What follows belongs to an exercise in optimizing a design on an open flow for a short achievable clock period and few clock cycles; a production flow would make more cautious choices.
At most, simulation tests tie the RTL to the original design; equivalence was not proved.
The series may have gaps, and a smaller design here may also do less where the tests do not look.
The RTL of run 7 was laid out without a check of its function.

Run 1, PDN straps and rails:
The bar under the picture is 200 um long. Pins as bars on the die edge. Tap cells in grey.
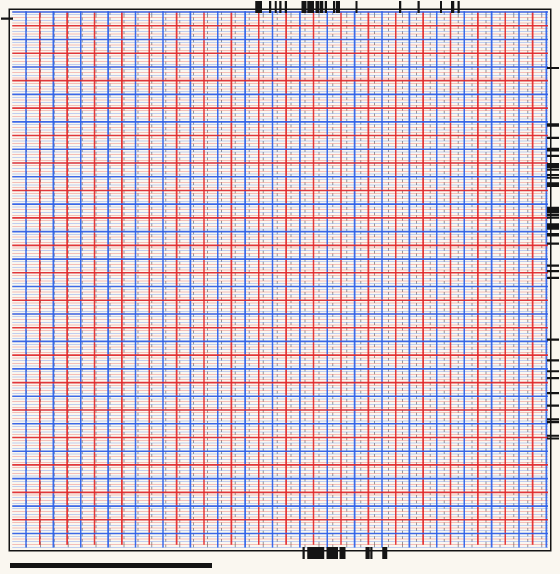
Run 1, clock wiring as the flow saved it:
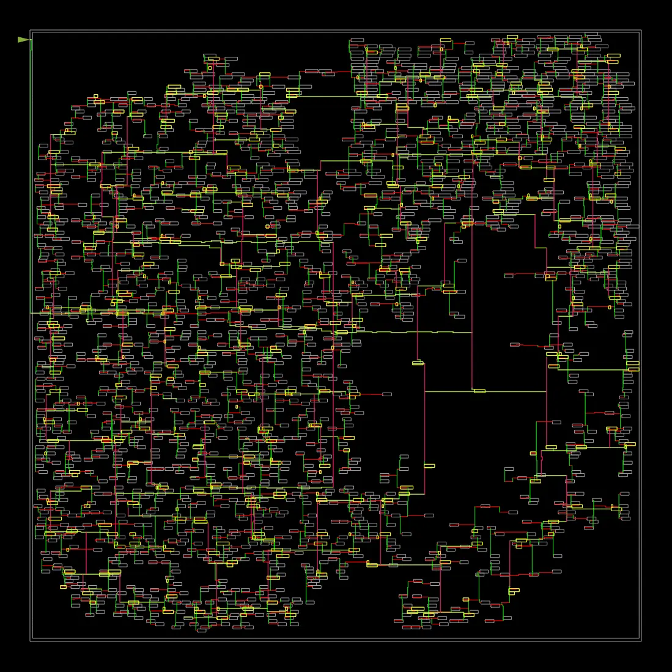
Run 1, I/O nets highlighted:
The bar under the picture is 200 um long.
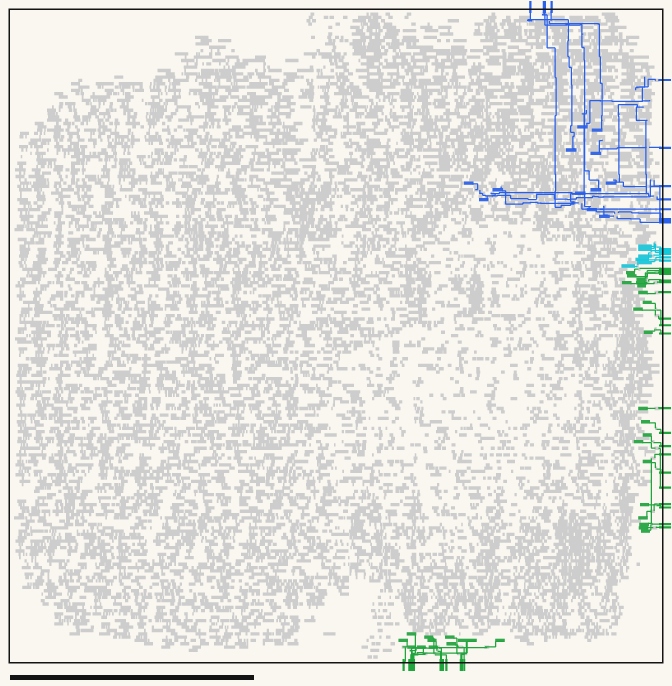
==> flow/design.v <==
`timescale 1ns / 1ps
module mips_core
(
	input clk,
	input rst,
	output [11:0] imem_addr,
	input [31:0] imem_rdata,
	output [5:0] dmem_addr,
	output [31:0] dmem_wdata,
	output dmem_we,
	input [31:0] dmem_rdata,
	output halted
);
	reg [31:0] pc;
	reg        d_valid_r;
	reg        e_redir_q;		 
	wire       d_valid = d_valid_r & ~e_redir_q;
	reg [31:0] d_ir;
	reg [31:0] d_pc1;		 
	reg [31:0] d_rs_oh, d_rt_oh;	 
	reg        d_pred;		 
	reg [31:0] d_ptgt;		 
	reg [31:0] link;		 
	reg [31:0] d_pc;		 
	localparam BTB_N = 4;
	reg [BTB_N-1:0] btb_v;
	reg [31:0] btb_pc [0:BTB_N-1];
	reg [31:0] btb_tg [0:BTB_N-1];
	reg [1:0]  btb_ptr;
	reg        e_valid_r;
	wire       e_valid = e_valid_r & ~e_redir_q;
	reg [31:0] e_a;			 
	reg [31:0] e_b;			 
	reg [31:0] e_s;			 
	reg [4:0]  e_sh;		 
	reg        e_fa_n, e_fa_ad, e_fa_sb, e_fa_lg, e_fa_sh, e_fa_st;
	reg        e_fb_n, e_fb_ad, e_fb_sb, e_fb_lg, e_fb_sh, e_fb_st;
	reg        e_fs_n, e_fs_ad, e_fs_sb, e_fs_lg, e_fs_sh, e_fs_st;
	reg        e_add, e_sub, e_and, e_or, e_xor, e_nor, e_slt, e_shl, e_shr, e_passb;
	reg        e_shvar;
	reg        e_we;
	reg [4:0]  e_rd;
	reg        e_load;
	reg        e_store;
	reg [1:0]  e_sext;		 
	reg [2:0]  e_lty;		 
	reg        e_br, e_bne, e_pred;
	reg [31:0] e_alt;		 
	reg        e_jr;
	reg        e_mis1, e_mis0;	 
	reg        e_jrv;		 
	reg        e_jpred;		 
	wire       e_lgu = e_and | e_or | e_xor | e_nor | e_passb;	 
	wire       e_shu = e_shl | e_shr;
	reg        e_halt;
	reg        m_we;
	reg [4:0]  m_rd;
	reg [31:0] m_add, m_sub, m_lg, m_sh;
	reg        m_slt;		 
	reg        m_u_ad, m_u_sb, m_u_lg, m_u_sh, m_u_st;
	reg [5:0]  m_addr;
	reg [31:0] m_sdata;
	reg        m_store;
	reg        m_load;
	reg [2:0]  m_lty;
	reg        w_we;
	reg [4:0]  w_rd;
	reg [31:0] w_res;
	reg        stall_r;		 
	reg        halted_r;
	reg [31:0] rf [0:31];
	wire [5:0]  op = d_ir[31:26];
	wire [5:0]  fn = d_ir[5:0];
	wire [4:0]  rs = d_ir[25:21];
	wire [4:0]  rt = d_ir[20:16];
	wire [4:0]  rd = d_ir[15:11];
	wire [31:0] simm = {{16{d_ir[15]}}, d_ir[15:0]};
	wire is_r    = (op == 6'h00);
	wire f_sll   = is_r & (fn == 6'h00);
	wire f_srl   = is_r & (fn == 6'h02);
	wire f_sra   = is_r & (fn == 6'h03);
	wire f_sllv  = is_r & (fn == 6'h04);
	wire f_srlv  = is_r & (fn == 6'h06);
	wire f_srav  = is_r & (fn == 6'h07);
	wire f_jr    = is_r & (fn == 6'h08);
	wire f_jalr  = is_r & (fn == 6'h09);
	wire f_addu  = is_r & (fn == 6'h21);
	wire f_subu  = is_r & (fn == 6'h23);
	wire f_and   = is_r & (fn == 6'h24);
	wire f_or    = is_r & (fn == 6'h25);
	wire f_xor   = is_r & (fn == 6'h26);
	wire f_nor   = is_r & (fn == 6'h27);
	wire f_slt   = is_r & (fn == 6'h2a);
	wire o_addi  = (op == 6'h08);
	wire o_slti  = (op == 6'h0a);
	wire o_andi  = (op == 6'h0c);
	wire o_ori   = (op == 6'h0d);
	wire o_xori  = (op == 6'h0e);
	wire o_lui   = (op == 6'h0f);
	wire o_lb    = (op == 6'h20);
	wire o_lh    = (op == 6'h21);
	wire o_lw    = (op == 6'h23);
	wire o_lbu   = (op == 6'h24);
	wire o_lhu   = (op == 6'h25);
	wire o_lwu   = (op == 6'h27);
	wire o_sb    = (op == 6'h28);
	wire o_sh    = (op == 6'h29);
	wire o_sw    = (op == 6'h2b);
	wire o_beq   = (op == 6'h04);
	wire o_bne   = (op == 6'h05);
	wire o_j     = (op == 6'h02);
	wire o_jal   = (op == 6'h03);
	wire is_load  = o_lb | o_lh | o_lw | o_lbu | o_lhu | o_lwu;
	wire is_store = o_sb | o_sh | o_sw;
	wire is_br    = o_beq | o_bne;
	wire is_ialu  = o_addi | o_slti | o_andi | o_ori | o_xori | o_lui;
	wire is_halt  = ~(is_r | is_ialu | is_load | is_store | is_br | o_j | o_jal);
	wire r_shc   = f_sll | f_srl | f_sra;
	wire r_shv   = f_sllv | f_srlv | f_srav;
	wire r_alu   = r_shc | r_shv | f_addu | f_subu | f_and | f_or | f_xor | f_nor | f_slt;
	wire use_rs  = (r_alu & ~r_shc) | f_jr | f_jalr | (is_ialu & ~o_lui) | is_load | is_store | is_br;
	wire use_rtb = r_alu | is_br;
	wire use_rts = is_store;
	wire d_wr    = r_alu | f_jalr | (is_ialu) | is_load | o_jal;
	wire [4:0] d_dst = (f_jalr | o_jal) ? 5'd31 : (is_r ? rd : rt);
	wire stall = d_valid & stall_r;
	reg [31:0] rf_s, rf_t;
	integer rk;
	always @*
	begin
		rf_s = 32'b0;
		rf_t = 32'b0;
		for (rk = 0; rk < 32; rk = rk + 1)
		begin
			rf_s = rf_s | ({32{d_rs_oh[rk]}} & rf[rk]);
			rf_t = rf_t | ({32{d_rt_oh[rk]}} & rf[rk]);
		end
	end
	wire w_s = w_we & (w_rd == rs);
	wire w_t = w_we & (w_rd == rt);
	wire [31:0] rd_s = w_s ? w_res : rf_s;
	wire [31:0] rd_t = w_t ? w_res : rf_t;
	wire fm_s = e_valid & e_we & (e_rd == rs);
	wire fm_t = e_valid & e_we & (e_rd == rt);
	wire fw_s = m_we & (m_rd == rs);
	wire fw_t = m_we & (m_rd == rt);
	wire [31:0] br_tgt = d_pc1 + simm;
	wire        d_same = (rs == rt);
	wire        d_bt   = is_br & ~d_pred & (d_same ? o_beq : (o_bne | (o_beq & d_ir[15])));
	wire        d_predx = d_pred | d_bt;	 
	wire [31:0] A = e_a | ({32{e_fa_ad}} & m_add) | ({32{e_fa_sb}} & m_sub) |
	                ({32{e_fa_lg}} & m_lg) | ({32{e_fa_sh}} & m_sh) | {31'b0, e_fa_st & m_slt};
	wire [31:0] B = e_b | ({32{e_fb_ad}} & m_add) | ({32{e_fb_sb}} & m_sub) |
	                ({32{e_fb_lg}} & m_lg) | ({32{e_fb_sh}} & m_sh) | {31'b0, e_fb_st & m_slt};
	wire [31:0] S = e_s | ({32{e_fs_ad}} & m_add) | ({32{e_fs_sb}} & m_sub) |
	                ({32{e_fs_lg}} & m_lg) | ({32{e_fs_sh}} & m_sh) | {31'b0, e_fs_st & m_slt};
	wire [31:0] sum  = A + B;
	wire [32:0] diff = {1'b0, A} - {1'b0, B};
	wire        ltu  = diff[32];
	wire [4:0]  shamt = e_shvar ? A[4:0] : e_sh;
	wire        shbig = e_shvar & (|A[31:5]);
	wire [31:0] shl  = B << shamt;
	wire [31:0] shr  = B >> shamt;
	wire [31:0] lgres =
		({32{e_and}}   & (A & B)) |
		({32{e_or}}    & (A | B)) |
		({32{e_xor}}   & (A ^ B)) |
		({32{e_nor}}   & ~(A | B)) |
		({32{e_passb}} & B);
	wire [31:0] shres = shbig ? 32'b0 : (e_shl ? shl : shr);
	wire eq_aa = (e_a == e_b);
	wire [31:0] m_stw = {31'b0, m_slt};
	wire eq_ab = (m_add == e_b), eq_sb = (m_sub == e_b), eq_lb = (m_lg == e_b), eq_hb = (m_sh == e_b);
	wire eq_tb = (m_stw == e_b);
	wire eq_aA = (e_a == m_add), eq_aS = (e_a == m_sub), eq_aL = (e_a == m_lg), eq_aH = (e_a == m_sh);
	wire eq_aT = (e_a == m_stw);
	wire eq = (e_fa_n & e_fb_n & eq_aa) | (~e_fa_n & ~e_fb_n) |
	          (e_fb_n & ((e_fa_ad & eq_ab) | (e_fa_sb & eq_sb) | (e_fa_lg & eq_lb) | (e_fa_sh & eq_hb) | (e_fa_st & eq_tb))) |
	          (e_fa_n & ((e_fb_ad & eq_aA) | (e_fb_sb & eq_aS) | (e_fb_lg & eq_aL) | (e_fb_sh & eq_aH) | (e_fb_st & eq_aT)));
	wire jeq = (e_fa_n & (e_a == e_alt)) | (e_fa_ad & (m_add == e_alt)) | (e_fa_sb & (m_sub == e_alt)) |
	           (e_fa_lg & (m_lg == e_alt)) | (e_fa_sh & (m_sh == e_alt)) | (e_fa_st & (m_stw == e_alt));
	wire [31:0] fast_res =
		({32{e_and}}   & (A & B)) |
		({32{e_or}}    & (A | B)) |
		({32{e_xor}}   & (A ^ B)) |
		({32{e_nor}}   & ~(A | B)) |
		({32{e_passb}} & B);
	wire e_redir = ((eq ? e_mis1 : e_mis0) | (e_jrv & ~(e_jpred & jeq))) & ~e_redir_q;
	wire [31:0] e_tgt = e_jr ? A : e_alt;
	wire [31:0] pc1 = pc + 32'd1;
	wire [5:0]  p_op = imem_rdata[31:26];
	wire [5:0]  p_fn = imem_rdata[5:0];
	wire        p_j   = (p_op == 6'h02) | (p_op == 6'h03);
	wire        p_beq = (p_op == 6'h04);
	wire        p_bne = (p_op == 6'h05);
	wire        p_jr  = (p_op == 6'h00) & (p_fn == 6'h08);
	wire        p_link = (p_op == 6'h03) | ((p_op == 6'h00) & (p_fn == 6'h09));
	wire [BTB_N-1:0] btb_hit;
	wire [31:0] btb_tgt;
	genvar bk;
	generate
		for (bk = 0; bk < BTB_N; bk = bk + 1)
		begin : g_btb
			assign btb_hit[bk] = btb_v[bk] & (btb_pc[bk] == pc);
		end
	endgenerate
	integer bj;
	reg [31:0] btb_sel;
	always @*
	begin
		btb_sel = 32'b0;
		for (bj = 0; bj < BTB_N; bj = bj + 1)
			btb_sel = btb_sel | ({32{btb_hit[bj]}} & btb_tg[bj]);
	end
	assign btb_tgt = btb_sel;
	wire        p_bt  = (|btb_hit) & (p_beq | p_bne);
	wire        p_take = p_j | p_bt | p_jr;
	wire        p_use_s = ((p_op == 6'h00) & ~((p_fn == 6'h00) | (p_fn == 6'h02) | (p_fn == 6'h03))) |
	                      (p_op == 6'h08) | (p_op == 6'h0a) | (p_op == 6'h0c) | (p_op == 6'h0d) | (p_op == 6'h0e) |
	                      (p_op[5] & ~p_op[4]) | p_beq | p_bne;
	wire        p_use_t = ((p_op == 6'h00) & ~((p_fn == 6'h08) | (p_fn == 6'h09))) | p_beq | p_bne |
	                      (p_op[5] & ~p_op[4] & p_op[3]);
	wire        p_stall = d_valid & is_load & ~stall &
	                      (((imem_rdata[25:21] == rt) & p_use_s) | ((imem_rdata[20:16] == rt) & p_use_t));
	wire [31:0] p_tgt = p_j ? {6'b0, imem_rdata[25:0]} : (p_jr ? link : btb_tgt);
	wire [31:0] sdata = (e_sext == 2'd2) ? {{24{S[7]}}, S[7:0]} :
	                    (e_sext == 2'd3) ? {{16{S[15]}}, S[15:0]} : S;
	assign dmem_addr  = m_addr;
	assign dmem_wdata = m_sdata;
	assign dmem_we    = m_store;
	reg [31:0] ldata;
	wire [31:0] w_next;
	always @*
	begin
		case (m_lty)
			3'd1: ldata = {{24{dmem_rdata[7]}}, dmem_rdata[7:0]};	 
			3'd2: ldata = {24'b0, dmem_rdata[7:0]};			 
			3'd3: ldata = {{16{dmem_rdata[15]}}, dmem_rdata[15:0]};	 
			3'd4: ldata = {16'b0, dmem_rdata[15:0]};		 
			default: ldata = dmem_rdata;				 
		endcase
	end
	wire [31:0] m_res = ({32{m_u_ad}} & m_add) | ({32{m_u_sb}} & m_sub) | ({32{m_u_lg}} & m_lg) |
	                    ({32{m_u_sh}} & m_sh) | {31'b0, m_u_st & m_slt};
	assign w_next = m_load ? ldata : m_res;
	wire d_go = d_valid & ~stall;		 
	wire        d_jx    = (f_jr & ~d_pred) | f_jalr;
	wire        d_redir = d_go & d_jx & (fm_s ? e_lgu : ~(fw_s & m_load));
	wire [31:0] d_jtgt  = fm_s ? fast_res : (fw_s ? m_res : rd_s);
	wire        d_bredir = d_go & d_bt;
	assign imem_addr = pc[11:0];
	assign halted = halted_r;
	always @(posedge clk)
	begin
		if (rst)
			pc <= 32'b0;
		else if (e_redir)
			pc <= e_tgt;
		else if (stall)
			pc <= pc;
		else if (d_bredir)
			pc <= br_tgt;
		else if (d_redir)
			pc <= d_jtgt;
		else if (p_take)
			pc <= p_tgt;
		else
			pc <= pc1;
	end
	always @(posedge clk)
	begin
		if (rst)
			d_valid_r <= 1'b0;
		else if (stall)
			d_valid_r <= 1'b1;
		else if (halted_r | (e_valid & e_halt) | (d_valid & is_halt) | d_redir | d_bredir)
			d_valid_r <= 1'b0;
		else
			d_valid_r <= 1'b1;
	end
	always @(posedge clk)
	begin
		if (rst)
			e_redir_q <= 1'b0;
		else
			e_redir_q <= e_redir;
	end
	always @(posedge clk)
	begin
		if (~stall)
		begin
			d_ir   <= imem_rdata;
			d_rs_oh <= 32'b1 << imem_rdata[25:21];
			d_rt_oh <= 32'b1 << imem_rdata[20:16];
			d_pc1  <= pc1;
			d_pc   <= pc;
			d_pred <= p_take;
			d_ptgt <= link;
		end
	end
	always @(posedge clk)
	begin
		if (rst)
			link <= 32'b0;
		else if (d_valid & (o_jal | f_jalr))
			link <= d_pc1;
	end
	integer bw;
	always @(posedge clk)
	begin
		if (rst)
		begin
			btb_v   <= {BTB_N{1'b0}};
			btb_ptr <= 2'd0;
		end
		else if (d_bredir & d_ir[15])
		begin
			btb_v[btb_ptr] <= 1'b1;
			btb_ptr <= btb_ptr + 2'd1;
		end
	end
	always @(posedge clk)
	begin
		for (bw = 0; bw < BTB_N; bw = bw + 1)
			if (d_bredir & d_ir[15] & (btb_ptr == bw))
			begin
				btb_pc[bw] <= d_pc;
				btb_tg[bw] <= br_tgt;
			end
	end
	always @(posedge clk)
	begin
		if (rst)
			stall_r <= 1'b0;
		else
			stall_r <= p_stall;
	end
	wire d_issue = ~rst & d_go;
	always @(posedge clk)
	begin
		e_valid_r <= d_issue;
		e_mis1  <= d_issue & is_br & (o_beq ? ~d_predx : d_predx);
		e_mis0  <= d_issue & is_br & (o_beq ? d_predx : ~d_predx);
		e_jrv   <= d_issue & (f_jr | f_jalr) & ~d_redir;
	end
	always @(posedge clk)
	begin
		e_a    <= fm_s ? 32'b0 : (fw_s ? w_next : rd_s);
		e_b    <= use_rtb ? ((fm_t ? 32'b0 : (fw_t ? w_next : rd_t))) :
		          (o_lui ? {d_ir[15:0], 16'b0} : ((f_jalr | o_jal) ? d_pc1 : simm));
		e_s    <= fm_t ? 32'b0 : (fw_t ? w_next : rd_t);
		e_sh   <= d_ir[10:6];
		e_fa_n  <= ~fm_s;
		e_fa_ad <= fm_s & e_add;
		e_fa_sb <= fm_s & e_sub;
		e_fa_lg <= fm_s & e_lgu;
		e_fa_sh <= fm_s & e_shu;
		e_fa_st <= fm_s & e_slt;
		e_fb_n  <= ~(fm_t & use_rtb);
		e_fb_ad <= fm_t & use_rtb & e_add;
		e_fb_sb <= fm_t & use_rtb & e_sub;
		e_fb_lg <= fm_t & use_rtb & e_lgu;
		e_fb_sh <= fm_t & use_rtb & e_shu;
		e_fb_st <= fm_t & use_rtb & e_slt;
		e_fs_n  <= ~fm_t;
		e_fs_ad <= fm_t & e_add;
		e_fs_sb <= fm_t & e_sub;
		e_fs_lg <= fm_t & e_lgu;
		e_fs_sh <= fm_t & e_shu;
		e_fs_st <= fm_t & e_slt;
		e_add  <= f_addu | o_addi | is_load | is_store;
		e_sub  <= f_subu;
		e_and  <= f_and | o_andi;
		e_or   <= f_or | o_ori;
		e_xor  <= f_xor | o_xori;
		e_nor  <= f_nor;
		e_slt  <= f_slt | o_slti;
		e_shl  <= f_sll | f_sllv;
		e_shr  <= f_srl | f_sra | f_srlv | f_srav;
		e_passb <= o_lui | f_jalr | o_jal;
		e_shvar <= r_shv;
		e_we   <= d_wr;
		e_rd   <= d_dst;
		e_load <= is_load;
		e_store <= is_store;
		e_sext <= o_sb ? 2'd2 : (o_sh ? 2'd3 : 2'd0);
		e_lty  <= o_lb ? 3'd1 : o_lbu ? 3'd2 : o_lh ? 3'd3 : o_lhu ? 3'd4 : 3'd0;
		e_br   <= is_br;
		e_bne  <= o_bne;
		e_pred <= d_predx;
		e_alt  <= (f_jr | f_jalr) ? d_ptgt : (d_predx ? d_pc1 : br_tgt);
		e_jr   <= f_jr | f_jalr;
		e_jpred <= d_pred & f_jr;
		e_halt <= is_halt;
	end
	always @(posedge clk)
	begin
		if (rst)
		begin
			m_we <= 1'b0;
			m_store <= 1'b0;
			m_load <= 1'b0;
		end
		else
		begin
			m_we <= e_valid & e_we;
			m_store <= e_valid & e_store;
			m_load <= e_valid & e_load;
		end
		m_rd    <= e_rd;
		m_add   <= sum;
		m_sub   <= diff[31:0];
		m_lg    <= lgres;
		m_sh    <= shres;
		m_u_ad  <= e_add;
		m_u_sb  <= e_sub;
		m_u_lg  <= e_lgu;
		m_u_sh  <= e_shu;
		m_u_st  <= e_slt;
		m_slt   <= ltu;
		if (e_load | e_store)
			m_addr <= sum[5:0];
		m_sdata <= sdata;
		m_lty   <= e_lty;
	end
	always @(posedge clk)
	begin
		if (rst)
			w_we <= 1'b0;
		else
			w_we <= m_we;
		w_rd  <= m_rd;
		w_res <= w_next;
	end
	integer k;
	always @(posedge clk)
	begin
		for (k = 0; k < 32; k = k + 1)
		begin
			if (rst)
				rf[k] <= 32'b0;
			else if (w_we && w_rd == k)
				rf[k] <= w_res;
		end
	end
	always @(posedge clk)
	begin
		if (rst)
			halted_r <= 1'b0;
		else if (e_valid & e_halt)
			halted_r <= 1'b1;
	end
endmodule
==> flow/flow/run.sh <==
#!/bin/bash
set -euo pipefail
bash standard.sh SETUP_SLACK_MARGIN=7 finish > standard_flow.log 2>&1
==> flow/standard.sh <==
#!/bin/bash
# synth_recipe.tcl (not shown) runs the flow's synth.tcl, then flattens the netlist and writes it again
# the make line also repeats each setting of config.mk as NAME=value (left out here)
make -C /OpenROAD-flow-scripts/flow DESIGN_CONFIG=/design/flow/config.mk WORK_HOME=/design/flow/orfs CLKGATE_MAP_FILE= SYNTH_SCRIPT=/design/flow/synth_recipe.tcl "${@:-finish}"
==> flow/config.mk <==
export PLATFORM = sky130hd
export DESIGN_NAME = mips_core
export DESIGN_NICKNAME = mips_core
export VERILOG_FILES = /design/flow/design.v
export SDC_FILE = /design/flow/constraint.sdc
export NUM_CORES = 4
export LEC_CHECK = 0
export ABC_CLOCK_PERIOD_IN_PS = 2500
export CAP_MARGIN = 20
export CORE_MARGIN = 2
export CORE_UTILIZATION = 35
export PLACE_DENSITY = 0.5
export SETUP_SLACK_MARGIN = 5
export SLEW_MARGIN = 20
==> flow/constraint.sdc <==
create_clock -name core_clock -period 10.0 [get_ports {clk}]
set_input_delay 2.0000 -clock core_clock [delete_from_list [all_inputs] [get_ports {clk}]]
set_output_delay 2.0000 -clock core_clock [all_outputs]
set_load 0.01 [all_outputs]
==> qor.yml, run 1 <==
status:
  outcome: "timing/DRC/antenna clean"
final_layout:
  nFillCells: 27370
  area_delta_synth_final_pct: 26.16
  mostFrequentLayoutCell: "nand2_1"
  finalInstanceArea_um2: 124600
  nNetsFinal: 12200
  final-instance-count-excl-fill: 15970
  layout_common_cells: "2597 x nand2_1, 1348 x a21oi_1, 1270 x dfxtp_1"
  drive_gt1_frac: 0.2084
floorplanning:
  io_pins: 118
  fp.dieH_um: 535.2
  initial_core_util: 0.3507
  dieArea_um2: 286400
  fp-row-count: 195
  fp.dieW_um: 535.2
sta:
  rsz0062_at_grt: "true"
  finalMaxSlewViolations: 0
  maxSlewHeadroom: 0.2265
  worst_pin_slew_ns: 1.160
  finalClockSkew_ns: 0.1360
  clock.fmax_mhz: 253.2
  post-route-period-util: 0.3949
synthesis:
  syn_avg_cell_area_um2: 8.315
  yosysWarningCount: 4
  ys_async_sr_fraction: 0
  synthCells: 11880
  yosysSeqAreaShare: 0.4411
global_route:
  antenna_found_initial: 64
  grtUsageTotal: 0.4507
  grt_pass1_wl_um: 887000
  grt_overflow: 0
  grt_pass1_vias: 97900
routing:
  vias: 109300
  drt_iter0_markers: 21100
  drt_wl_total_um: 687500
  via_per_inst: 6.845
  firstDrtPassIters: 14
  drc_errors: 0
cts:
  cts_root_buf: "clkbuf_16"
  clkTransAtPathRegs_ns: 0.06
  clockBufferDepth: 4
  hold_buffers: 0
  cts_max_level: 4
hold_path:
  min_to: "m_lty[1]"
  hold_path_class: "register to register"
  whs_path_depth: 0
placement:
  portBuffers: 117
  place_area_um2: 103900
setup_path:
  arrival_ns: 4.77
  worst_setup_path_end_kind: "register"
  r2r-end: "m_sub[24]"
  path_class: "register to register"
job:
  maxCapViolations: 0
Testbench counts for the RTL of run 1, summed over its fixed seeds: cycles 438,104.
Back to the opening pictures, 'PDN straps and rails':
blue -> VSS
red -> VDD
met5 straps = 39
tap cells = 3743
met4 straps = 39

Back to the opening pictures, 'clock wiring as the flow saved it':
Clk Latency, worst-skew pair: 1.04 ns
CTS buffer count: 226
CTS sink cnt: 1948

Back to the opening pictures, 'I/O nets highlighted':
green -> `dmem_wdata`  # direction output, end cells 32, buffers 32, wire 795 um
blue -> `imem_addr`  # direction output, end cells 12, buffers 16, wire 1860 um
cyan -> `dmem_addr`  # direction output, end cells 6, buffers 6, wire 90.9 um

run 1: layer usage:
metal / share of wire / global-route usage / up-vias
met1: 0.35 / 0.5383 / 52780
met4: 0.11 / 0.3770 / 48
met3: 0.14 / 0.1666 / 3498
met2: 0.40 / 0.6407 / 10340
met5: 0.0014 / 0 / -
li1: - / - / 42660
run 1: layout make-up:
type,instances,area (um2),area share
timing repair buffer,1108,11660,0.09357
antenna,49,122.6,0.0009843
clock inverter,105,1529,0.01227
sequential,1948,43960,0.3528
inverter,139,563.0,0.004520
multi-input combinational,8570,55670,0.4469
tap,3743,4683,0.03759
clock buffer,310,6395,0.05133
run 1: timing repair:
action / in CTS / in global routing
buffers inserted: 305 / 222
resized for setup: 1234 / 787
cloned: 34 / 31
setup endpoints to repair: 1483 / 801
pin swaps: 247 / 303
run 1: synth_stat cells, types with 9 or more instances:
master | number | area [um2]
nand2_1 | 2683 | 10070
dfxtp_1 | 1493 | 29890
a21oi_1 | 1469 | 7352
clkbuf_1 | 913 | 3427
a22oi_1 | 804 | 6036
xor2_1 | 482 | 4222
nor2_1 | 474 | 1779
edfxtp_1 | 455 | 13660
xnor2_1 | 255 | 2233
buf_2 | 234 | 1171
a221oi_1 | 232 | 2032
a22o_1 | 222 | 1944
nand3_1 | 219 | 1096
nand4_1 | 209 | 1308
nor4_1 | 202 | 1264
o21ai_0 | 201 | 1006
inv_1 | 136 | 510.5
ha_1 | 134 | 1677
mux2i_1 | 116 | 1161
nor3_1 | 111 | 555.5
a222oi_1 | 88 | 880.8
a211oi_1 | 69 | 518.0
buf_1 | 69 | 259.0
a21o_1 | 63 | 473.0
and3_1 | 61 | 381.6
o211ai_1 | 59 | 442.9
and2_1 | 35 | 219.0
a31oi_1 | 33 | 206.5
nand2b_1 | 31 | 193.9
o221ai_1 | 28 | 245.2
o21bai_1 | 23 | 172.7
o22ai_1 | 23 | 143.9
a211o_1 | 22 | 192.7
or3_1 | 19 | 118.9
buf_4 | 14 | 105.1
nor2b_1 | 13 | 81.33
o31ai_1 | 13 | 97.59
mux2_2 | 12 | 135.1
nand3b_1 | 12 | 90.09
o21a_1 | 12 | 90.09
or2_2 | 10 | 62.56
nor3b_1 | 9 | 67.56
run 1: worst max path at each step:
stage / startpoint / to / slack, ns / cells after the start
floorplan: imem_rdata[2] / pc[24] / 6.07 / 12
CTS: e_fa_lg / m_add[30] / 6.11 / 17
detailed placement: imem_rdata[2] / pc[24] / 4.17 / 12
global route: e_fb_ad / m_sub[24] / 6.02 / 19
global placement: imem_rdata[2] / pc[24] / 4.11 / 12
finish: e_fa_st / m_sub[24] / 6.05 / 20
run 1: stage by stage:
step	worst slack [ns]	hold slack [ns]	utilization
finish	6.051	0.3259	0.4425
floorplan	6.067	0.3096	-
detailed placement	4.168	0.3150	0.3690
global placement	4.112	0.3140	0.3689
CTS	6.112	0.3277	0.4215
global route	6.017	0.3304	0.4421
run 1: critical path: stages (launching register included):
cell       delay [ns]
dfxtp_1          0.58
a22oi_2          0.11
and3_4           0.26
buf_6            0.13
buf_8            0.12
ha_4             0.16
fa_2             0.39
o21bai_4         0.15
a21oi_4          0.08
o21ai_2          0.15
o21ai_2          0.09
o211ai_1         0.18
buf_4            0.22
a2111oi_4        0.09
buf_6            0.16
buf_4            0.14
o31ai_4          0.18
a21oi_2          0.09
o21bai_1         0.25
a21oi_2          0.12
xnor2_2          0.20
run 1: cells by family after synthesis:
logic type                 synth area share
buffers and inverters               0.05565
AOI/OAI and AO/OA                    0.2293
xor gates and xnor gates            0.06554
muxes                               0.01313
and+or+nand+nor                      0.1778
DFF                                  0.4411
adders and majority gates           0.01759
run 1: flip-flops by register name, indices dropped and copies added, names as in the netlist, 32 cells and up:
signal,count
e_s,32
d_pc1,32
d_pc,32
w_res,32
m_sub,32
m_lg,32
d_ptgt,32
pc,32
d_rt_oh,32
d_ir,32
rf,1024
e_a,32
btb_tg,128
m_sh,32
d_rs_oh,32
e_alt,32
link,32
e_b,32
btb_pc,128
m_sdata,32
--- run 2 (changed files replaced; the others as in run 1) ---
==> flow/design.v <==
`timescale 1ns / 1ps
module mips_core
(
	input clk,
	input rst,
	output [11:0] imem_addr,
	input [31:0] imem_rdata,
	output [5:0] dmem_addr,
	output [31:0] dmem_wdata,
	output dmem_we,
	input [31:0] dmem_rdata,
	output halted
);
	reg [31:0] pc;
	reg        d_valid_r;
	reg        e_redir_q;		 
	wire       d_valid = d_valid_r & ~e_redir_q;
	reg [31:0] d_ir;
	reg [31:0] d_pc1;		 
	reg [31:0] d_rs_oh, d_rt_oh;	 
	reg        d_pred;		 
	reg [31:0] d_ptgt;		 
	reg [31:0] link;		 
	reg [31:0] d_pc;		 
	reg        d_cross;		 
	reg        e_valid_r;
	wire       e_valid = e_valid_r & ~e_redir_q;
	reg [31:0] e_a;			 
	reg [31:0] e_b;			 
	reg [31:0] e_s;			 
	reg [4:0]  e_sh;		 
	reg        e_fa_ad, e_fa_sb, e_fa_ls, e_fa_st;
	reg        e_fa_ad_h, e_fa_sb_h, e_fa_ls_h;
	reg        e_fa_n, e_fc_ad, e_fc_sb, e_fc_ls, e_fc_st;
	reg        e_fb_ad, e_fb_sb, e_fb_ls, e_fb_st;
	reg        e_fb_ad_h, e_fb_sb_h, e_fb_ls_h;
	reg        e_fb_n, e_fd_ad, e_fd_sb, e_fd_ls, e_fd_st;
	reg        e_fs_ad, e_fs_sb, e_fs_ls, e_fs_st;
	reg        e_add, e_sub, e_and, e_or, e_xor, e_nor, e_slt, e_shl, e_shr, e_passb;
	reg        e_shvar;
	reg        e_we;
	reg [4:0]  e_rd;
	reg        e_load;
	reg        e_store;
	reg [1:0]  e_sext;		 
	reg [2:0]  e_lty;		 
	reg        e_br, e_bne, e_pred;
	reg [31:0] e_alt;		 
	reg        e_jr;
	reg        e_mis1, e_mis0;	 
	reg        e_jrv;		 
	reg        e_jpred;		 
	wire       e_lgu = e_and | e_or | e_xor | e_nor | e_passb;	 
	wire       e_shu = e_shl | e_shr;
	reg        e_halt;
	reg        m_we;
	reg [4:0]  m_rd;
	reg [31:0] m_add, m_sub, m_ls;	 
	reg        m_slt;		 
	reg        m_u_ad, m_u_sb, m_u_ls, m_u_st;
	reg [5:0]  m_addr;
	reg [31:0] m_sdata;
	reg        m_store;
	reg        m_load;
	reg [2:0]  m_lty;
	reg        w_we;
	reg [4:0]  w_rd;
	reg [31:0] w_res;
	reg        stall_r;		 
	reg        halted_r;
	reg [31:0] rf [0:31];
	reg [31:0] rf_v;
	wire [5:0]  op = d_ir[31:26];
	wire [5:0]  fn = d_ir[5:0];
	wire [4:0]  rs = d_ir[25:21];
	wire [4:0]  rt = d_ir[20:16];
	wire [4:0]  rd = d_ir[15:11];
	wire [31:0] simm = {{16{d_ir[15]}}, d_ir[15:0]};
	wire is_r    = (op == 6'h00);
	wire f_sll   = is_r & (fn == 6'h00);
	wire f_srl   = is_r & (fn == 6'h02);
	wire f_sra   = is_r & (fn == 6'h03);
	wire f_sllv  = is_r & (fn == 6'h04);
	wire f_srlv  = is_r & (fn == 6'h06);
	wire f_srav  = is_r & (fn == 6'h07);
	wire f_jr    = is_r & (fn == 6'h08);
	wire f_jalr  = is_r & (fn == 6'h09);
	wire f_addu  = is_r & (fn == 6'h21);
	wire f_subu  = is_r & (fn == 6'h23);
	wire f_and   = is_r & (fn == 6'h24);
	wire f_or    = is_r & (fn == 6'h25);
	wire f_xor   = is_r & (fn == 6'h26);
	wire f_nor   = is_r & (fn == 6'h27);
	wire f_slt   = is_r & (fn == 6'h2a);
	wire o_addi  = (op == 6'h08);
	wire o_slti  = (op == 6'h0a);
	wire o_andi  = (op == 6'h0c);
	wire o_ori   = (op == 6'h0d);
	wire o_xori  = (op == 6'h0e);
	wire o_lui   = (op == 6'h0f);
	wire o_lb    = (op == 6'h20);
	wire o_lh    = (op == 6'h21);
	wire o_lw    = (op == 6'h23);
	wire o_lbu   = (op == 6'h24);
	wire o_lhu   = (op == 6'h25);
	wire o_lwu   = (op == 6'h27);
	wire o_sb    = (op == 6'h28);
	wire o_sh    = (op == 6'h29);
	wire o_sw    = (op == 6'h2b);
	wire o_beq   = (op == 6'h04);
	wire o_bne   = (op == 6'h05);
	wire o_j     = (op == 6'h02);
	wire o_jal   = (op == 6'h03);
	wire is_load  = o_lb | o_lh | o_lw | o_lbu | o_lhu | o_lwu;
	wire is_store = o_sb | o_sh | o_sw;
	wire is_br    = o_beq | o_bne;
	wire is_ialu  = o_addi | o_slti | o_andi | o_ori | o_xori | o_lui;
	wire is_halt  = ~(is_r | is_ialu | is_load | is_store | is_br | o_j | o_jal);
	wire r_shc   = f_sll | f_srl | f_sra;
	wire r_shv   = f_sllv | f_srlv | f_srav;
	wire r_alu   = r_shc | r_shv | f_addu | f_subu | f_and | f_or | f_xor | f_nor | f_slt;
	wire use_rs  = (r_alu & ~r_shc) | f_jr | f_jalr | (is_ialu & ~o_lui) | is_load | is_store | is_br;
	wire use_rtb = r_alu | is_br;
	wire use_rts = is_store;
	wire d_wr    = r_alu | f_jalr | (is_ialu) | is_load | o_jal;
	wire [4:0] d_dst = (f_jalr | o_jal) ? 5'd31 : (is_r ? rd : rt);
	wire stall = d_valid & stall_r;
	reg [31:0] rf_s, rf_t;
	integer rk;
	always @*
	begin
		rf_s = 32'b0;
		rf_t = 32'b0;
		for (rk = 0; rk < 32; rk = rk + 1)
		begin
			rf_s = rf_s | ({32{d_rs_oh[rk] & rf_v[rk]}} & rf[rk]);
			rf_t = rf_t | ({32{d_rt_oh[rk] & rf_v[rk]}} & rf[rk]);
		end
	end
	wire w_s = w_we & (w_rd == rs);
	wire w_t = w_we & (w_rd == rt);
	wire [31:0] rd_s = w_s ? w_res : rf_s;
	wire [31:0] rd_t = w_t ? w_res : rf_t;
	wire fm_s = e_valid & e_we & (e_rd == rs);
	wire fm_t = e_valid & e_we & (e_rd == rt);
	wire fw_s = m_we & (m_rd == rs);
	wire fw_t = m_we & (m_rd == rt);
	wire [31:0] br_tgt;
	wire        br_co;
	ks_add32 u_btgt (.a(d_pc1), .b(simm), .cin(1'b0), .s(br_tgt), .cout(br_co));
	wire        d_predx = d_pred;	 
	wire [31:0] A = e_a | {31'b0, e_fa_st & m_slt} |
		{({16{e_fa_ad_h}} & m_add[31:16]) | ({16{e_fa_sb_h}} & m_sub[31:16]) | ({16{e_fa_ls_h}} & m_ls[31:16]),
		 ({16{e_fa_ad}}   & m_add[15:0])  | ({16{e_fa_sb}}   & m_sub[15:0])  | ({16{e_fa_ls}}   & m_ls[15:0])};
	wire [31:0] B = e_b | {31'b0, e_fb_st & m_slt} |
		{({16{e_fb_ad_h}} & m_add[31:16]) | ({16{e_fb_sb_h}} & m_sub[31:16]) | ({16{e_fb_ls_h}} & m_ls[31:16]),
		 ({16{e_fb_ad}}   & m_add[15:0])  | ({16{e_fb_sb}}   & m_sub[15:0])  | ({16{e_fb_ls}}   & m_ls[15:0])};
	wire [31:0] S = e_s | ({32{e_fs_ad}} & m_add) | ({32{e_fs_sb}} & m_sub) |
	                ({32{e_fs_ls}} & m_ls) | {31'b0, e_fs_st & m_slt};
	wire [31:0] sum;
	wire [32:0] diff;
	wire        add_co, sub_co;
	ks_add32 u_add (.a(A), .b(B),  .cin(1'b0), .s(sum),        .cout(add_co));
	ks_add32 u_sub (.a(A), .b(~B), .cin(1'b1), .s(diff[31:0]), .cout(sub_co));
	assign diff[32] = ~sub_co;		 
	wire        ltu  = diff[32];
	wire [4:0]  shamt = e_shvar ? A[4:0] : e_sh;
	wire        shbig = e_shvar & (|A[31:5]);
	wire [31:0] shl  = B << shamt;
	wire [31:0] shr  = B >> shamt;
	wire [31:0] lgres =
		({32{e_and}}   & (A & B)) |
		({32{e_or}}    & (A | B)) |
		({32{e_xor}}   & (A ^ B)) |
		({32{e_nor}}   & ~(A | B)) |
		({32{e_passb}} & B);
	wire [31:0] shres = shbig ? 32'b0 : (e_shl ? shl : shr);
	wire eq_aa = (e_a == e_b);
	wire [31:0] m_stw = {31'b0, m_slt};
	wire eq_ab = (m_add == e_b), eq_sb = (m_sub == e_b), eq_lb = (m_ls == e_b);
	wire eq_tb = (m_stw == e_b);
	wire eq_aA = (e_a == m_add), eq_aS = (e_a == m_sub), eq_aL = (e_a == m_ls);
	wire eq_aT = (e_a == m_stw);
	wire eq = (e_fa_n & e_fb_n & eq_aa) | (~e_fa_n & ~e_fb_n) |
	          (e_fb_n & ((e_fc_ad & eq_ab) | (e_fc_sb & eq_sb) | (e_fc_ls & eq_lb) | (e_fc_st & eq_tb))) |
	          (e_fa_n & ((e_fd_ad & eq_aA) | (e_fd_sb & eq_aS) | (e_fd_ls & eq_aL) | (e_fd_st & eq_aT)));
	wire jeq = (e_fa_n & (e_a == e_alt)) | (e_fc_ad & (m_add == e_alt)) | (e_fc_sb & (m_sub == e_alt)) |
	           (e_fc_ls & (m_ls == e_alt)) | (e_fc_st & (m_stw == e_alt));
	wire [31:0] fast_res =
		({32{e_and}}   & (A & B)) |
		({32{e_or}}    & (A | B)) |
		({32{e_xor}}   & (A ^ B)) |
		({32{e_nor}}   & ~(A | B)) |
		({32{e_passb}} & B);
	wire e_redir = ((eq ? e_mis1 : e_mis0) | (e_jrv & ~(e_jpred & jeq))) & ~e_redir_q;
	wire [31:0] e_tgt = e_jr ? A : e_alt;
	wire [31:0] pc1 = pc + 32'd1;
	wire [5:0]  p_op = imem_rdata[31:26];
	wire [5:0]  p_fn = imem_rdata[5:0];
	wire        f_ok;		 
	wire        p_j, p_jr, p_bt, p_take, s_pj, s_pjr, s_pbt, s_pseq;
	fdec u_fdec (.w(imem_rdata), .ok(f_ok), .j(p_j), .jr(p_jr), .bt(p_bt), .take(p_take),
	             .s_j(s_pj), .s_jr(s_pjr), .s_bt(s_pbt), .s_seq(s_pseq));
	wire        p_beq = (p_op == 6'h04);
	wire        p_bne = (p_op == 6'h05);
	wire        p_link = (p_op == 6'h03) | ((p_op == 6'h00) & (p_fn == 6'h09));
	wire [11:0] p_s12;
	wire        p_c12;
	ks_add12 u_badd (.a(pc[11:0]), .b(imem_rdata[11:0]), .cin(1'b1), .s(p_s12), .cout(p_c12));
	wire        p_cross = ~(((imem_rdata[15:12] == 4'h0) & ~p_c12) | ((imem_rdata[15:12] == 4'hf) & p_c12));
	wire        p_use_s = ((p_op == 6'h00) & ~((p_fn == 6'h00) | (p_fn == 6'h02) | (p_fn == 6'h03))) |
	                      (p_op == 6'h08) | (p_op == 6'h0a) | (p_op == 6'h0c) | (p_op == 6'h0d) | (p_op == 6'h0e) |
	                      (p_op[5] & ~p_op[4]) | p_beq | p_bne;
	wire        p_use_t = ((p_op == 6'h00) & ~((p_fn == 6'h08) | (p_fn == 6'h09))) | p_beq | p_bne |
	                      (p_op[5] & ~p_op[4] & p_op[3]);
	wire        p_stall = d_valid & is_load & ~stall &
	                      (((imem_rdata[25:21] == rt) & p_use_s) | ((imem_rdata[20:16] == rt) & p_use_t));
	wire [31:0] sdata = (e_sext == 2'd2) ? {{24{S[7]}}, S[7:0]} :
	                    (e_sext == 2'd3) ? {{16{S[15]}}, S[15:0]} : S;
	assign dmem_addr  = m_addr;
	assign dmem_wdata = m_sdata;
	assign dmem_we    = m_store;
	reg [31:0] ldata;
	wire [31:0] w_next;
	always @*
	begin
		case (m_lty)
			3'd1: ldata = {{24{dmem_rdata[7]}}, dmem_rdata[7:0]};	 
			3'd2: ldata = {24'b0, dmem_rdata[7:0]};			 
			3'd3: ldata = {{16{dmem_rdata[15]}}, dmem_rdata[15:0]};	 
			3'd4: ldata = {16'b0, dmem_rdata[15:0]};		 
			default: ldata = dmem_rdata;				 
		endcase
	end
	wire [31:0] m_res = ({32{m_u_ad}} & m_add) | ({32{m_u_sb}} & m_sub) | ({32{m_u_ls}} & m_ls) |
	                    {31'b0, m_u_st & m_slt};
	assign w_next = m_load ? ldata : m_res;
	wire [31:0] e_a_nx, e_b_nx, e_s_nx;
	wire        m_ld = m_load;
	sel4 u_cap_a (
		.s0(~fm_s & fw_s & m_ld),  .v0(ldata),
		.s1(~fm_s & fw_s & ~m_ld), .v1(m_res),
		.s2(~fm_s & ~fw_s),        .v2(rd_s),
		.s3(1'b0),                 .v3(32'b0),
		.y(e_a_nx));
	sel4 u_cap_b (
		.s0(use_rtb & ~fm_t & fw_t & m_ld),  .v0(ldata),
		.s1(use_rtb & ~fm_t & fw_t & ~m_ld), .v1(m_res),
		.s2(use_rtb & ~fm_t & ~fw_t),        .v2(rd_t),
		.s3(~use_rtb),                       .v3(o_lui ? {d_ir[15:0], 16'b0} : ((f_jalr | o_jal) ? d_pc1 : simm)),
		.y(e_b_nx));
	sel4 u_cap_s (
		.s0(~fm_t & fw_t & m_ld),  .v0(ldata),
		.s1(~fm_t & fw_t & ~m_ld), .v1(m_res),
		.s2(~fm_t & ~fw_t),        .v2(rd_t),
		.s3(1'b0),                 .v3(32'b0),
		.y(e_s_nx));
	wire d_go = d_valid & ~stall;		 
	wire        d_jx    = (f_jr & ~d_pred) | f_jalr;
	wire        d_redir = d_go & d_jx & (fm_s ? e_lgu : ~(fw_s & m_load));
	wire [31:0] d_jtgt  = fm_s ? fast_res : (fw_s ? m_res : rd_s);
	wire        d_bredir = d_go & is_br & d_pred & d_cross;
	wire        s_db  = ~stall & d_bredir;
	wire        s_dj  = ~stall & ~d_bredir & d_redir;
	assign      f_ok  = ~stall & ~d_bredir & ~d_redir;
	wire [31:0] pc_rest, pc_next;
	pc_sel8 u_psel (
		.s0(stall), .v0(pc),
		.s1(s_db),  .v1(br_tgt),
		.s2(s_dj),  .v2(d_jtgt),
		.s3(s_pj),  .v3({6'b0, imem_rdata[25:0]}),
		.s4(s_pjr), .v4(link),
		.s5(s_pbt), .v5({pc[31:12], 12'b0}),
		.s6(s_pseq), .v6(pc1),
		.s7(1'b0), .v7(32'b0),
		.y(pc_rest));
	pc_fin u_pfin (.s(rst | e_redir), .a({32{~rst}} & e_tgt), .sb(s_pbt), .s12(p_s12), .b(pc_rest), .y(pc_next));
	assign imem_addr = pc[11:0];
	assign halted = halted_r;
	always @(posedge clk)
	begin
		pc <= pc_next;
	end
	always @(posedge clk)
	begin
		if (rst)
			d_valid_r <= 1'b0;
		else if (stall)
			d_valid_r <= 1'b1;
		else if (halted_r | (e_valid & e_halt) | (d_valid & is_halt) | d_redir | d_bredir)
			d_valid_r <= 1'b0;
		else
			d_valid_r <= 1'b1;
	end
	always @(posedge clk)
	begin
		if (rst)
			e_redir_q <= 1'b0;
		else
			e_redir_q <= e_redir;
	end
	always @(posedge clk)
	begin
		if (~stall)
		begin
			d_ir   <= imem_rdata;
			d_rs_oh <= 32'b1 << imem_rdata[25:21];
			d_rt_oh <= 32'b1 << imem_rdata[20:16];
			d_pc1  <= pc1;
			d_pc   <= pc;
			d_pred <= p_take;
			d_cross <= p_cross;
			d_ptgt <= link;
		end
	end
	always @(posedge clk)
	begin
		if (rst)
			link <= 32'b0;
		else if (d_valid & (o_jal | f_jalr))
			link <= d_pc1;
	end
	always @(posedge clk)
	begin
		if (rst)
			stall_r <= 1'b0;
		else
			stall_r <= p_stall;
	end
	wire d_issue = ~rst & d_go;
	always @(posedge clk)
	begin
		if (rst)
		begin
			e_fa_ad_h <= 1'b0;
			e_fa_sb_h <= 1'b0;
			e_fa_ls_h <= 1'b0;
			e_fb_ad_h <= 1'b0;
			e_fb_sb_h <= 1'b0;
			e_fb_ls_h <= 1'b0;
		end
		else
		begin
			e_fa_ad_h <= fm_s & e_add;
			e_fa_sb_h <= fm_s & e_sub;
			e_fa_ls_h <= fm_s & (e_lgu | e_shu);
			e_fb_ad_h <= fm_t & use_rtb & e_add;
			e_fb_sb_h <= fm_t & use_rtb & e_sub;
			e_fb_ls_h <= fm_t & use_rtb & (e_lgu | e_shu);
		end
	end
	always @(posedge clk)
	begin
		if (d_go)
		begin
			e_fa_n  <= ~fm_s;
			e_fc_ad <= fm_s & e_add;
			e_fc_sb <= fm_s & e_sub;
			e_fc_ls <= fm_s & (e_lgu | e_shu);
			e_fc_st <= fm_s & e_slt;
			e_fb_n  <= ~(fm_t & use_rtb);
			e_fd_ad <= fm_t & use_rtb & e_add;
			e_fd_sb <= fm_t & use_rtb & e_sub;
			e_fd_ls <= fm_t & use_rtb & (e_lgu | e_shu);
			e_fd_st <= fm_t & use_rtb & e_slt;
		end
	end
	always @(posedge clk)
	begin
		e_valid_r <= d_issue;
		e_mis1  <= d_issue & is_br & (o_beq ? ~d_predx : d_predx);
		e_mis0  <= d_issue & is_br & (o_beq ? d_predx : ~d_predx);
		e_jrv   <= d_issue & (f_jr | f_jalr) & ~d_redir;
	end
	always @(posedge clk)
	begin
		e_a    <= e_a_nx;
		e_b    <= e_b_nx;
		e_s    <= e_s_nx;
		e_sh   <= d_ir[10:6];
		e_fa_ad <= fm_s & e_add;
		e_fa_sb <= fm_s & e_sub;
		e_fa_ls <= fm_s & (e_lgu | e_shu);
		e_fa_st <= fm_s & e_slt;
		e_fb_ad <= fm_t & use_rtb & e_add;
		e_fb_sb <= fm_t & use_rtb & e_sub;
		e_fb_ls <= fm_t & use_rtb & (e_lgu | e_shu);
		e_fb_st <= fm_t & use_rtb & e_slt;
		e_fs_ad <= fm_t & e_add;
		e_fs_sb <= fm_t & e_sub;
		e_fs_ls <= fm_t & (e_lgu | e_shu);
		e_fs_st <= fm_t & e_slt;
		e_add  <= f_addu | o_addi | is_load | is_store;
		e_sub  <= f_subu;
		e_and  <= f_and | o_andi;
		e_or   <= f_or | o_ori;
		e_xor  <= f_xor | o_xori;
		e_nor  <= f_nor;
		e_slt  <= f_slt | o_slti;
		e_shl  <= f_sll | f_sllv;
		e_shr  <= f_srl | f_sra | f_srlv | f_srav;
		e_passb <= o_lui | f_jalr | o_jal;
		e_shvar <= r_shv;
		e_we   <= d_wr;
		e_rd   <= d_dst;
		e_load <= is_load;
		e_store <= is_store;
		e_sext <= o_sb ? 2'd2 : (o_sh ? 2'd3 : 2'd0);
		e_lty  <= o_lb ? 3'd1 : o_lbu ? 3'd2 : o_lh ? 3'd3 : o_lhu ? 3'd4 : 3'd0;
		e_br   <= is_br;
		e_bne  <= o_bne;
		e_pred <= d_predx;
		e_alt  <= (f_jr | f_jalr) ? d_ptgt : (d_predx ? d_pc1 : br_tgt);
		e_jr   <= f_jr | f_jalr;
		e_jpred <= d_pred & f_jr;
		e_halt <= is_halt;
	end
	always @(posedge clk)
	begin
		if (rst)
		begin
			m_we <= 1'b0;
			m_store <= 1'b0;
			m_load <= 1'b0;
		end
		else
		begin
			m_we <= e_valid & e_we;
			m_store <= e_valid & e_store;
			m_load <= e_valid & e_load;
		end
		m_rd    <= e_rd;
		m_add   <= sum;
		m_sub   <= diff[31:0];
		m_ls    <= lgres | ({32{e_shu}} & shres);
		m_u_ad  <= e_add;
		m_u_sb  <= e_sub;
		m_u_ls  <= e_lgu | e_shu;
		m_u_st  <= e_slt;
		m_slt   <= ltu;
		if (e_load | e_store)
			m_addr <= sum[5:0];
		m_sdata <= sdata;
		m_lty   <= e_lty;
	end
	always @(posedge clk)
	begin
		if (rst)
			w_we <= 1'b0;
		else
			w_we <= m_we;
		w_rd  <= m_rd;
		w_res <= w_next;
	end
	integer k;
	always @(posedge clk)
	begin
		for (k = 0; k < 32; k = k + 1)
			if (w_we && w_rd == k)
				rf[k] <= w_res;
	end
	always @(posedge clk)
	begin
		if (rst)
			rf_v <= 32'b0;
		else if (w_we)
			rf_v <= rf_v | (32'b1 << w_rd);
	end
	always @(posedge clk)
	begin
		if (rst)
			halted_r <= 1'b0;
		else if (e_valid & e_halt)
			halted_r <= 1'b1;
	end
endmodule
`timescale 1ns / 1ps
module pc_sel8
(
	input s0, input [31:0] v0,
	input s1, input [31:0] v1,
	input s2, input [31:0] v2,
	input s3, input [31:0] v3,
	input s4, input [31:0] v4,
	input s5, input [31:0] v5,
	input s6, input [31:0] v6,
	input s7, input [31:0] v7,
	output [31:0] y
);
	assign y = ({32{s0}} & v0) | ({32{s1}} & v1) | ({32{s2}} & v2) | ({32{s3}} & v3) |
	           ({32{s4}} & v4) | ({32{s5}} & v5) | ({32{s6}} & v6) | ({32{s7}} & v7);
endmodule
module pc_fin
(
	input s,
	input [31:0] a,
	input sb,
	input [11:0] s12,
	input [31:0] b,
	output [31:0] y
);
	assign y = s ? a : (b | {20'b0, {12{sb}} & s12});
endmodule
module sel4
(
	input s0, input [31:0] v0,
	input s1, input [31:0] v1,
	input s2, input [31:0] v2,
	input s3, input [31:0] v3,
	output [31:0] y
);
	assign y = ({32{s0}} & v0) | ({32{s1}} & v1) | ({32{s2}} & v2) | ({32{s3}} & v3);
endmodule
module fdec
(
	input [31:0] w,
	input ok,
	output j,
	output jr,
	output bt,
	output take,
	output s_j,
	output s_jr,
	output s_bt,
	output s_seq
);
	wire beq = (w[31:26] == 6'h04);
	wire bne = (w[31:26] == 6'h05);
	wire same = (w[25:21] == w[20:16]);
	assign j  = (w[31:27] == 5'b00001);
	assign jr = (w[31:26] == 6'h00) & (w[5:0] == 6'h08);
	assign bt = same ? beq : (bne | (beq & w[15]));
	assign take = j | jr | bt;
	assign s_j = ok & j;
	assign s_jr = ok & jr;
	assign s_bt = ok & bt;
	assign s_seq = ok & ~take;
endmodule
`timescale 1ns / 1ps
module ks_node
(
	input gh,
	input ph,
	input gl,
	input pl,
	output g,
	output p
);
	assign g = gh | (ph & gl);
	assign p = ph & pl;
endmodule
module ks_add32
(
	input [31:0] a,
	input [31:0] b,
	input cin,
	output [31:0] s,
	output cout
);
	wire [31:0] x = a ^ b;
	wire [31:0] g0 = {a[31:1] & b[31:1], (a[0] & b[0]) | (x[0] & cin)};
	wire [31:0] p0 = {x[31:1], 1'b0};
	wire [31:0] g [0:5];
	wire [31:0] p [0:5];
	assign g[0] = g0;
	assign p[0] = p0;
	genvar l, i;
	generate
		for (l = 0; l < 5; l = l + 1)
		begin : lv
			for (i = 0; i < 32; i = i + 1)
			begin : bt
				if (i >= (1 << l))
				begin : nd
					ks_node u (.gh(g[l][i]), .ph(p[l][i]), .gl(g[l][i - (1 << l)]), .pl(p[l][i - (1 << l)]),
					           .g(g[l + 1][i]), .p(p[l + 1][i]));
				end
				else
				begin : pass
					assign g[l + 1][i] = g[l][i];
					assign p[l + 1][i] = p[l][i];
				end
			end
		end
	endgenerate
	assign s = x ^ {g[5][30:0], cin};
	assign cout = g[5][31];
endmodule
module ks_add12
(
	input [11:0] a,
	input [11:0] b,
	input cin,
	output [11:0] s,
	output cout
);
	wire [11:0] x = a ^ b;
	wire [11:0] g0 = {a[11:1] & b[11:1], (a[0] & b[0]) | (x[0] & cin)};
	wire [11:0] p0 = {x[11:1], 1'b0};
	wire [11:0] g [0:4];
	wire [11:0] p [0:4];
	assign g[0] = g0;
	assign p[0] = p0;
	genvar l, i;
	generate
		for (l = 0; l < 4; l = l + 1)
		begin : lv
			for (i = 0; i < 12; i = i + 1)
			begin : bt
				if (i >= (1 << l))
				begin : nd
					ks_node u (.gh(g[l][i]), .ph(p[l][i]), .gl(g[l][i - (1 << l)]), .pl(p[l][i - (1 << l)]),
					           .g(g[l + 1][i]), .p(p[l + 1][i]));
				end
				else
				begin : pass
					assign g[l + 1][i] = g[l][i];
					assign p[l + 1][i] = p[l][i];
				end
			end
		end
	endgenerate
	assign s = x ^ {g[4][10:0], cin};
	assign cout = g[4][11];
endmodule
==> flow/flow/run.sh <==
#!/bin/bash
set -euo pipefail
bash standard.sh SETUP_SLACK_MARGIN=7 MATCH_CELL_FOOTPRINT=0 \
  "BUFFER_PORTS_ARGS=-buffer_cell sky130_fd_sc_hd__buf_4" finish > standard_flow.log 2>&1
==> flow/config.mk <==
export PLATFORM = sky130hd
export DESIGN_NAME = mips_core
export DESIGN_NICKNAME = mips_core
export VERILOG_FILES = /design/flow/design.v
export SDC_FILE = /design/flow/constraint.sdc
export NUM_CORES = 4
export LEC_CHECK = 0
export ABC_CLOCK_PERIOD_IN_PS = 2500
export CAP_MARGIN = 20
export CORE_MARGIN = 2
export CORE_UTILIZATION = 30
export PLACE_DENSITY = 0.45
export SETUP_SLACK_MARGIN = 5
export SLEW_MARGIN = 20
export SYNTH_HIERARCHICAL = 1
export SYNTH_MINIMUM_KEEP_SIZE = 0
Run 2, PDN straps and rails:
The bar under the picture is 200 um long. Pins as bars on the die edge. Tap cells in grey.
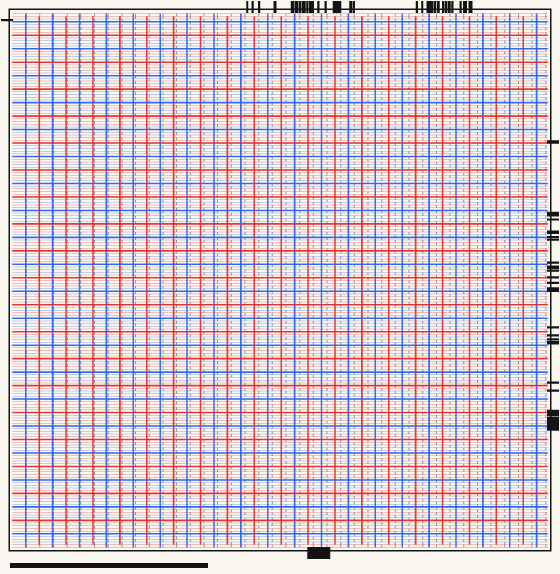
red -> VDD
blue -> VSS
met4 straps = 39
rows = 198
tap cells = 3900
met1 rails = 199
met5 straps = 39

Run 2, placed cells, one colour a class:
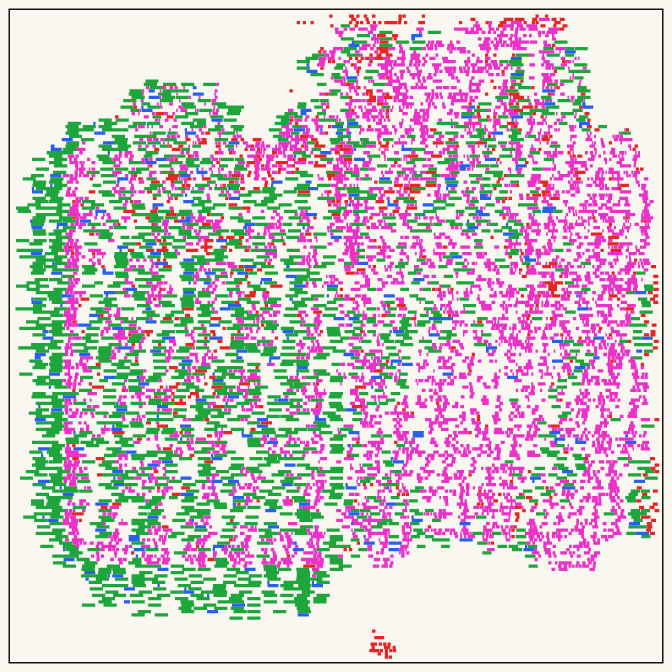
red -> other buffers and delay cells  # cells 673
magenta -> all other logic  # cells 5771
blue -> clock drivers and dummy loads  # cells 353
green -> flip-flops  # cells 1666

==> qor.yml, run 2 <==
setup_path:
  cp_slowest_cell: "a221oi_1"  # was dfxtp_1
  cp_common_cell: "buf_12"
  worst_setup_path_end_kind: "register"  # unchanged
  worst_setup_path_start_kind: "register"  # unchanged
  crit_fanout: 14  # was 3
  path_class: "register to register"  # unchanged
  required_ns: 10.74  # was 10.82 ns
  reg2reg_from: "d_rs_oh[16]"  # was e_fa_st
  crit_path_cell_trace: "and2_2, buf_12, buf_16, buf_12, a22o_1, a221oi_1, a31oi_4, mux2i_4, mux2i_1, a22oi_1, nand4_1, mux2_4"  # was a22oi_2, and3_4, buf_6, buf_8, ha_4, fa_2, o21bai_4, a21oi_4, o21ai_2, o21ai_2, o211ai_1, buf_4, a2111oi_4, buf_6, buf_4, o31ai_4, a21oi_2, o21bai_1, a21oi_2, xnor2_2
  arrival_ns: 4.26  # was 4.77 ns
  r2r-end: "pc[13]"  # was m_sub[24]
  reg2reg_slack_ns: 6.48  # was 6.05 ns
  reg2reg_depth: 12  # was 20
  critPathMaxStageDelay_ns: 0.41  # was 0.58 ns
floorplanning:
  dieArea_um2: 297000  # was 286400 um2
  fp.dieW_um: 545.0  # was 535.2 um
  fp-row-count: 198  # was 195
  coreArea_um2: 291100  # was 281600 um2
  fp.dieH_um: 545.0  # was 535.2 um
  io_pins: 118  # unchanged
  initial_core_util: 0.3016  # was 0.3507
sta:
  fin_crit_ns: 3.521  # was 3.949 ns
  setup_violations: 0  # unchanged
  fin_tns_setup_ns: 0  # unchanged
  finalMaxSlewViolations: 0  # unchanged
  rsz0062_at_grt: "true"  # unchanged
  worst_pin_slew_ns: 1.276  # was 1.160 ns
  post-route-period-util: 0.3521  # was 0.3949
  clock.fmax_mhz: 284.0  # was 253.2 MHz
  maxSlewHeadroom: 0.1491  # was 0.2265
  hold_viol: 0  # unchanged
hold_path:
  hold_path_class: "register to register"  # unchanged
  min-delay-start: "e_lty[1]"  # unchanged
  whs_path_depth: 0  # unchanged
  min_to: "m_lty[1]"  # unchanged
synthesis:
  synthCells: 8058  # was 11880
  synth_area_um2: 87810  # was 98740 um2
  syn_avg_cell_area_um2: 10.90  # was 8.315 um2
  yosysWarningCount: 10  # was 4
placement:
  portBuffers: 117  # unchanged
  hpwl_um: 343500  # was 410800 um
  place_congestion: 1.058  # was 1.040
cts:
  cts_max_level: 4  # unchanged
  cts_root_buf: "clkbuf_16"  # unchanged
  numCtsBuffers: 196  # was 226
  cts_sinks: 1666  # was 1948
  cts_tree: "yes"  # unchanged
  clockBufferDepth: 4  # unchanged
  clkLatencyLatePin_ns: 0.92  # was 1.04 ns
  clkTransAtPathRegs_ns: 0.06  # about the same
routing:
  drc_errors: 0  # unchanged
  final_antenna_net_count: 0  # unchanged
  firstDrtPassIters: 10  # was 14
  wl_per_cell_um: 44.22  # was 43.04 um
  via_per_inst: 6.601  # was 6.845
  vias: 81750  # was 109300
  drt_iter0_markers: 15210  # was 21100
  drt_wl_total_um: 547600  # was 687500 um
final_layout:
  final_core_util: 0.3741  # was 0.4425
  max_flop_register: "rf"  # unchanged
  area_delta_synth_final_pct: 24.02  # was 26.16%
  layout_common_cells: "1202 x edfxtp_1, 975 x a22oi_1, 511 x nand2_1"  # was 2597 x nand2_1, 1348 x a21oi_1, 1270 x dfxtp_1
  nNetsFinal: 8547  # was 12200
  mostFrequentLayoutCell: "edfxtp_1"  # was nand2_1
  drive_gt1_frac: 0.2363  # was 0.2084
  largest_register_ffs: 1024  # unchanged
global_route:
  grt_overflow: 0  # unchanged
  grtUsageTotal: 0.3528  # was 0.4507
  grt_pass1_vias: 76230  # was 97900
  grt_start_max_net_pins: 98  # was 131
  antenna_found_initial: 38  # was 64
  grt_pass1_wl_um: 710100  # was 887000 um
job:
  maxCapViolations: 0  # unchanged
status:
  outcome: "timing/DRC/antenna clean"  # unchanged
Testbench counts for the RTL of run 2, summed over its fixed seeds: cycles 424,173.
Run 2, clock wiring as the flow saved it:
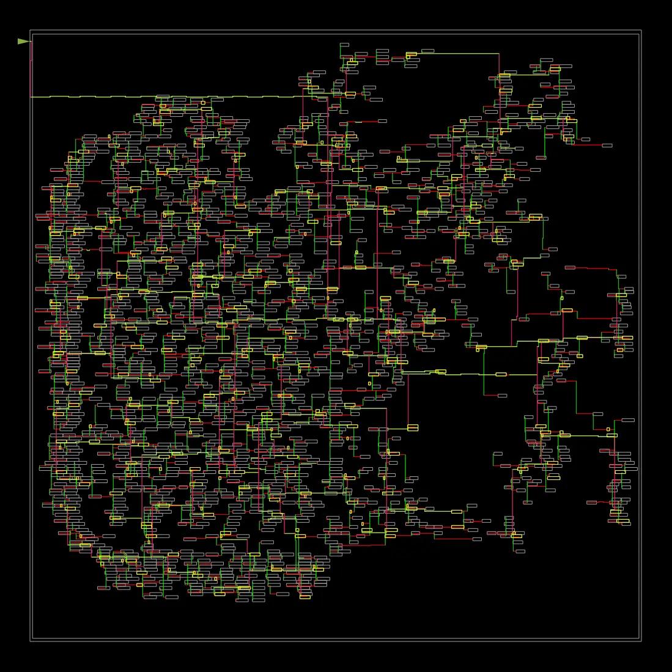
clk_skew: 0.09435 ns

## run 2: metal layers
layer	GRT usage	share of wire	wire, um
met1	0.4201	0.36	195500
met2	0.5293	0.42	232100
met3	0.1145	0.12	67510
met4	0.2640	0.095	52130
met5	0.001623	0.00052	284
## run 2: through the flow
stage,instances,instance area [um2],hold slack [ns],worst slack [ns]
finish,12380,108900,0.3252,6.479
CTS,12230,105500,0.3268,6.525
floorplan,8189,88650,0.3096,6.285
global route,12370,108900,0.3387,6.494
detailed placement,11710,93440,0.3132,5.047
global placement,11700,93400,0.3157,5.047
## run 2: area by class of cell
type | count | area, um2
Tap cell | 3900 | 4880
Clock buffer | 261 | 5391
Inverter | 95 | 417.9
Antenna cell | 21 | 52.55
Multi-Input combinational cell | 5676 | 43940
Clock inverter | 92 | 959.7
Fill cell | 28400 | 182200
Sequential cell | 1666 | 45940
Timing Repair Buffer | 673 | 7325
## run 2: worst max-delay path: cells and delay by family (launching register included)
family                 cells  cell delay (ns)
AND/OR/NAND/NOR            2             0.37
AO/OA/AOI/OAI              4             1.20
flip-flops                 1             0.37
multiplexers               3             0.81
buffers and inverters      3             0.54
## run 2: worst max path at each step
stage / endpoint / depth (start not counted) / from
global route: pc[14] / 14 / d_rs_oh[16]
floorplan: rf[4][0] / 4 / w_rd[1]
global placement: pc[24] / 12 / w_rd[3]
detailed placement: pc[17] / 12 / w_rd[3]
CTS: pc[17] / 13 / d_rs_oh[15]
finish: pc[13] / 12 / d_rs_oh[16]
## run 2: repair_timing
| item | in CTS | in global routing |
|---|---|---|
| hold buffers | 0 | 0 |
| gates resized for setup | 1049 | 420 |
| gates cloned | 29 | 17 |
| pin swaps | 74 | 145 |
| setup buffers | 138 | 120 |
| setup endpoints to repair | 502 | 238 |
--- run 3 (diff from run 2) ---
--- a/flow/design.v
+++ b/flow/design.v
@@ -275,5 +275,5 @@
 		.s7(1'b0), .v7(32'b0),
 		.y(pc_rest));
-	pc_fin u_pfin (.s(rst | e_redir), .a({32{~rst}} & e_tgt), .sb(s_pbt), .s12(p_s12), .b(pc_rest), .y(pc_next));
+	pc_fin u_pfin (.r(rst), .s(e_redir), .a(e_tgt), .sb(s_pbt), .s12(p_s12), .b(pc_rest), .y(pc_next));
 	assign imem_addr = pc[11:0];
 	assign halted = halted_r;
@@ -331,14 +331,5 @@
 	always @(posedge clk)
 	begin
-		if (rst)
-		begin
-			e_fa_ad_h <= 1'b0;
-			e_fa_sb_h <= 1'b0;
-			e_fa_ls_h <= 1'b0;
-			e_fb_ad_h <= 1'b0;
-			e_fb_sb_h <= 1'b0;
-			e_fb_ls_h <= 1'b0;
-		end
-		else
+		if (~stall_r)
 		begin
 			e_fa_ad_h <= fm_s & e_add;
@@ -493,4 +484,5 @@
 module pc_fin
 (
+	input r,
 	input s,
 	input [31:0] a,
@@ -500,5 +492,5 @@
 	output [31:0] y
 );
-	assign y = s ? a : (b | {20'b0, {12{sb}} & s12});
+	assign y = {32{~r}} & (s ? a : (b | {20'b0, {12{sb}} & s12}));
 endmodule
 module sel4
Run 3, I/O nets highlighted:
The bar under the picture is 200 um long.
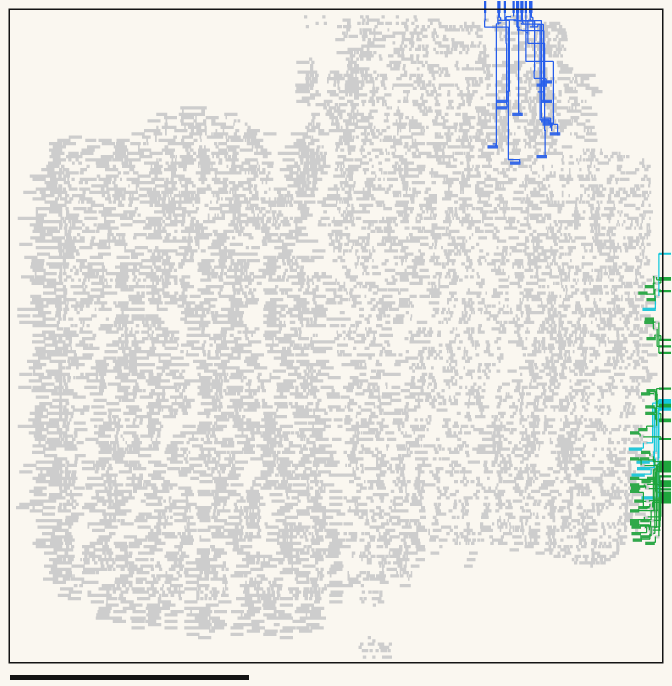
cyan -> `dmem_addr`  # direction output, end cells 6, buffers 6, wire 364 um
blue -> `imem_addr`  # direction output, end cells 12, buffers 12, wire 1360 um
green -> `dmem_wdata`  # direction output, end cells 32, buffers 32, wire 929 um

Run 3, clock wiring as the flow saved it:
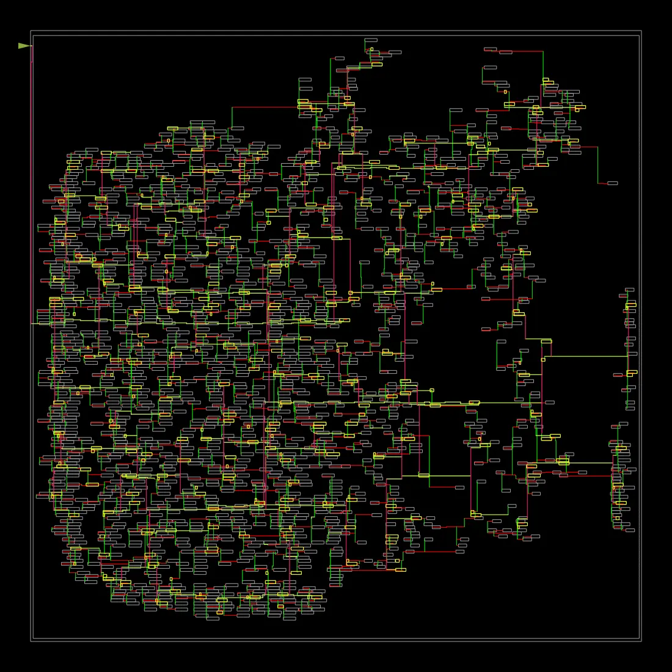
clk_skew: 0.09643 ns
seq_cells: 1666
Clk Latency, worst-skew pair: 0.94 ns
CTS sink cnt: 1666

==> qor.yml, run 3 <==
status:
  outcome: "timing/DRC/antenna clean"  # unchanged
placement:
  place_congestion: 1.042  # was 1.058
  portBuffers: 117  # unchanged
  hpwl_um: 343100  # was 343500 um
cts:
  numCtsBuffers: 194  # was 196
  cts_max_level: 4  # unchanged
  cts_tree: "yes"  # unchanged
  hold_buffers: 0  # unchanged
  clkTransAtPathRegs_ns: 0.06  # about the same
  cts_root_buf: "clkbuf_16"  # unchanged
sta:
  worst_pin_slew_ns: 1.207  # was 1.276 ns
  rsz0062_at_grt: "true"  # unchanged
  fin_crit_ns: 3.441  # was 3.521 ns
  post-route-period-util: 0.3441  # was 0.3521
  hold_viol: 0  # unchanged
  finalMaxSlewViolations: 0  # unchanged
  clock.fmax_mhz: 290.6  # was 284.0 MHz
  maxSlewHeadroom: 0.1954  # was 0.1491
  fin_tns_setup_ns: 0  # unchanged
floorplanning:
  fp.dieW_um: 545.7  # was 545.0 um
  dieArea_um2: 297800  # was 297000 um2
  fp-row-count: 198  # unchanged
  io_pins: 118  # unchanged
final_layout:
  drive_gt1_frac: 0.2435  # was 0.2363
  layout_common_cells: "1208 x edfxtp_1, 1080 x a22oi_1, 607 x nand2_1"  # was 1202 x edfxtp_1, 975 x a22oi_1, 511 x nand2_1
  largest_register_ffs: 1024  # unchanged
routing:
  firstDrtPassIters: 10  # unchanged
  wl_per_cell_um: 44.26  # was 44.22 um
  vias: 82960  # was 81750
  final_antenna_net_count: 0  # unchanged
  via_per_inst: 6.596  # was 6.601
  drt_iter0_markers: 15680  # was 15210
job:
  maxCapViolations: 0  # unchanged
setup_path:
  arrival_ns: 4.21  # was 4.26 ns
  worst_setup_path_end_kind: "register"  # unchanged
  worst_setup_path_start_kind: "register"  # unchanged
  path_class: "register to register"  # unchanged
global_route:
  grt_overflow: 0  # unchanged
  antenna_found_initial: 45  # was 38
  grtUsageTotal: 0.3569  # was 0.3528
synthesis:
  yosysWarningCount: 10  # unchanged
  synth_area_um2: 88040  # was 87810 um2
  syn_avg_cell_area_um2: 10.80  # was 10.90 um2
Testbench counts for the RTL of run 3, summed over its fixed seeds: cycles 424,173.
Run 3, placed cells, one colour a class:
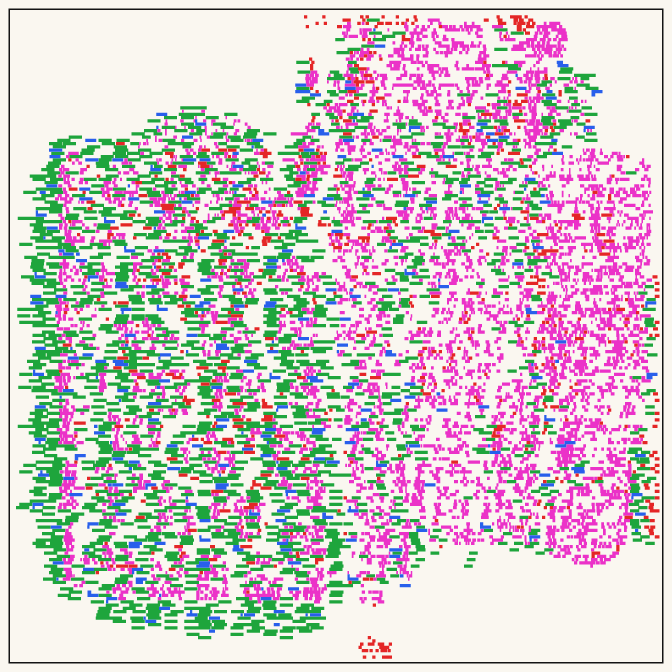
blue -> clock drivers and dummy loads  # cells 360
red -> other buffers and delay cells  # cells 750
magenta -> all other logic  # cells 5867
green -> flip-flops  # cells 1666

## run 3: timing repair
item / in CTS / in global routing
buffers inserted: 251 / 92
pin swaps: 144 / 145
cloned: 44 / 4
endpoints found under the setup margin: 424 / 520
gates resized for setup: 1227 / 278
## run 3: worst max-delay path: stages, from the launching register on
cell and delay [ns]:
dfxtp_2 0.66, a22oi_1 0.15, nand2_2 0.33, inv_1 0.19, ha_1 0.31, a22oi_1 0.18, nand2_1 0.13, a21oi_2 0.48
o21ai_2 0.28, a22oi_1 0.25, nand4_1 0.12, mux2i_1 0.15, nor2_1 0.07
## run 3: metrics by stage
stage	utilization	instances	hold WS (ns)	setup slack, ns
after global routing	0.3783	12550	0.3981	6.528
after global placement	0.3209	11790	0.3810	5.333
after detailed placement	0.3210	11790	0.3814	5.435
after floorplan	-	8284	0.3096	6.455
after CTS	0.3704	12450	0.3865	6.570
final	0.3785	12580	0.3884	6.559
## run 3: final cells by class
type                            count  area, um2
Multi-Input combinational cell   5786      44030
Timing Repair inverter              1      5.005
Antenna cell                       35      87.58
Inverter                           80      391.6
Timing Repair Buffer              750       8270
Fill cell                       28380     181200
Sequential cell                  1666      45940
Clock inverter                    112       1375
Tap cell                         3900       4880
Clock buffer                      248       5398
## run 3: worst paths after layout
path	start	to	slack [ns]	cells past startpoint
worst min-delay path	m_rd[1]	w_rd[1]	0.39	0
worst min register to register	m_rd[1]	w_rd[1]	0.39	0
worst max-delay path	m_ls[16]	pc[16]	6.56	12
worst max register to register	m_ls[16]	pc[16]	6.56	12
## run 3: metal layers
layer | vias to the layer above | share of wire | track usage
li1 | 31690 | - | -
met1 | 41060 | 0.35 | 0.4248
met2 | 7764 | 0.42 | 0.5317
met3 | 2414 | 0.12 | 0.1088
met4 | 28 | 0.10 | 0.2881
met5 | - | 0.00054 | 0.002244
--- run 4 (diff from run 3) ---
--- a/flow/design.v
+++ b/flow/design.v
@@ -258,6 +258,6 @@
 	wire d_go = d_valid & ~stall;		 
 	wire        d_jx    = (f_jr & ~d_pred) | f_jalr;
-	wire        d_redir = d_go & d_jx & (fm_s ? e_lgu : ~(fw_s & m_load));
-	wire [31:0] d_jtgt  = fm_s ? fast_res : (fw_s ? m_res : rd_s);
+	wire        d_redir = d_go & d_jx & (fm_s ? e_lgu : (fw_s & ~m_load));
+	wire [31:0] d_jtgt  = fm_s ? fast_res : m_res;
 	wire        d_bredir = d_go & is_br & d_pred & d_cross;
 	wire        s_db  = ~stall & d_bredir;
Run 4, clock wiring as the flow saved it:
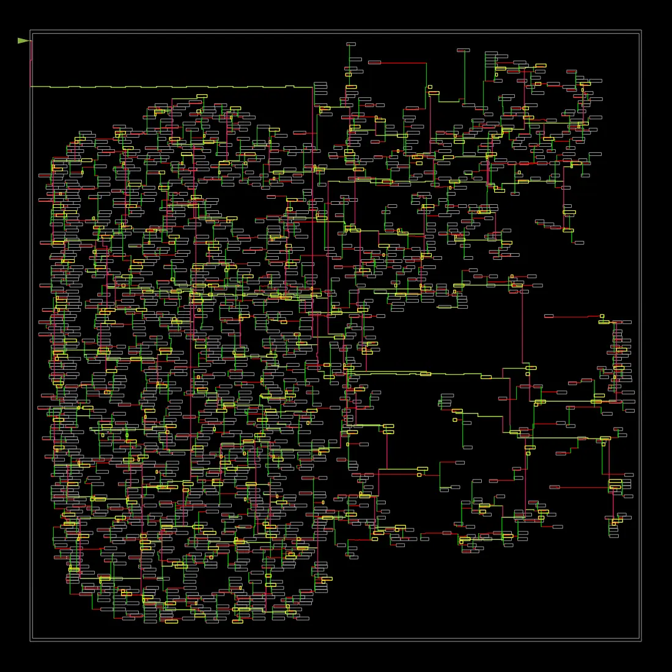
Clk Latency, worst-skew pair: 0.92 ns
clk_skew: 0.07720 ns
CTS buffer count: 200
CLK BUF: 268

Run 4, PDN straps and rails:
The bar under the picture is 200 um long. Pins as bars on the die edge. Tap cells in grey.
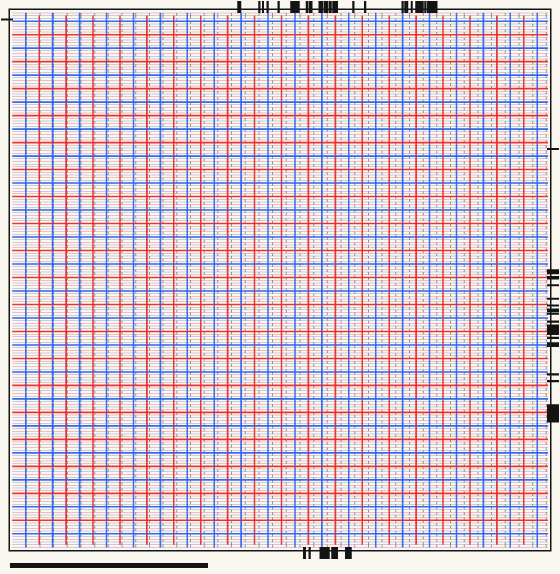
blue -> VSS
red -> VDD
signal pins = 118
met4 straps = 39
tap cells = 3900
met1 rails = 199
met5 straps = 39

==> qor.yml, run 4 <==
routing:
  firstDrtPassIters: 7  # was 10
  final_antenna_net_count: 0  # unchanged
  drt_iter0_markers: 14160  # was 15680
  drt_wl_total_um: 557200  # was 556700 um
  via_per_inst: 6.525  # was 6.596
  drc_errors: 0  # unchanged
  wl_per_cell_um: 45.08  # was 44.26 um
floorplanning:
  fp.dieW_um: 544.4  # was 545.7 um
  coreArea_um2: 290800  # was 291600 um2
  dieArea_um2: 296400  # was 297800 um2
  initial_core_util: 0.3012  # was 0.3019
  fp.dieH_um: 544.4  # was 545.7 um
  io_pins: 118  # unchanged
synthesis:
  syn_avg_cell_area_um2: 10.93  # was 10.80 um2
  synthCells: 8012  # was 8153
  synth_area_um2: 87610  # was 88040 um2
  yosysWarningCount: 10  # unchanged
final_layout:
  nFillCells: 28690  # was 28380
  max_flop_register: "rf"  # unchanged
  largest_register_ffs: 1024  # unchanged
  final-instance-count-excl-fill: 12360  # was 12580
  nNetsFinal: 8522  # was 8718
  mostFrequentLayoutCell: "edfxtp_1"  # unchanged
  multi_input_area_um2: 42970  # was 44030 um2
  seq_area_um2: 45860  # was 45940 um2
global_route:
  grt_start_max_net_pins: 71  # was 73
  use_met2: 0.5463  # was 0.5317
  antenna_found_initial: 33  # was 45
  grt_pass1_vias: 76610  # was 77400
  globalRouteMet3Util: 0.09225  # was 0.1088
  grtUsageTotal: 0.3631  # was 0.3569
  grt_pass1_wl_um: 726100  # was 725800 um
  top_usage_layer: "met2"  # unchanged
  met1_usage: 0.4420  # was 0.4248
setup_path:
  path_class: "register to primary output"  # was register to register
  crit_buf_inv: 1  # unchanged
  required_ns: 8.00  # was 10.77 ns
  critPathMaxStageDelay_ns: 0.40  # was 0.66 ns
  arrival_ns: 1.39  # was 4.21 ns
  worst_setup_path_start_kind: "register"  # unchanged
  crit_path_cell_trace: "buf_6"  # was a22oi_1, nand2_2, inv_1, ha_1, a22oi_1, nand2_1, a21oi_2, o21ai_2, a22oi_1, nand4_1, mux2i_1, nor2_1
sta:
  rsz0062_at_grt: "true"  # unchanged
  hold_viol: 0  # unchanged
  worst_slack_ns: 6.606  # was 6.559 ns
  fin_tns_setup_ns: 0  # unchanged
  clock.fmax_mhz: 294.7  # was 290.6 MHz
  maxSlewHeadroom: 0.1722  # was 0.1954
  setup_violations: 0  # unchanged
  finalMaxSlewViolations: 0  # unchanged
  post-route-period-util: 0.3394  # was 0.3441
  fin_crit_ns: 3.394  # was 3.441 ns
cts:
  clockBufferDepth: 4  # unchanged
  cts_sinks: 1666  # unchanged
  cts_root_buf: "clkbuf_16"  # unchanged
  cts_tree: "yes"  # unchanged
placement:
  post-place-ws_ns: 5.508  # was 5.435 ns
  place_congestion: 1.028  # was 1.042
  hpwl_um: 357400  # was 343100 um
  dp.cells: 11700  # was 11790
  place_area_um2: 93480  # was 93590 um2
  portBuffers: 117  # unchanged
hold_path:
  hold_path_class: "register to register"  # unchanged
job:
  maxCapViolations: 0  # unchanged
status:
  outcome: "timing/DRC/antenna clean"  # unchanged
Testbench counts for the RTL of run 4, summed over its fixed seeds: cycles 424,173.
Run 4, placed cells, one colour a class:
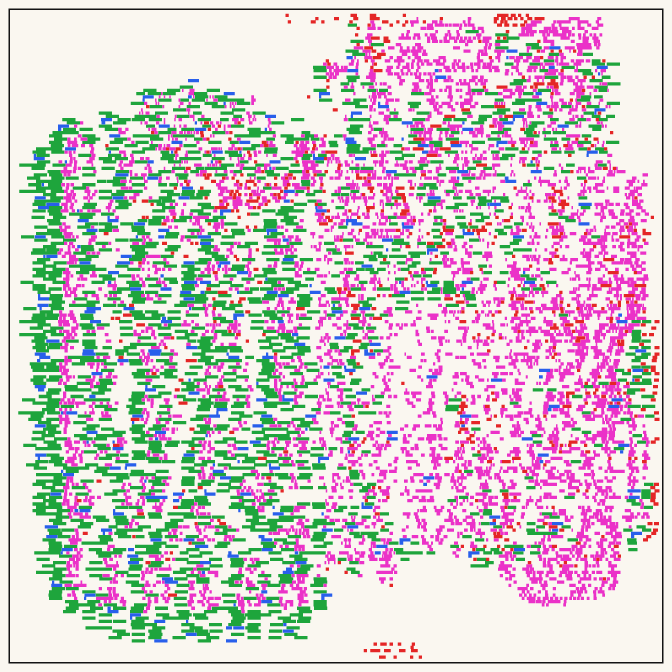
magenta -> all other logic  # cells 5732
red -> other buffers and delay cells  # cells 683
green -> flip-flops  # cells 1666
blue -> clock drivers and dummy loads  # cells 362

[run 4: stage by stage]
step	hold WS, ns
3_5_place_dp	0.3171
3_3_place_gp	0.3160
2_1_floorplan	0.3096
5_1_grt	0.3369
6_report	0.3274
4_1_cts	0.3307
[run 4: final cells by class]
type / instances / share of cell area
Antenna cell: 18 / 0.0004192
Clock buffer: 268 / 0.05197
Clock inverter: 94 / 0.008454
Inverter: 80 / 0.003272
Multi-Input combinational cell: 5652 / 0.3999
Sequential cell: 1666 / 0.4268
Tap cell: 3900 / 0.04541
Timing Repair Buffer: 683 / 0.06371
[run 4: final timing paths]
check        startpoint      endpoint  slack (ns)  cells after the start
max               pc[9]  imem_addr[9]        6.61                      1
min            e_lty[2]      m_lty[2]        0.33                      0
max reg2reg   e_fb_sb_h        pc[25]        6.63                     14
min reg2reg    e_lty[2]      m_lty[2]        0.33                      0
[run 4: repair_timing]
action | 4_1_cts | 5_1_grt
endpoints found under the setup margin | 676 | 278
buffers inserted | 179 | 72
resized for setup | 855 | 331
gates cloned | 27 | 4
pin swaps | 148 | 108
[run 4: per-layer routing]
metal | vias to the layer above | share of wire
li1 | 31220 | -
met1 | 40480 | 0.37
met2 | 6885 | 0.43
met3 | 2050 | 0.11
met4 | 24 | 0.097
met5 | - | 0.00040
--- run 5 (diff from run 4) ---
--- a/flow/design.v
+++ b/flow/design.v
@@ -188,9 +188,9 @@
 	           (e_fc_ls & (m_ls == e_alt)) | (e_fc_st & (m_stw == e_alt));
 	wire [31:0] fast_res =
-		({32{e_and}}   & (A & B)) |
-		({32{e_or}}    & (A | B)) |
-		({32{e_xor}}   & (A ^ B)) |
-		({32{e_nor}}   & ~(A | B)) |
-		({32{e_passb}} & B);
+		({32{e_and}}   & (e_a & e_b)) |
+		({32{e_or}}    & (e_a | e_b)) |
+		({32{e_xor}}   & (e_a ^ e_b)) |
+		({32{e_nor}}   & ~(e_a | e_b)) |
+		({32{e_passb}} & e_b);
 	wire e_redir = ((eq ? e_mis1 : e_mis0) | (e_jrv & ~(e_jpred & jeq))) & ~e_redir_q;
 	wire [31:0] e_tgt = e_jr ? A : e_alt;
@@ -258,5 +258,5 @@
 	wire d_go = d_valid & ~stall;		 
 	wire        d_jx    = (f_jr & ~d_pred) | f_jalr;
-	wire        d_redir = d_go & d_jx & (fm_s ? e_lgu : (fw_s & ~m_load));
+	wire        d_redir = d_go & d_jx & (fm_s ? (e_lgu & e_fa_n & e_fb_n) : (fw_s & ~m_load));
 	wire [31:0] d_jtgt  = fm_s ? fast_res : m_res;
 	wire        d_bredir = d_go & is_br & d_pred & d_cross;
Run 5, clock wiring as the flow saved it:
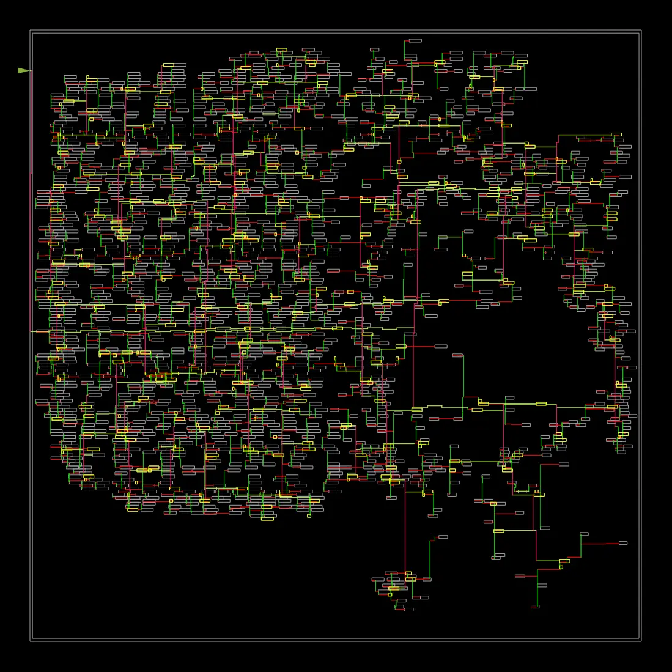
clk_skew: 0.1019 ns
CTS buffer count: 199
Clk Latency, worst-skew pair: 0.91 ns

Run 5, close-up of the layout:
Window x 250 to 300, y 140 to 190 um. Cells in grey, sequential cells in the stronger grey; small squares are vias.
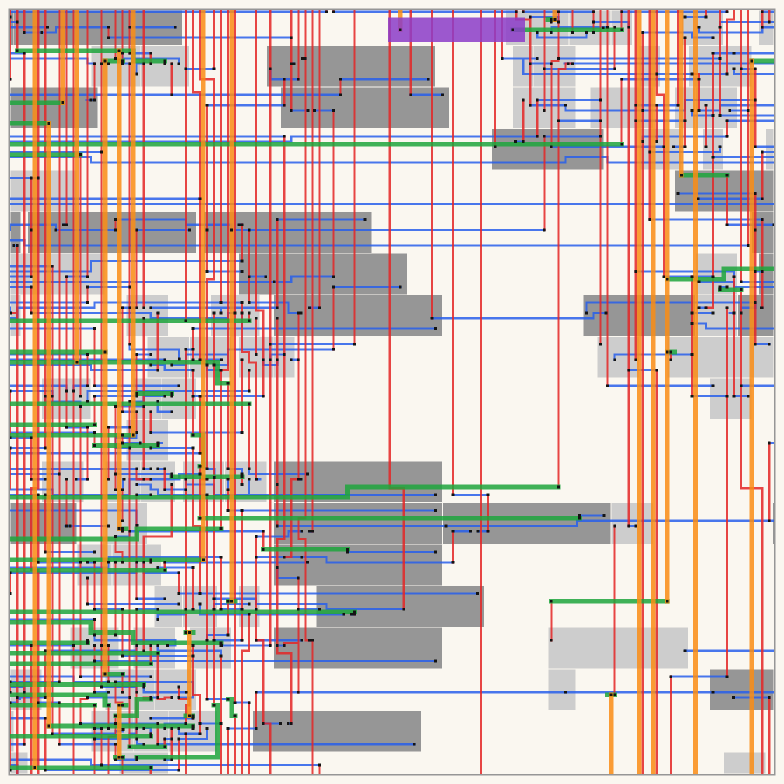
red -> met2
blue -> met1
green -> met3
orange -> met4
purple -> met5
most frequent = a22oi_1 (16), edfxtp_1 (15), a21o_1 (6)
sequential cells in the window = 19
netlist names of flops here include = `rf` (15), `w_res` (2)
cells with their middle in the window = 76

==> qor.yml, run 5 <==
routing:
  final_antenna_net_count: 0  # unchanged
  wl_met1_um: 206900  # was 203800 um
  wl_per_cell_um: 44.14  # was 45.08 um
  drt_wl_total_um: 559200  # was 557200 um
  via_per_inst: 6.573  # was 6.525
  drc_errors: 0  # unchanged
  wl_met2_um: 237300  # was 238600 um
  routed.top_layer: "met5"  # unchanged
setup_path:
  required_ns: 10.72  # was 8.00 ns
  crit_path_cell_trace: "buf_6, inv_1, ha_1, nor4_2, nand4_1, o311a_1, and2_1, a21oi_2, a211oi_4, a21oi_4, buf_12, clkbuf_16, mux2i_1, nor2_1"  # was buf_6
  crit_fanout: 11  # was 3
  cp_slowest_cell: "o311a_1"  # was dfxtp_4
  crit_buf_inv: 4  # was 1
  path_class: "register to register"  # was register to primary output
  path_delay_family: "compound AO/OA/AOI/OAI gates"  # was flip-flops
  worst_setup_path_end_kind: "register"  # was primary output
  critPathMaxStageDelay_ns: 0.40  # about the same
  arrival_ns: 4.21  # was 1.39 ns
  worst_setup_path_start_kind: "register"  # unchanged
sta:
  rsz0062_at_grt: "true"  # unchanged
  finalMaxSlewViolations: 0  # unchanged
  setup_violations: 0  # unchanged
  hold_viol: 0  # unchanged
  worst_slack_ns: 6.511  # was 6.606 ns
  worst_pin_slew_ns: 1.234  # was 1.242 ns
  fin_tns_setup_ns: 0  # unchanged
  clock.fmax_mhz: 286.7  # was 294.7 MHz
final_layout:
  area_delta_synth_final_pct: 23.03  # was 22.65%
  nNetsFinal: 8862  # was 8522
  mostFrequentLayoutCell: "edfxtp_1"  # unchanged
  layout_common_cells: "1208 x edfxtp_1, 1001 x a22oi_1, 534 x nand2_1"  # was 1208 x edfxtp_1, 1061 x a22oi_1, 456 x nand2_1
status:
  outcome: "timing/DRC/antenna clean"  # unchanged
cts:
  clkTransAtPathRegs_ns: 0.06  # about the same
  cts_sinks: 1666  # unchanged
  cts_tree: "yes"  # unchanged
  cts_root_buf: "clkbuf_16"  # unchanged
synthesis:
  synth_area_um2: 89300  # was 87610 um2
  synthCells: 8252  # was 8012
  yosysWarningCount: 10  # unchanged
job:
  maxCapViolations: 0  # unchanged
floorplanning:
  io_pins: 118  # unchanged
  fp.dieW_um: 549.6  # was 544.4 um
  coreArea_um2: 296500  # was 290800 um2
  dieArea_um2: 302000  # was 296400 um2
  fp-row-count: 200  # was 198
global_route:
  grtUsageTotal: 0.3552  # was 0.3631
  antenna_found_initial: 33  # unchanged
  grt_overflow: 0  # unchanged
  grt_pass1_vias: 78100  # was 76610
  grt_start_max_net_pins: 67  # was 71
placement:
  place_congestion: 1.026  # was 1.028
  portBuffers: 117  # unchanged
  post-place-ws_ns: 5.019  # was 5.508 ns
  hpwl_um: 350300  # was 357400 um
hold_path:
  hold_path_class: "register to register"  # unchanged
Testbench counts for the RTL of run 5, summed over its fixed seeds: cycles 424,173.
Run 5, PDN straps and rails:
The bar under the picture is 200 um long. Pins as bars on the die edge. Tap cells in grey.
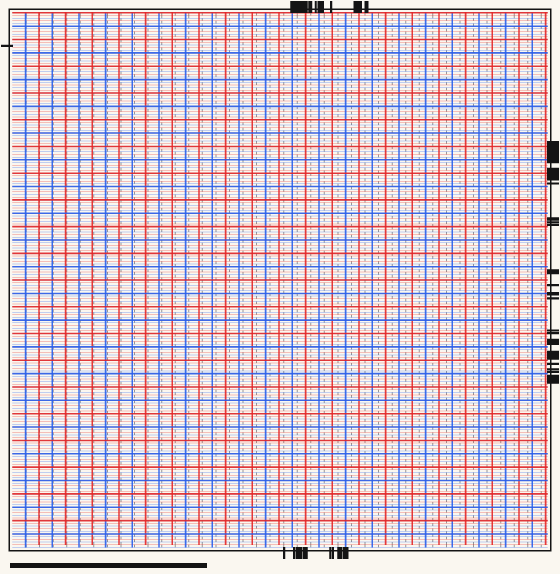
red -> VDD
blue -> VSS
signal pins = 118
met1 rails = 201
tap cells = 3939

run 5: worst paths after layout:
path | cells past startpoint | to | startpoint | slack, ns
worst min-delay path | 0 | m_lty[1] | e_lty[1] | 0.33
worst max-delay path | 14 | pc[15] | e_a[26] | 6.51
worst min register to register | 0 | m_lty[1] | e_lty[1] | 0.33
worst max register to register | 14 | pc[15] | e_a[26] | 6.51
run 5: routing by layer:
| layer | global-route usage | vias to the layer above |
|---|---|---|
| met5 | 0.001108 | - |
| met4 | 0.2438 | 26 |
| met3 | 0.1012 | 2003 |
| met2 | 0.5356 | 7184 |
| met1 | 0.4384 | 41870 |
| li1 | - | 32200 |
run 5: cell type report:
cell class,count,area [um2]
tap,3939,4928
inverter,145,688.2
clock buffer,248,5425
fill,29040,186700
timing repair buffer,732,7234
antenna,9,22.52
clock inverter,116,1326
sequential,1666,45840
multi-input combinational,5814,44390
timing repair inverter,1,5.005
run 5: repair_timing:
action / CTS / global route
gates cloned: 30 / 4
endpoints found under the setup margin: 378 / 514
hold buffers: 0 / 0
resized for setup: 952 / 244
pin swaps: 164 / 114
buffers inserted: 236 / 74
run 5: through the flow:
stage | instance area, um2 | hold WS, ns | utilization
after global placement | 95070 | 0.3147 | 0.3206
after floorplan | 90020 | 0.3096 | -
after CTS | 108100 | 0.3281 | 0.3646
after detailed placement | 95120 | 0.3151 | 0.3208
final | 109900 | 0.3265 | 0.3705
after global routing | 109800 | 0.3320 | 0.3704
--- run 6 (diff from run 5) ---
--- a/flow/design.v
+++ b/flow/design.v
@@ -182,7 +182,4 @@
 	wire eq_aA = (e_a == m_add), eq_aS = (e_a == m_sub), eq_aL = (e_a == m_ls);
 	wire eq_aT = (e_a == m_stw);
-	wire eq = (e_fa_n & e_fb_n & eq_aa) | (~e_fa_n & ~e_fb_n) |
-	          (e_fb_n & ((e_fc_ad & eq_ab) | (e_fc_sb & eq_sb) | (e_fc_ls & eq_lb) | (e_fc_st & eq_tb))) |
-	          (e_fa_n & ((e_fd_ad & eq_aA) | (e_fd_sb & eq_aS) | (e_fd_ls & eq_aL) | (e_fd_st & eq_aT)));
 	wire jeq = (e_fa_n & (e_a == e_alt)) | (e_fc_ad & (m_add == e_alt)) | (e_fc_sb & (m_sub == e_alt)) |
 	           (e_fc_ls & (m_ls == e_alt)) | (e_fc_st & (m_stw == e_alt));
@@ -193,5 +190,10 @@
 		({32{e_nor}}   & ~(e_a | e_b)) |
 		({32{e_passb}} & e_b);
-	wire e_redir = ((eq ? e_mis1 : e_mis0) | (e_jrv & ~(e_jpred & jeq))) & ~e_redir_q;
+	wire [9:0]  eqv = {eq_aa, eq_ab, eq_sb, eq_lb, eq_tb, eq_aA, eq_aS, eq_aL, eq_aT, jeq};
+	wire [9:0]  fwv = {e_fa_n, e_fb_n, e_fc_ad, e_fc_sb, e_fc_ls, e_fc_st, e_fd_ad, e_fd_sb, e_fd_ls, e_fd_st};
+	wire [4:0]  ctv = {e_mis1, e_mis0, e_jrv, e_jpred, e_redir_q};
+	wire e_redir, e_redir_h;
+	redir_sel u_redir   (.eqv(eqv), .fwv(fwv), .ctv(ctv), .r(e_redir));
+	redir_sel u_redir_h (.eqv(eqv), .fwv(fwv), .ctv(ctv), .r(e_redir_h));
 	wire [31:0] e_tgt = e_jr ? A : e_alt;
 	wire [31:0] pc1 = pc + 32'd1;
@@ -275,5 +277,5 @@
 		.s7(1'b0), .v7(32'b0),
 		.y(pc_rest));
-	pc_fin u_pfin (.r(rst), .s(e_redir), .a(e_tgt), .sb(s_pbt), .s12(p_s12), .b(pc_rest), .y(pc_next));
+	pc_fin u_pfin (.r(rst), .s(e_redir), .sh(e_redir_h), .a(e_tgt), .sb(s_pbt), .s12(p_s12), .b(pc_rest), .y(pc_next));
 	assign imem_addr = pc[11:0];
 	assign halted = halted_r;
@@ -486,4 +488,5 @@
 	input r,
 	input s,
+	input sh,		 
 	input [31:0] a,
 	input sb,
@@ -492,5 +495,6 @@
 	output [31:0] y
 );
-	assign y = {32{~r}} & (s ? a : (b | {20'b0, {12{sb}} & s12}));
+	wire [31:0] nr = b | {20'b0, {12{sb}} & s12};
+	assign y = {32{~r}} & {sh ? a[31:16] : nr[31:16], s ? a[15:0] : nr[15:0]};
 endmodule
 module sel4
@@ -616,2 +620,15 @@
 	assign cout = g[4][11];
 endmodule
+module redir_sel
+(
+	input [9:0] eqv,	 
+	input [9:0] fwv,	 
+	input [4:0] ctv,	 
+	output r
+);
+	wire fa_n = fwv[9], fb_n = fwv[8];
+	wire eq = (fa_n & fb_n & eqv[9]) | (~fa_n & ~fb_n) |
+	          (fb_n & ((fwv[7] & eqv[8]) | (fwv[6] & eqv[7]) | (fwv[5] & eqv[6]) | (fwv[4] & eqv[5]))) |
+	          (fa_n & ((fwv[3] & eqv[4]) | (fwv[2] & eqv[3]) | (fwv[1] & eqv[2]) | (fwv[0] & eqv[1])));
+	assign r = ((eq ? ctv[4] : ctv[3]) | (ctv[2] & ~(ctv[1] & eqv[0]))) & ~ctv[0];
+endmodule
Run 6, placed cells, one colour a class:
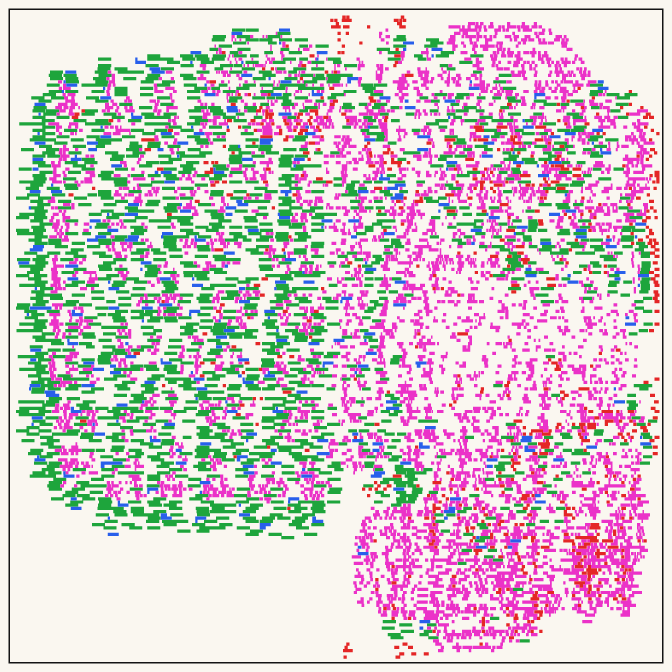
magenta -> all other logic  # cells 5946
blue -> clock drivers and dummy loads  # cells 360
green -> flip-flops  # cells 1666
red -> other buffers and delay cells  # cells 721

Run 6, PDN straps and rails:
The bar under the picture is 200 um long. Pins as bars on the die edge. Tap cells in grey.
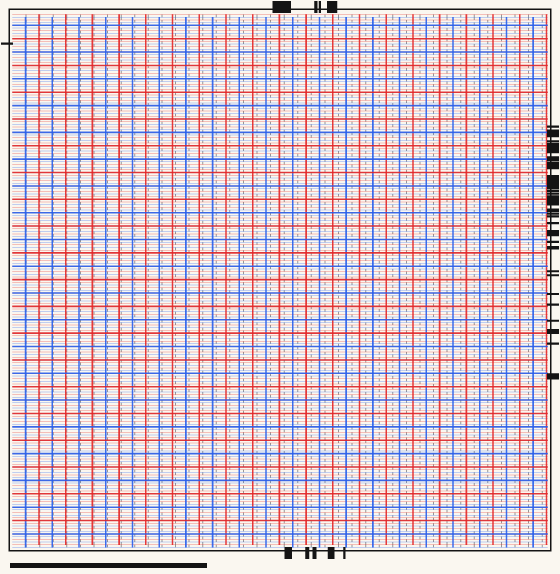
blue -> VSS
red -> VDD
met5 straps = 39
rows = 199
met4 straps = 40
signal pins = 118

==> qor.yml, run 6 <==
synthesis:
  syn_avg_cell_area_um2: 10.80  # was 10.82 um2
  synth_area_um2: 89000  # was 89300 um2
  synthCells: 8238  # was 8252
job:
  maxCapViolations: 0  # unchanged
sta:
  rsz0062_at_grt: "true"  # unchanged
  worst_pin_slew_ns: 1.199  # was 1.234 ns
  hold_viol: 0  # unchanged
  fin_tns_setup_ns: 0  # unchanged
  fin_hold_ws_ns: 0.2883  # was 0.3265 ns
  maxSlewHeadroom: 0.1994  # was 0.1688
  fin_crit_ns: 3.395  # was 3.489 ns
  setup_violations: 0  # unchanged
  clock.fmax_mhz: 294.5  # was 286.7 MHz
  finalMaxSlewViolations: 0  # unchanged
setup_path:
  required_ns: 8.00  # was 10.72 ns
  reg2reg_depth: 14  # unchanged
  path_delay_family: "flip-flops"  # was compound AO/OA/AOI/OAI gates
  reg2reg_slack_ns: 6.66  # was 6.51 ns
  crit_buf_inv: 1  # was 4
  crit_path_cell_trace: "buf_6"  # was buf_6, inv_1, ha_1, nor4_2, nand4_1, o311a_1, and2_1, a21oi_2, a211oi_4, a21oi_4, buf_12, clkbuf_16, mux2i_1, nor2_1
  crit_fanout: 1  # was 11
  cp_num_cells: 1  # was 14
  critPathMaxStageDelay_ns: 0.41  # was 0.40 ns
  worst_setup_path_start_kind: "register"  # unchanged
  arrival_ns: 1.40  # was 4.21 ns
  r2r-end: "pc[20]"  # was pc[15]
floorplanning:
  fp-row-count: 199  # was 200
  coreArea_um2: 294600  # was 296500 um2
  fp.dieW_um: 548.7  # was 549.6 um
  io_pins: 118  # unchanged
  fp.dieH_um: 548.7  # was 549.6 um
final_layout:
  nFillCells: 28640  # was 29040
  drive_gt1_frac: 0.2359  # was 0.2279
  nNetsFinal: 8831  # was 8862
  finalInstanceArea_um2: 110100  # was 109900 um2
  seq_area_um2: 45960  # was 45840 um2
  mostFrequentLayoutCell: "edfxtp_1"  # unchanged
  multi_input_area_um2: 44880  # was 44390 um2
  max_flop_register: "rf"  # unchanged
  area_delta_synth_final_pct: 23.68  # was 23.03%
global_route:
  use_met2: 0.5285  # was 0.5356
  grtUsageTotal: 0.3536  # was 0.3552
  grt_pass1_vias: 77600  # was 78100
  antenna_found_initial: 39  # was 33
  globalRouteMet3Util: 0.1028  # was 0.1012
  grt_overflow: 0  # unchanged
placement:
  hpwl_um: 349300  # was 350300 um
  place_congestion: 0.9951  # was 1.026
status:
  outcome: "timing/DRC/antenna clean"  # unchanged
hold_path:
  min_to: "m_lty[1]"  # unchanged
  min-delay-start: "e_lty[1]"  # unchanged
  hold_path_class: "register to register"  # unchanged
routing:
  drc_errors: 0  # unchanged
  via_per_inst: 6.581  # was 6.573
  drt_wl_total_um: 554800  # was 559200 um
  wl_per_cell_um: 43.92  # was 44.14 um
  final_antenna_net_count: 0  # unchanged
  vias: 83140  # was 83280
cts:
  clkTransAtPathRegs_ns: 0.07  # was 0.06 ns
  cts_tree: "yes"  # unchanged
  cts_root_buf: "clkbuf_16"  # unchanged
  hold_buffers: 0  # unchanged
  clockBufferDepth: 4  # unchanged
  clkLatencyLatePin_ns: 0.93  # was 0.91 ns
  cts_max_level: 4  # unchanged
Testbench counts for the RTL of run 6, summed over its fixed seeds: cycles 424,173.
Run 6, close-up of the layout:
Window x 249 to 299, y 140 to 190 um. Cells in grey, sequential cells in the stronger grey; small squares are vias.
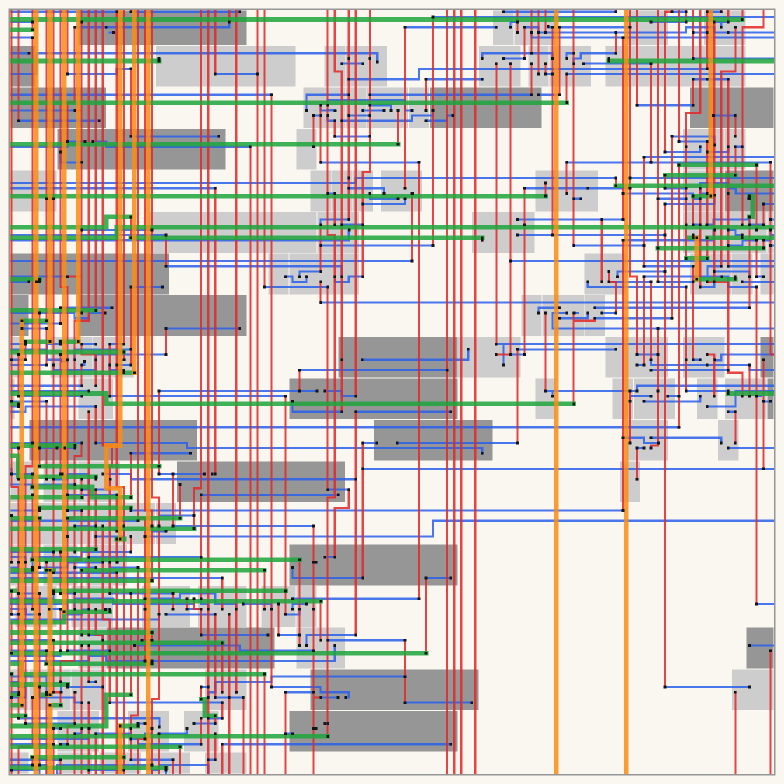
red -> met2
green -> met3
orange -> met4
blue -> met1
cells with their middle in the window = 98
most frequent = a22oi_1 (33), edfxtp_1 (12), conb_1 (11)
sequential cells in the window = 16
netlist names of flops here include = `rf` (12), `w_res` (2)

==> run 6: worst reg2reg max path, stage by stage, from the launching register on <==
cell      delay (ns)
dfxtp_2         0.58
nor3_1          0.30
nand2_1         0.19
and4_1          0.26
o2111a_2        0.29
buf_12          0.14
or2_4           0.24
nor2_4          0.21
buf_4           0.16
buf_6           0.08
o211a_4         0.33
a22oi_1         0.15
nand4_1         0.11
mux2i_1         0.08
nor2_1          0.13
==> run 6: what timing repair did <==
action,4_1_cts,5_1_grt
gates resized for setup,923,475
setup buffers,222,143
setup endpoints to repair,419,582
cloned,23,7
pin swaps,104,220
==> run 6: layout make-up <==
type,instances,area share
multi-input cells,5799,0.4077
well taps,3919,0.04455
repair buffers,721,0.06521
inverters,147,0.006081
clock inverters,97,0.009264
clock buffers,263,0.04914
flip-flops and latches,1666,0.4175
diodes,21,0.0004774
==> run 6: worst max path at each step <==
| stage | slack [ns] | endpoint | start |
|---|---|---|---|
| 6_report | 6.60 | dmem_addr[3] | m_addr[3] |
| 2_1_floorplan | 6.46 | pc[6] | imem_rdata[27] |
| 4_1_cts | 6.57 | dmem_addr[2] | m_addr[2] |
| 3_5_place_dp | 4.94 | pc[24] | imem_rdata[16] |
| 5_1_grt | 6.55 | pc[12] | d_ir[23] |
| 3_3_place_gp | 4.96 | pc[13] | imem_rdata[16] |
==> run 6: per-layer routing <==
layer,vias to the layer above,routed length [um]
met5,-,178
met4,24,49370
li1,32190,-
met1,41620,204900
met2,7232,234400
met3,2075,65930
==> run 6: metrics by stage <==
stage / setup WS, ns / utilization / std cells
final: 6.605 / 0.3737 / 12630
after global routing: 6.549 / 0.3735 / 12620
after global placement: 4.960 / 0.3200 / 11860
after CTS: 6.566 / 0.3609 / 12460
after detailed placement: 4.942 / 0.3200 / 11860
after floorplan: 6.461 / - / 8369
==> run 7: too many edits to list; what changed since run 6 <==
flow/design.v: 634 -> 1263 lines; modules unchanged: 0
  mips_core: edited, 468 -> 258 lines
  IF: new, 68 lines
  DE: new, 638 lines
  EX: new, 122 lines
  ME: new, 92 lines
  WB: new, 38 lines
  HazardUnit: new, 40 lines
  removed: pc_sel8, pc_fin, sel4, fdec, ks_node, ks_add32, ks_add12, redir_sel
==> module IF as of run 7 <==
module IF
(
	input clk,
	input rst,
	input [31:0] IF_PCBranch,		 
	input [31:0] IF_PCJump,			 
	input [25:0] IF_PCImmediate,	 
	input IF_C_PCSrc,		 
	input [1:0] IF_C_Jump,		 
	input IF_C_Halt,
	input IF_C_StallPC_HZ,
	input IF_C_StallOutput_HZ,
	input [31:0] IF_ImemData,
	output [11:0] IF_ImemAddr,
	output reg [31:0] IF_Instr, 
	output reg [31:0] IF_PCPlus4,
	output wire [31:0] IF_PC
);
	reg [31:0] PC;	 
	reg [31:0] PCPlus4;	 
	wire [31:0] PCFromImmediate;	 
	wire [31:0] PCAfterMux1;	 
	wire [31:0] PCAfterMux2;	 
	assign PCFromImmediate = {6'b000000, IF_PCImmediate};
	assign PCAfterMux1 = (IF_C_PCSrc) ? IF_PCBranch : PCPlus4;
	assign PCAfterMux2 = (IF_C_Jump == 2'b00) ? PCAfterMux1 : ((IF_C_Jump == 2'b01) ? PCFromImmediate : IF_PCJump);
	always @*
	begin
		PCPlus4 = PC + 1'b1;
	end
	always @(posedge clk)
	begin
		if(rst)
		begin
			PC <= 32'b0;
		end
		else if(IF_C_StallPC_HZ == 1'b0 && IF_C_Halt == 1'b0)
		begin
			PC <= PCAfterMux2;
		end
	end
	assign IF_PC = PC;
	assign IF_ImemAddr = PC[11:0];
	always @(posedge clk)
	begin
		if(rst)
		begin
			IF_Instr <= 32'b0;
			IF_PCPlus4 <= 32'b0;
		end
		else if(IF_C_StallOutput_HZ == 1'b0)
		begin
			if(IF_C_PCSrc | (IF_C_Jump[1] | IF_C_Jump[0]))
			begin
				IF_Instr <= 32'b00000000000000000000000000000000;
			end
			else if(IF_C_Halt)
			begin
				IF_Instr <= 32'b11111100000000000000000000000000;
			end
			else
			begin
				IF_Instr <= IF_ImemData;
			end
			IF_PCPlus4 <= PCPlus4;
		end
	end
endmodule
==> module WB as of run 7 <==
module WB
(
	input [31:0] WB_ALUOut,
	input [31:0] WB_ReadData,
	input [4:0] WB_RegToWrite,
	input [31:0] WB_PCPlus4,
	input WB_C_RegWrite,
	input WB_C_DataSource,
	input [1:0] WB_C_Jump,
	input WB_C_StoreLoad,
	input [1:0] WB_C_Extend,
	input WB_C_Halt,
	output wire [31:0] WB_Result,
	output wire [4:0] WB_RegToWrite_O,
	output wire WB_C_RegWrite_O,
	output wire WB_C_Halt_O
);
	wire [31:0] Result;
	wire Jump_A;
	wire Jump_B;
	wire [31:0] TrimData;
	wire [31:0] ReadData;
	assign TrimData = (WB_C_Extend == 2'b00) ? 
															{24'b000000000000000000000000, {WB_ReadData[7:0]}} : 
						  ((WB_C_Extend == 2'b01) ? 
															{16'b0000000000000000, {WB_ReadData[15:0]}} : 
						  ((WB_C_Extend == 2'b10) ? 
															{((WB_ReadData[7] == 1'b1) ? 24'b111111111111111111111111 : 24'b000000000000000000000000), {WB_ReadData[7:0]}} : 
															{((WB_ReadData[15] == 1'b1) ? 16'b1111111111111111 : 16'b0000000000000000), {WB_ReadData[15:0]}}));
	assign ReadData = (WB_C_StoreLoad == 1'b0) ? WB_ReadData : TrimData;
	assign Result = (WB_C_DataSource) ? ReadData : WB_ALUOut;
	assign Jump_A = {WB_C_Jump[1]};
	assign Jump_B = {WB_C_Jump[0]};
	assign WB_Result = (Jump_A | Jump_B) ? WB_PCPlus4 : Result;
	assign WB_RegToWrite_O = WB_RegToWrite;
	assign WB_C_RegWrite_O = WB_C_RegWrite;
	assign WB_C_Halt_O = WB_C_Halt;
endmodule
==> flow/run.sh (new file) <==
#!/bin/bash
# synth_recipe.tcl (not shown) runs the flow's synth.tcl, then flattens the netlist and writes it again
# the make line also repeats each setting of config.mk as NAME=value (left out here)
make -C /OpenROAD-flow-scripts/flow DESIGN_CONFIG=/design/flow/config.mk WORK_HOME=/design/flow/orfs CLKGATE_MAP_FILE= SYNTH_SCRIPT=/design/flow/synth_recipe.tcl finish
==> flow/config.mk (replaced) <==
export PLATFORM = sky130hd
export DESIGN_NAME = mips_core
export DESIGN_NICKNAME = mips_core
export VERILOG_FILES = /design/flow/design.v
export SDC_FILE = /design/flow/constraint.sdc
export NUM_CORES = 4
export LEC_CHECK = 0
export CAP_MARGIN = 20
export CORE_MARGIN = 2
export CORE_UTILIZATION = 40
export PLACE_DENSITY = 0.6
export SLEW_MARGIN = 20
removed: flow/flow/run.sh
removed: flow/standard.sh
Run 7, PDN straps and rails:
The bar under the picture is 100 um long. Pins as bars on the die edge. Tap cells in grey.
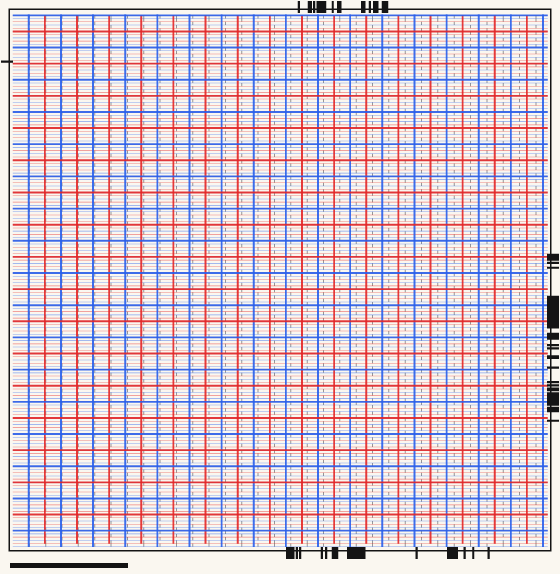
blue -> VSS
red -> VDD
rows = 165
met5 straps = 33

Run 7, I/O nets highlighted:
The bar under the picture is 100 um long.
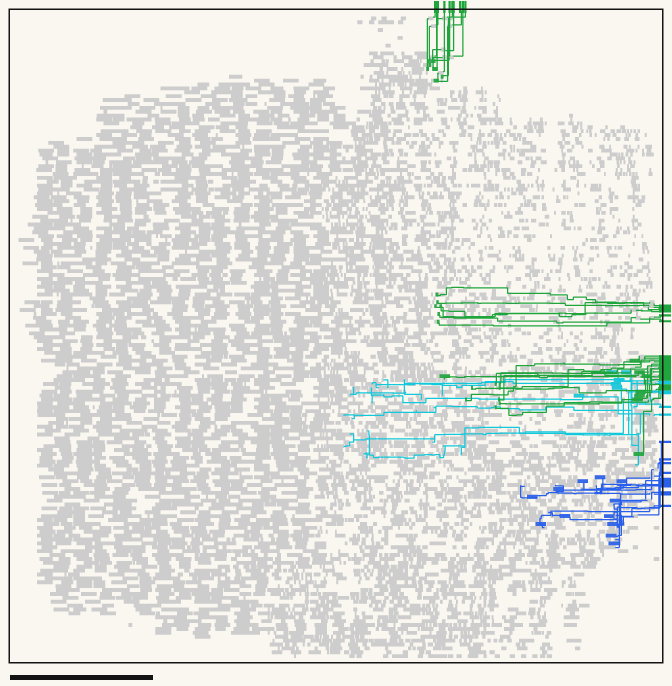
blue -> `imem_addr`  # direction output, end cells 12, buffers 12, wire 988 um
cyan -> `dmem_addr`  # direction output, end cells 6, buffers 9, wire 1710 um
green -> `dmem_wdata`  # direction output, end cells 32, buffers 32, wire 2920 um

==> qor.yml, run 7 <==
sta:
  finalClockSkew_ns: 0.09845  # was 0.09835 ns
  setup_violations: 0  # unchanged
  finalMaxSlewViolations: 0  # unchanged
  worst_pin_slew_ns: 1.248  # was 1.199 ns
  fin_hold_ws_ns: 0.4358  # was 0.2883 ns
  rsz0062_at_grt: "false"  # was true
  hold_viol: 0  # unchanged
cts:
  clockBufferDepth: 3  # was 4
  hold_buffers: 0  # unchanged
  cts_root_buf: "clkbuf_16"  # unchanged
  clkTransAtPathRegs_ns: 0.06  # was 0.07 ns
  cts_tree: "yes"  # unchanged
  clkLatencyLatePin_ns: 0.83  # was 0.93 ns
routing:
  drt_wl_total_um: 296400  # was 554800 um
  final_antenna_net_count: 0  # unchanged
  via_per_inst: 6.252  # was 6.581
  wl_per_cell_um: 31.89  # was 43.92 um
  firstDrtPassIters: 8  # unchanged
  drt_iter0_markers: 7809  # was 14950
  vias: 58100  # was 83140
status:
  outcome: "timing/DRC/antenna clean"  # unchanged
floorplanning:
  fp.dieH_um: 456.0  # was 548.7 um
  coreArea_um2: 202700  # was 294600 um2
  initial_core_util: 0.4031  # was 0.3021
  fp-row-count: 165  # was 199
  dieArea_um2: 208000  # was 301000 um2
synthesis:
  synthTopCellsByCount: "1024 x edfxtp_1, 662 x mux4_2, 614 x nor2_1"
  synth_top_family_by_area: "multiplexers"
  synth_compound_area_frac: 0.1119
  synthAdderAreaFrac: 0.02263
  synth_area_um2: 81730  # was 89000 um2
  synthCells: 6425  # was 8238
  synth.top_cell.area_share: 0.3762
  synth_xor_area_frac: 0.01606
  syn_avg_cell_area_um2: 12.72  # was 10.80 um2
  synthSimpleGateAreaFrac: 0.09055
placement:
  portBuffers: 117  # unchanged
  post-place-ws_ns: 0.8208  # was 4.942 ns
  dp.cells: 8908  # was 11860
  hpwl_um: 198700  # was 349300 um
final_layout:
  largest_register_ffs: 1024  # unchanged
  drive_gt1_frac: 0.1953  # was 0.2359
  max_flop_register: "decoder.REGISTERS"  # was rf
  area_delta_synth_final_pct: 12.96  # was 23.68%
  multi_input_area_um2: 37640  # was 44880 um2
  final-instance-count-excl-fill: 9293  # was 12630
  mostFrequentLayoutCell: "edfxtp_1"  # unchanged
  nFillCells: 18140  # was 28640
  layout_common_cells: "1024 x edfxtp_1, 662 x mux4_2, 574 x nor2_1"  # was 1208 x edfxtp_1, 1021 x a22oi_1, 495 x nand2_1
  nNetsFinal: 6691  # was 8831
setup_path:
  path_class: "register to register"  # was register to primary output
  worst_setup_path_end_kind: "register"  # was primary output
  worst_setup_path_start_kind: "register"  # unchanged
  critPathMaxStageDelay_ns: 0.57  # was 0.41 ns
  required_ns: 10.67  # was 8.00 ns
  arrival_ns: 9.94  # was 1.40 ns
  crit_path_cell_trace: "a222oi_1, xor2_1, nor4_1, o2111ai_1, or4_1, a21oi_4, o31a_1, inv_1, ha_1, o21ai_0, a211o_1, o211ai_1, o22ai_1"  # was buf_6
  crit_fanout: 7  # was 1
  cp_slowest_cell: "or4_1"  # was edfxtp_1
global_route:
  grt_overflow: 0  # unchanged
  grtUsageTotal: 0.2793  # was 0.3536
  antenna_found_initial: 11  # was 39
  grt_start_max_net_pins: 99  # was 66
  grt_pass1_wl_um: 421700  # was 724500 um
hold_path:
  hold_path_class: "register to register"  # unchanged
job:
  maxCapViolations: 0  # unchanged
Run 7, clock wiring as the flow saved it:
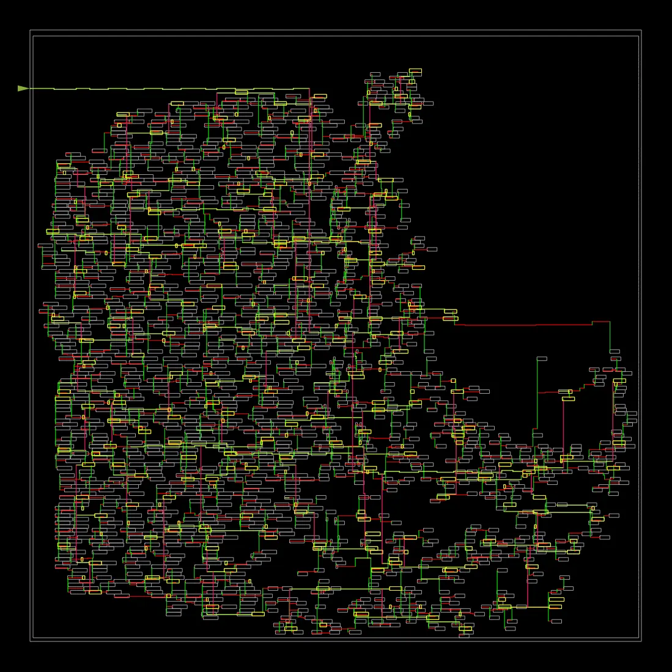
CTS buffer count: 169
CTS sink cnt: 1578

run 7: changes by cell type in the layout (fill, tap and decap cells not counted), moves of 260 or more:
cell	change
xor2_1	-260
dfxtp_1	+331
mux4_2	+662
a22oi_1	-978
a21o_1	-394
buf_4	-271
nand4_1	-273
run 7: cells by family after synthesis:
logic type | Yosys count
mux | 902
buf+inv | 691
xor+xnor | 149
compound gates | 1371
flops | 1578
simple gates | 1588
fa+ha+maj | 146
run 7: stage by stage:
stage            util  area, um2
6_report       0.4554      92320
3_3_place_gp   0.4261      86390
3_5_place_dp   0.4262      86400
2_1_floorplan       -      81730
4_1_cts        0.4543      92100
5_1_grt        0.4554      92320
run 7: worst paths after layout:
check | cells past startpoint | start | slack, ns | endpoint
worst max-delay path | 13 | decoder.RD1[31] | 0.73 | register
worst min-delay path | 1 | execution.EX_PCPlus4_O[5] | 0.44 | memory.ME_PCPlus4_O[5]
worst max register to register | 13 | decoder.RD1[31] | 0.73 | register
worst min register to register | 1 | execution.EX_PCPlus4_O[5] | 0.44 | memory.ME_PCPlus4_O[5]
run 7: final cells by class:
cell class | instances | area share
sequential | 1578 | 0.4535
antenna | 2 | 0.00005421
tap | 2672 | 0.03621
clock buffer | 216 | 0.04895
timing repair buffer | 321 | 0.03307
multi-input combinational | 4156 | 0.4077
inverter | 189 | 0.007684
clock inverter | 159 | 0.01281
run 7: critical path: cells and delay by family, from the launching register on:
family | cells | cell delay, ns
DFF | 1 | 0.29
xor gates and xnor gates | 1 | 0.15
and+or+nand+nor | 2 | 1.10
AOI/OAI and AO/OA | 8 | 2.21
adders and majority gates | 1 | 0.29
buffers and inverters | 1 | 0.13
run 7: per-layer routing:
metal	vias up	track usage	routed length [um]
met2	2907	0.4482	138800
li1	24920	-	-
met3	662	0.04839	24570
met5	-	0	54
met4	8	0.1424	17110
met1	29610	0.3648	115900

==> notes/layouts.md <==
Pictures saved along the way, in no particular order.

Placed cells, one colour a class.
image #1
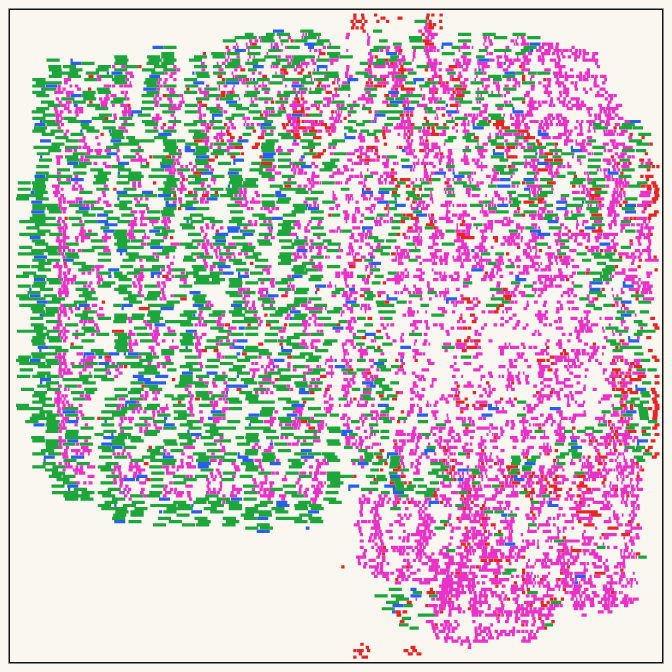
image #2
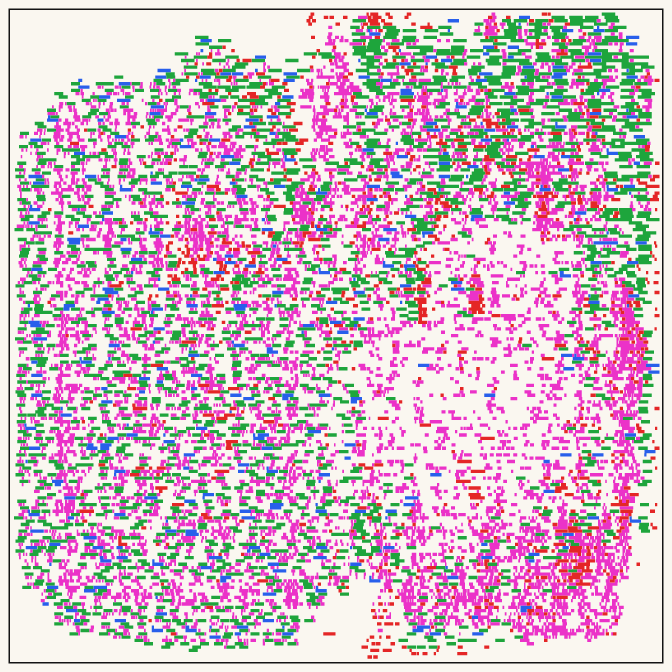
image #3
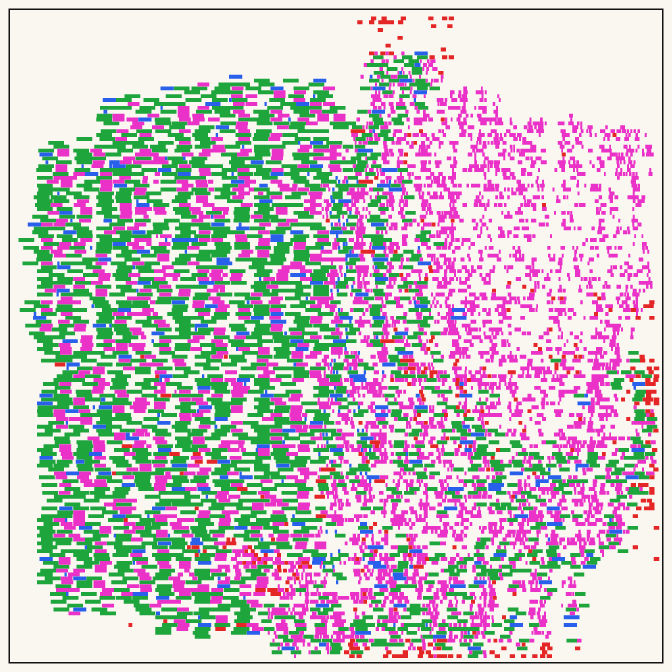
The one with the fewest cells is image #3.
The one with the most cells is image #2.
image #3 -> run 7
image #2 -> run 1
image #1 -> run 5


==> notes/layouts.md <==
Pictures saved along the way, in no particular order.

I/O nets highlighted.
The bar under the picture is 200 um long.
Plate I
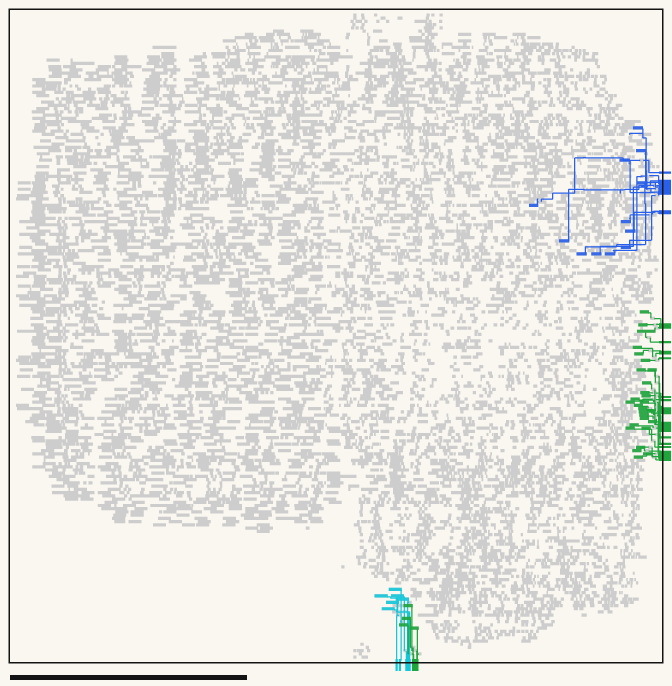
Plate II
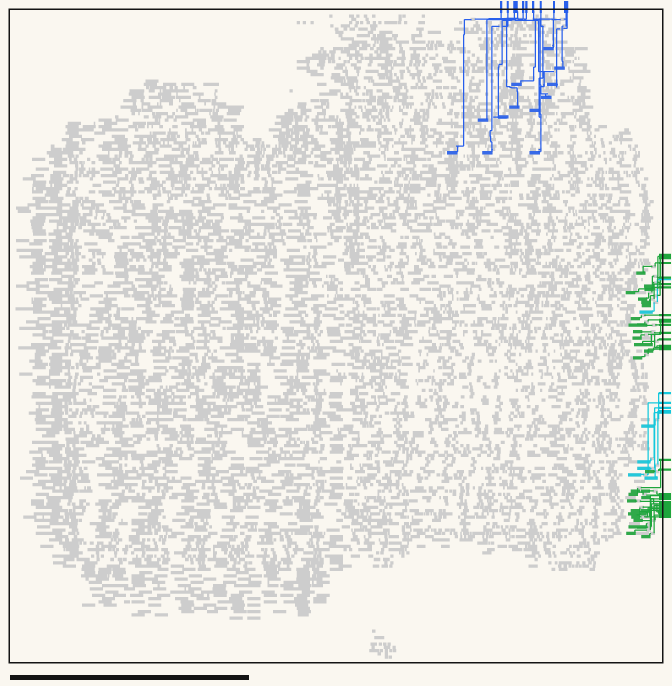
- run 5 = Plate I
- run 2 = Plate II

Key to Plate II:
green -> `dmem_wdata`  # direction output, end cells 32, buffers 32, wire 749 um
blue -> `imem_addr`  # direction output, end cells 12, buffers 12, wire 1250 um
cyan -> `dmem_addr`  # direction output, end cells 6, buffers 6, wire 300 um

[port drivers added, routing unchanged]
Ports are ideal in the flow. The routed layouts listed here were re-timed in OpenROAD.
Step 1 sets driving cells, clkbuf_16 on the clock port and buf_2 on the other inputs (assumed; they add their load-dependent delay and slew).
Step 2 times the ports against the registers' clock, not the clock port: input delays grow and output delays shrink by t, the midpoint of the rising clock arrivals with the driver on.
Three values: ideal, step 1, step 2; two values: the first two.
run | t, ns | slack for setup (ns) | hold slack, ns | slew at the worst register clock pin (ns)
run 1 | 1.064 | 6.051 / 6.051 / 5.482 | 0.326 / 0.326 / 0.326 | 0.07 / 0.07
run 2 | 0.965 | 6.479 / 6.479 / 5.750 | 0.325 / 0.325 / 0.325 | 0.07 / 0.07
run 3 | 1.000 | 6.559 / 6.494 / 5.837 | 0.388 / 0.388 / 0.388 | 0.07 / 0.07
run 4 | 0.984 | 6.606 / 6.504 / 5.814 | 0.327 / 0.327 / 0.327 | 0.07 / 0.07
run 5 | 0.968 | 6.511 / 6.463 / 5.652 | 0.327 / 0.327 / 0.327 | 0.07 / 0.07
run 6 | 0.987 | 6.605 / 6.503 / 5.768 | 0.288 / 0.288 / 0.288 | 0.08 / 0.08
After both steps setup and hold are still met in every run listed. For run 5, which loses most, drivers alone change the setup slack by -0.048 ns; drivers and shift together by -0.859 ns.
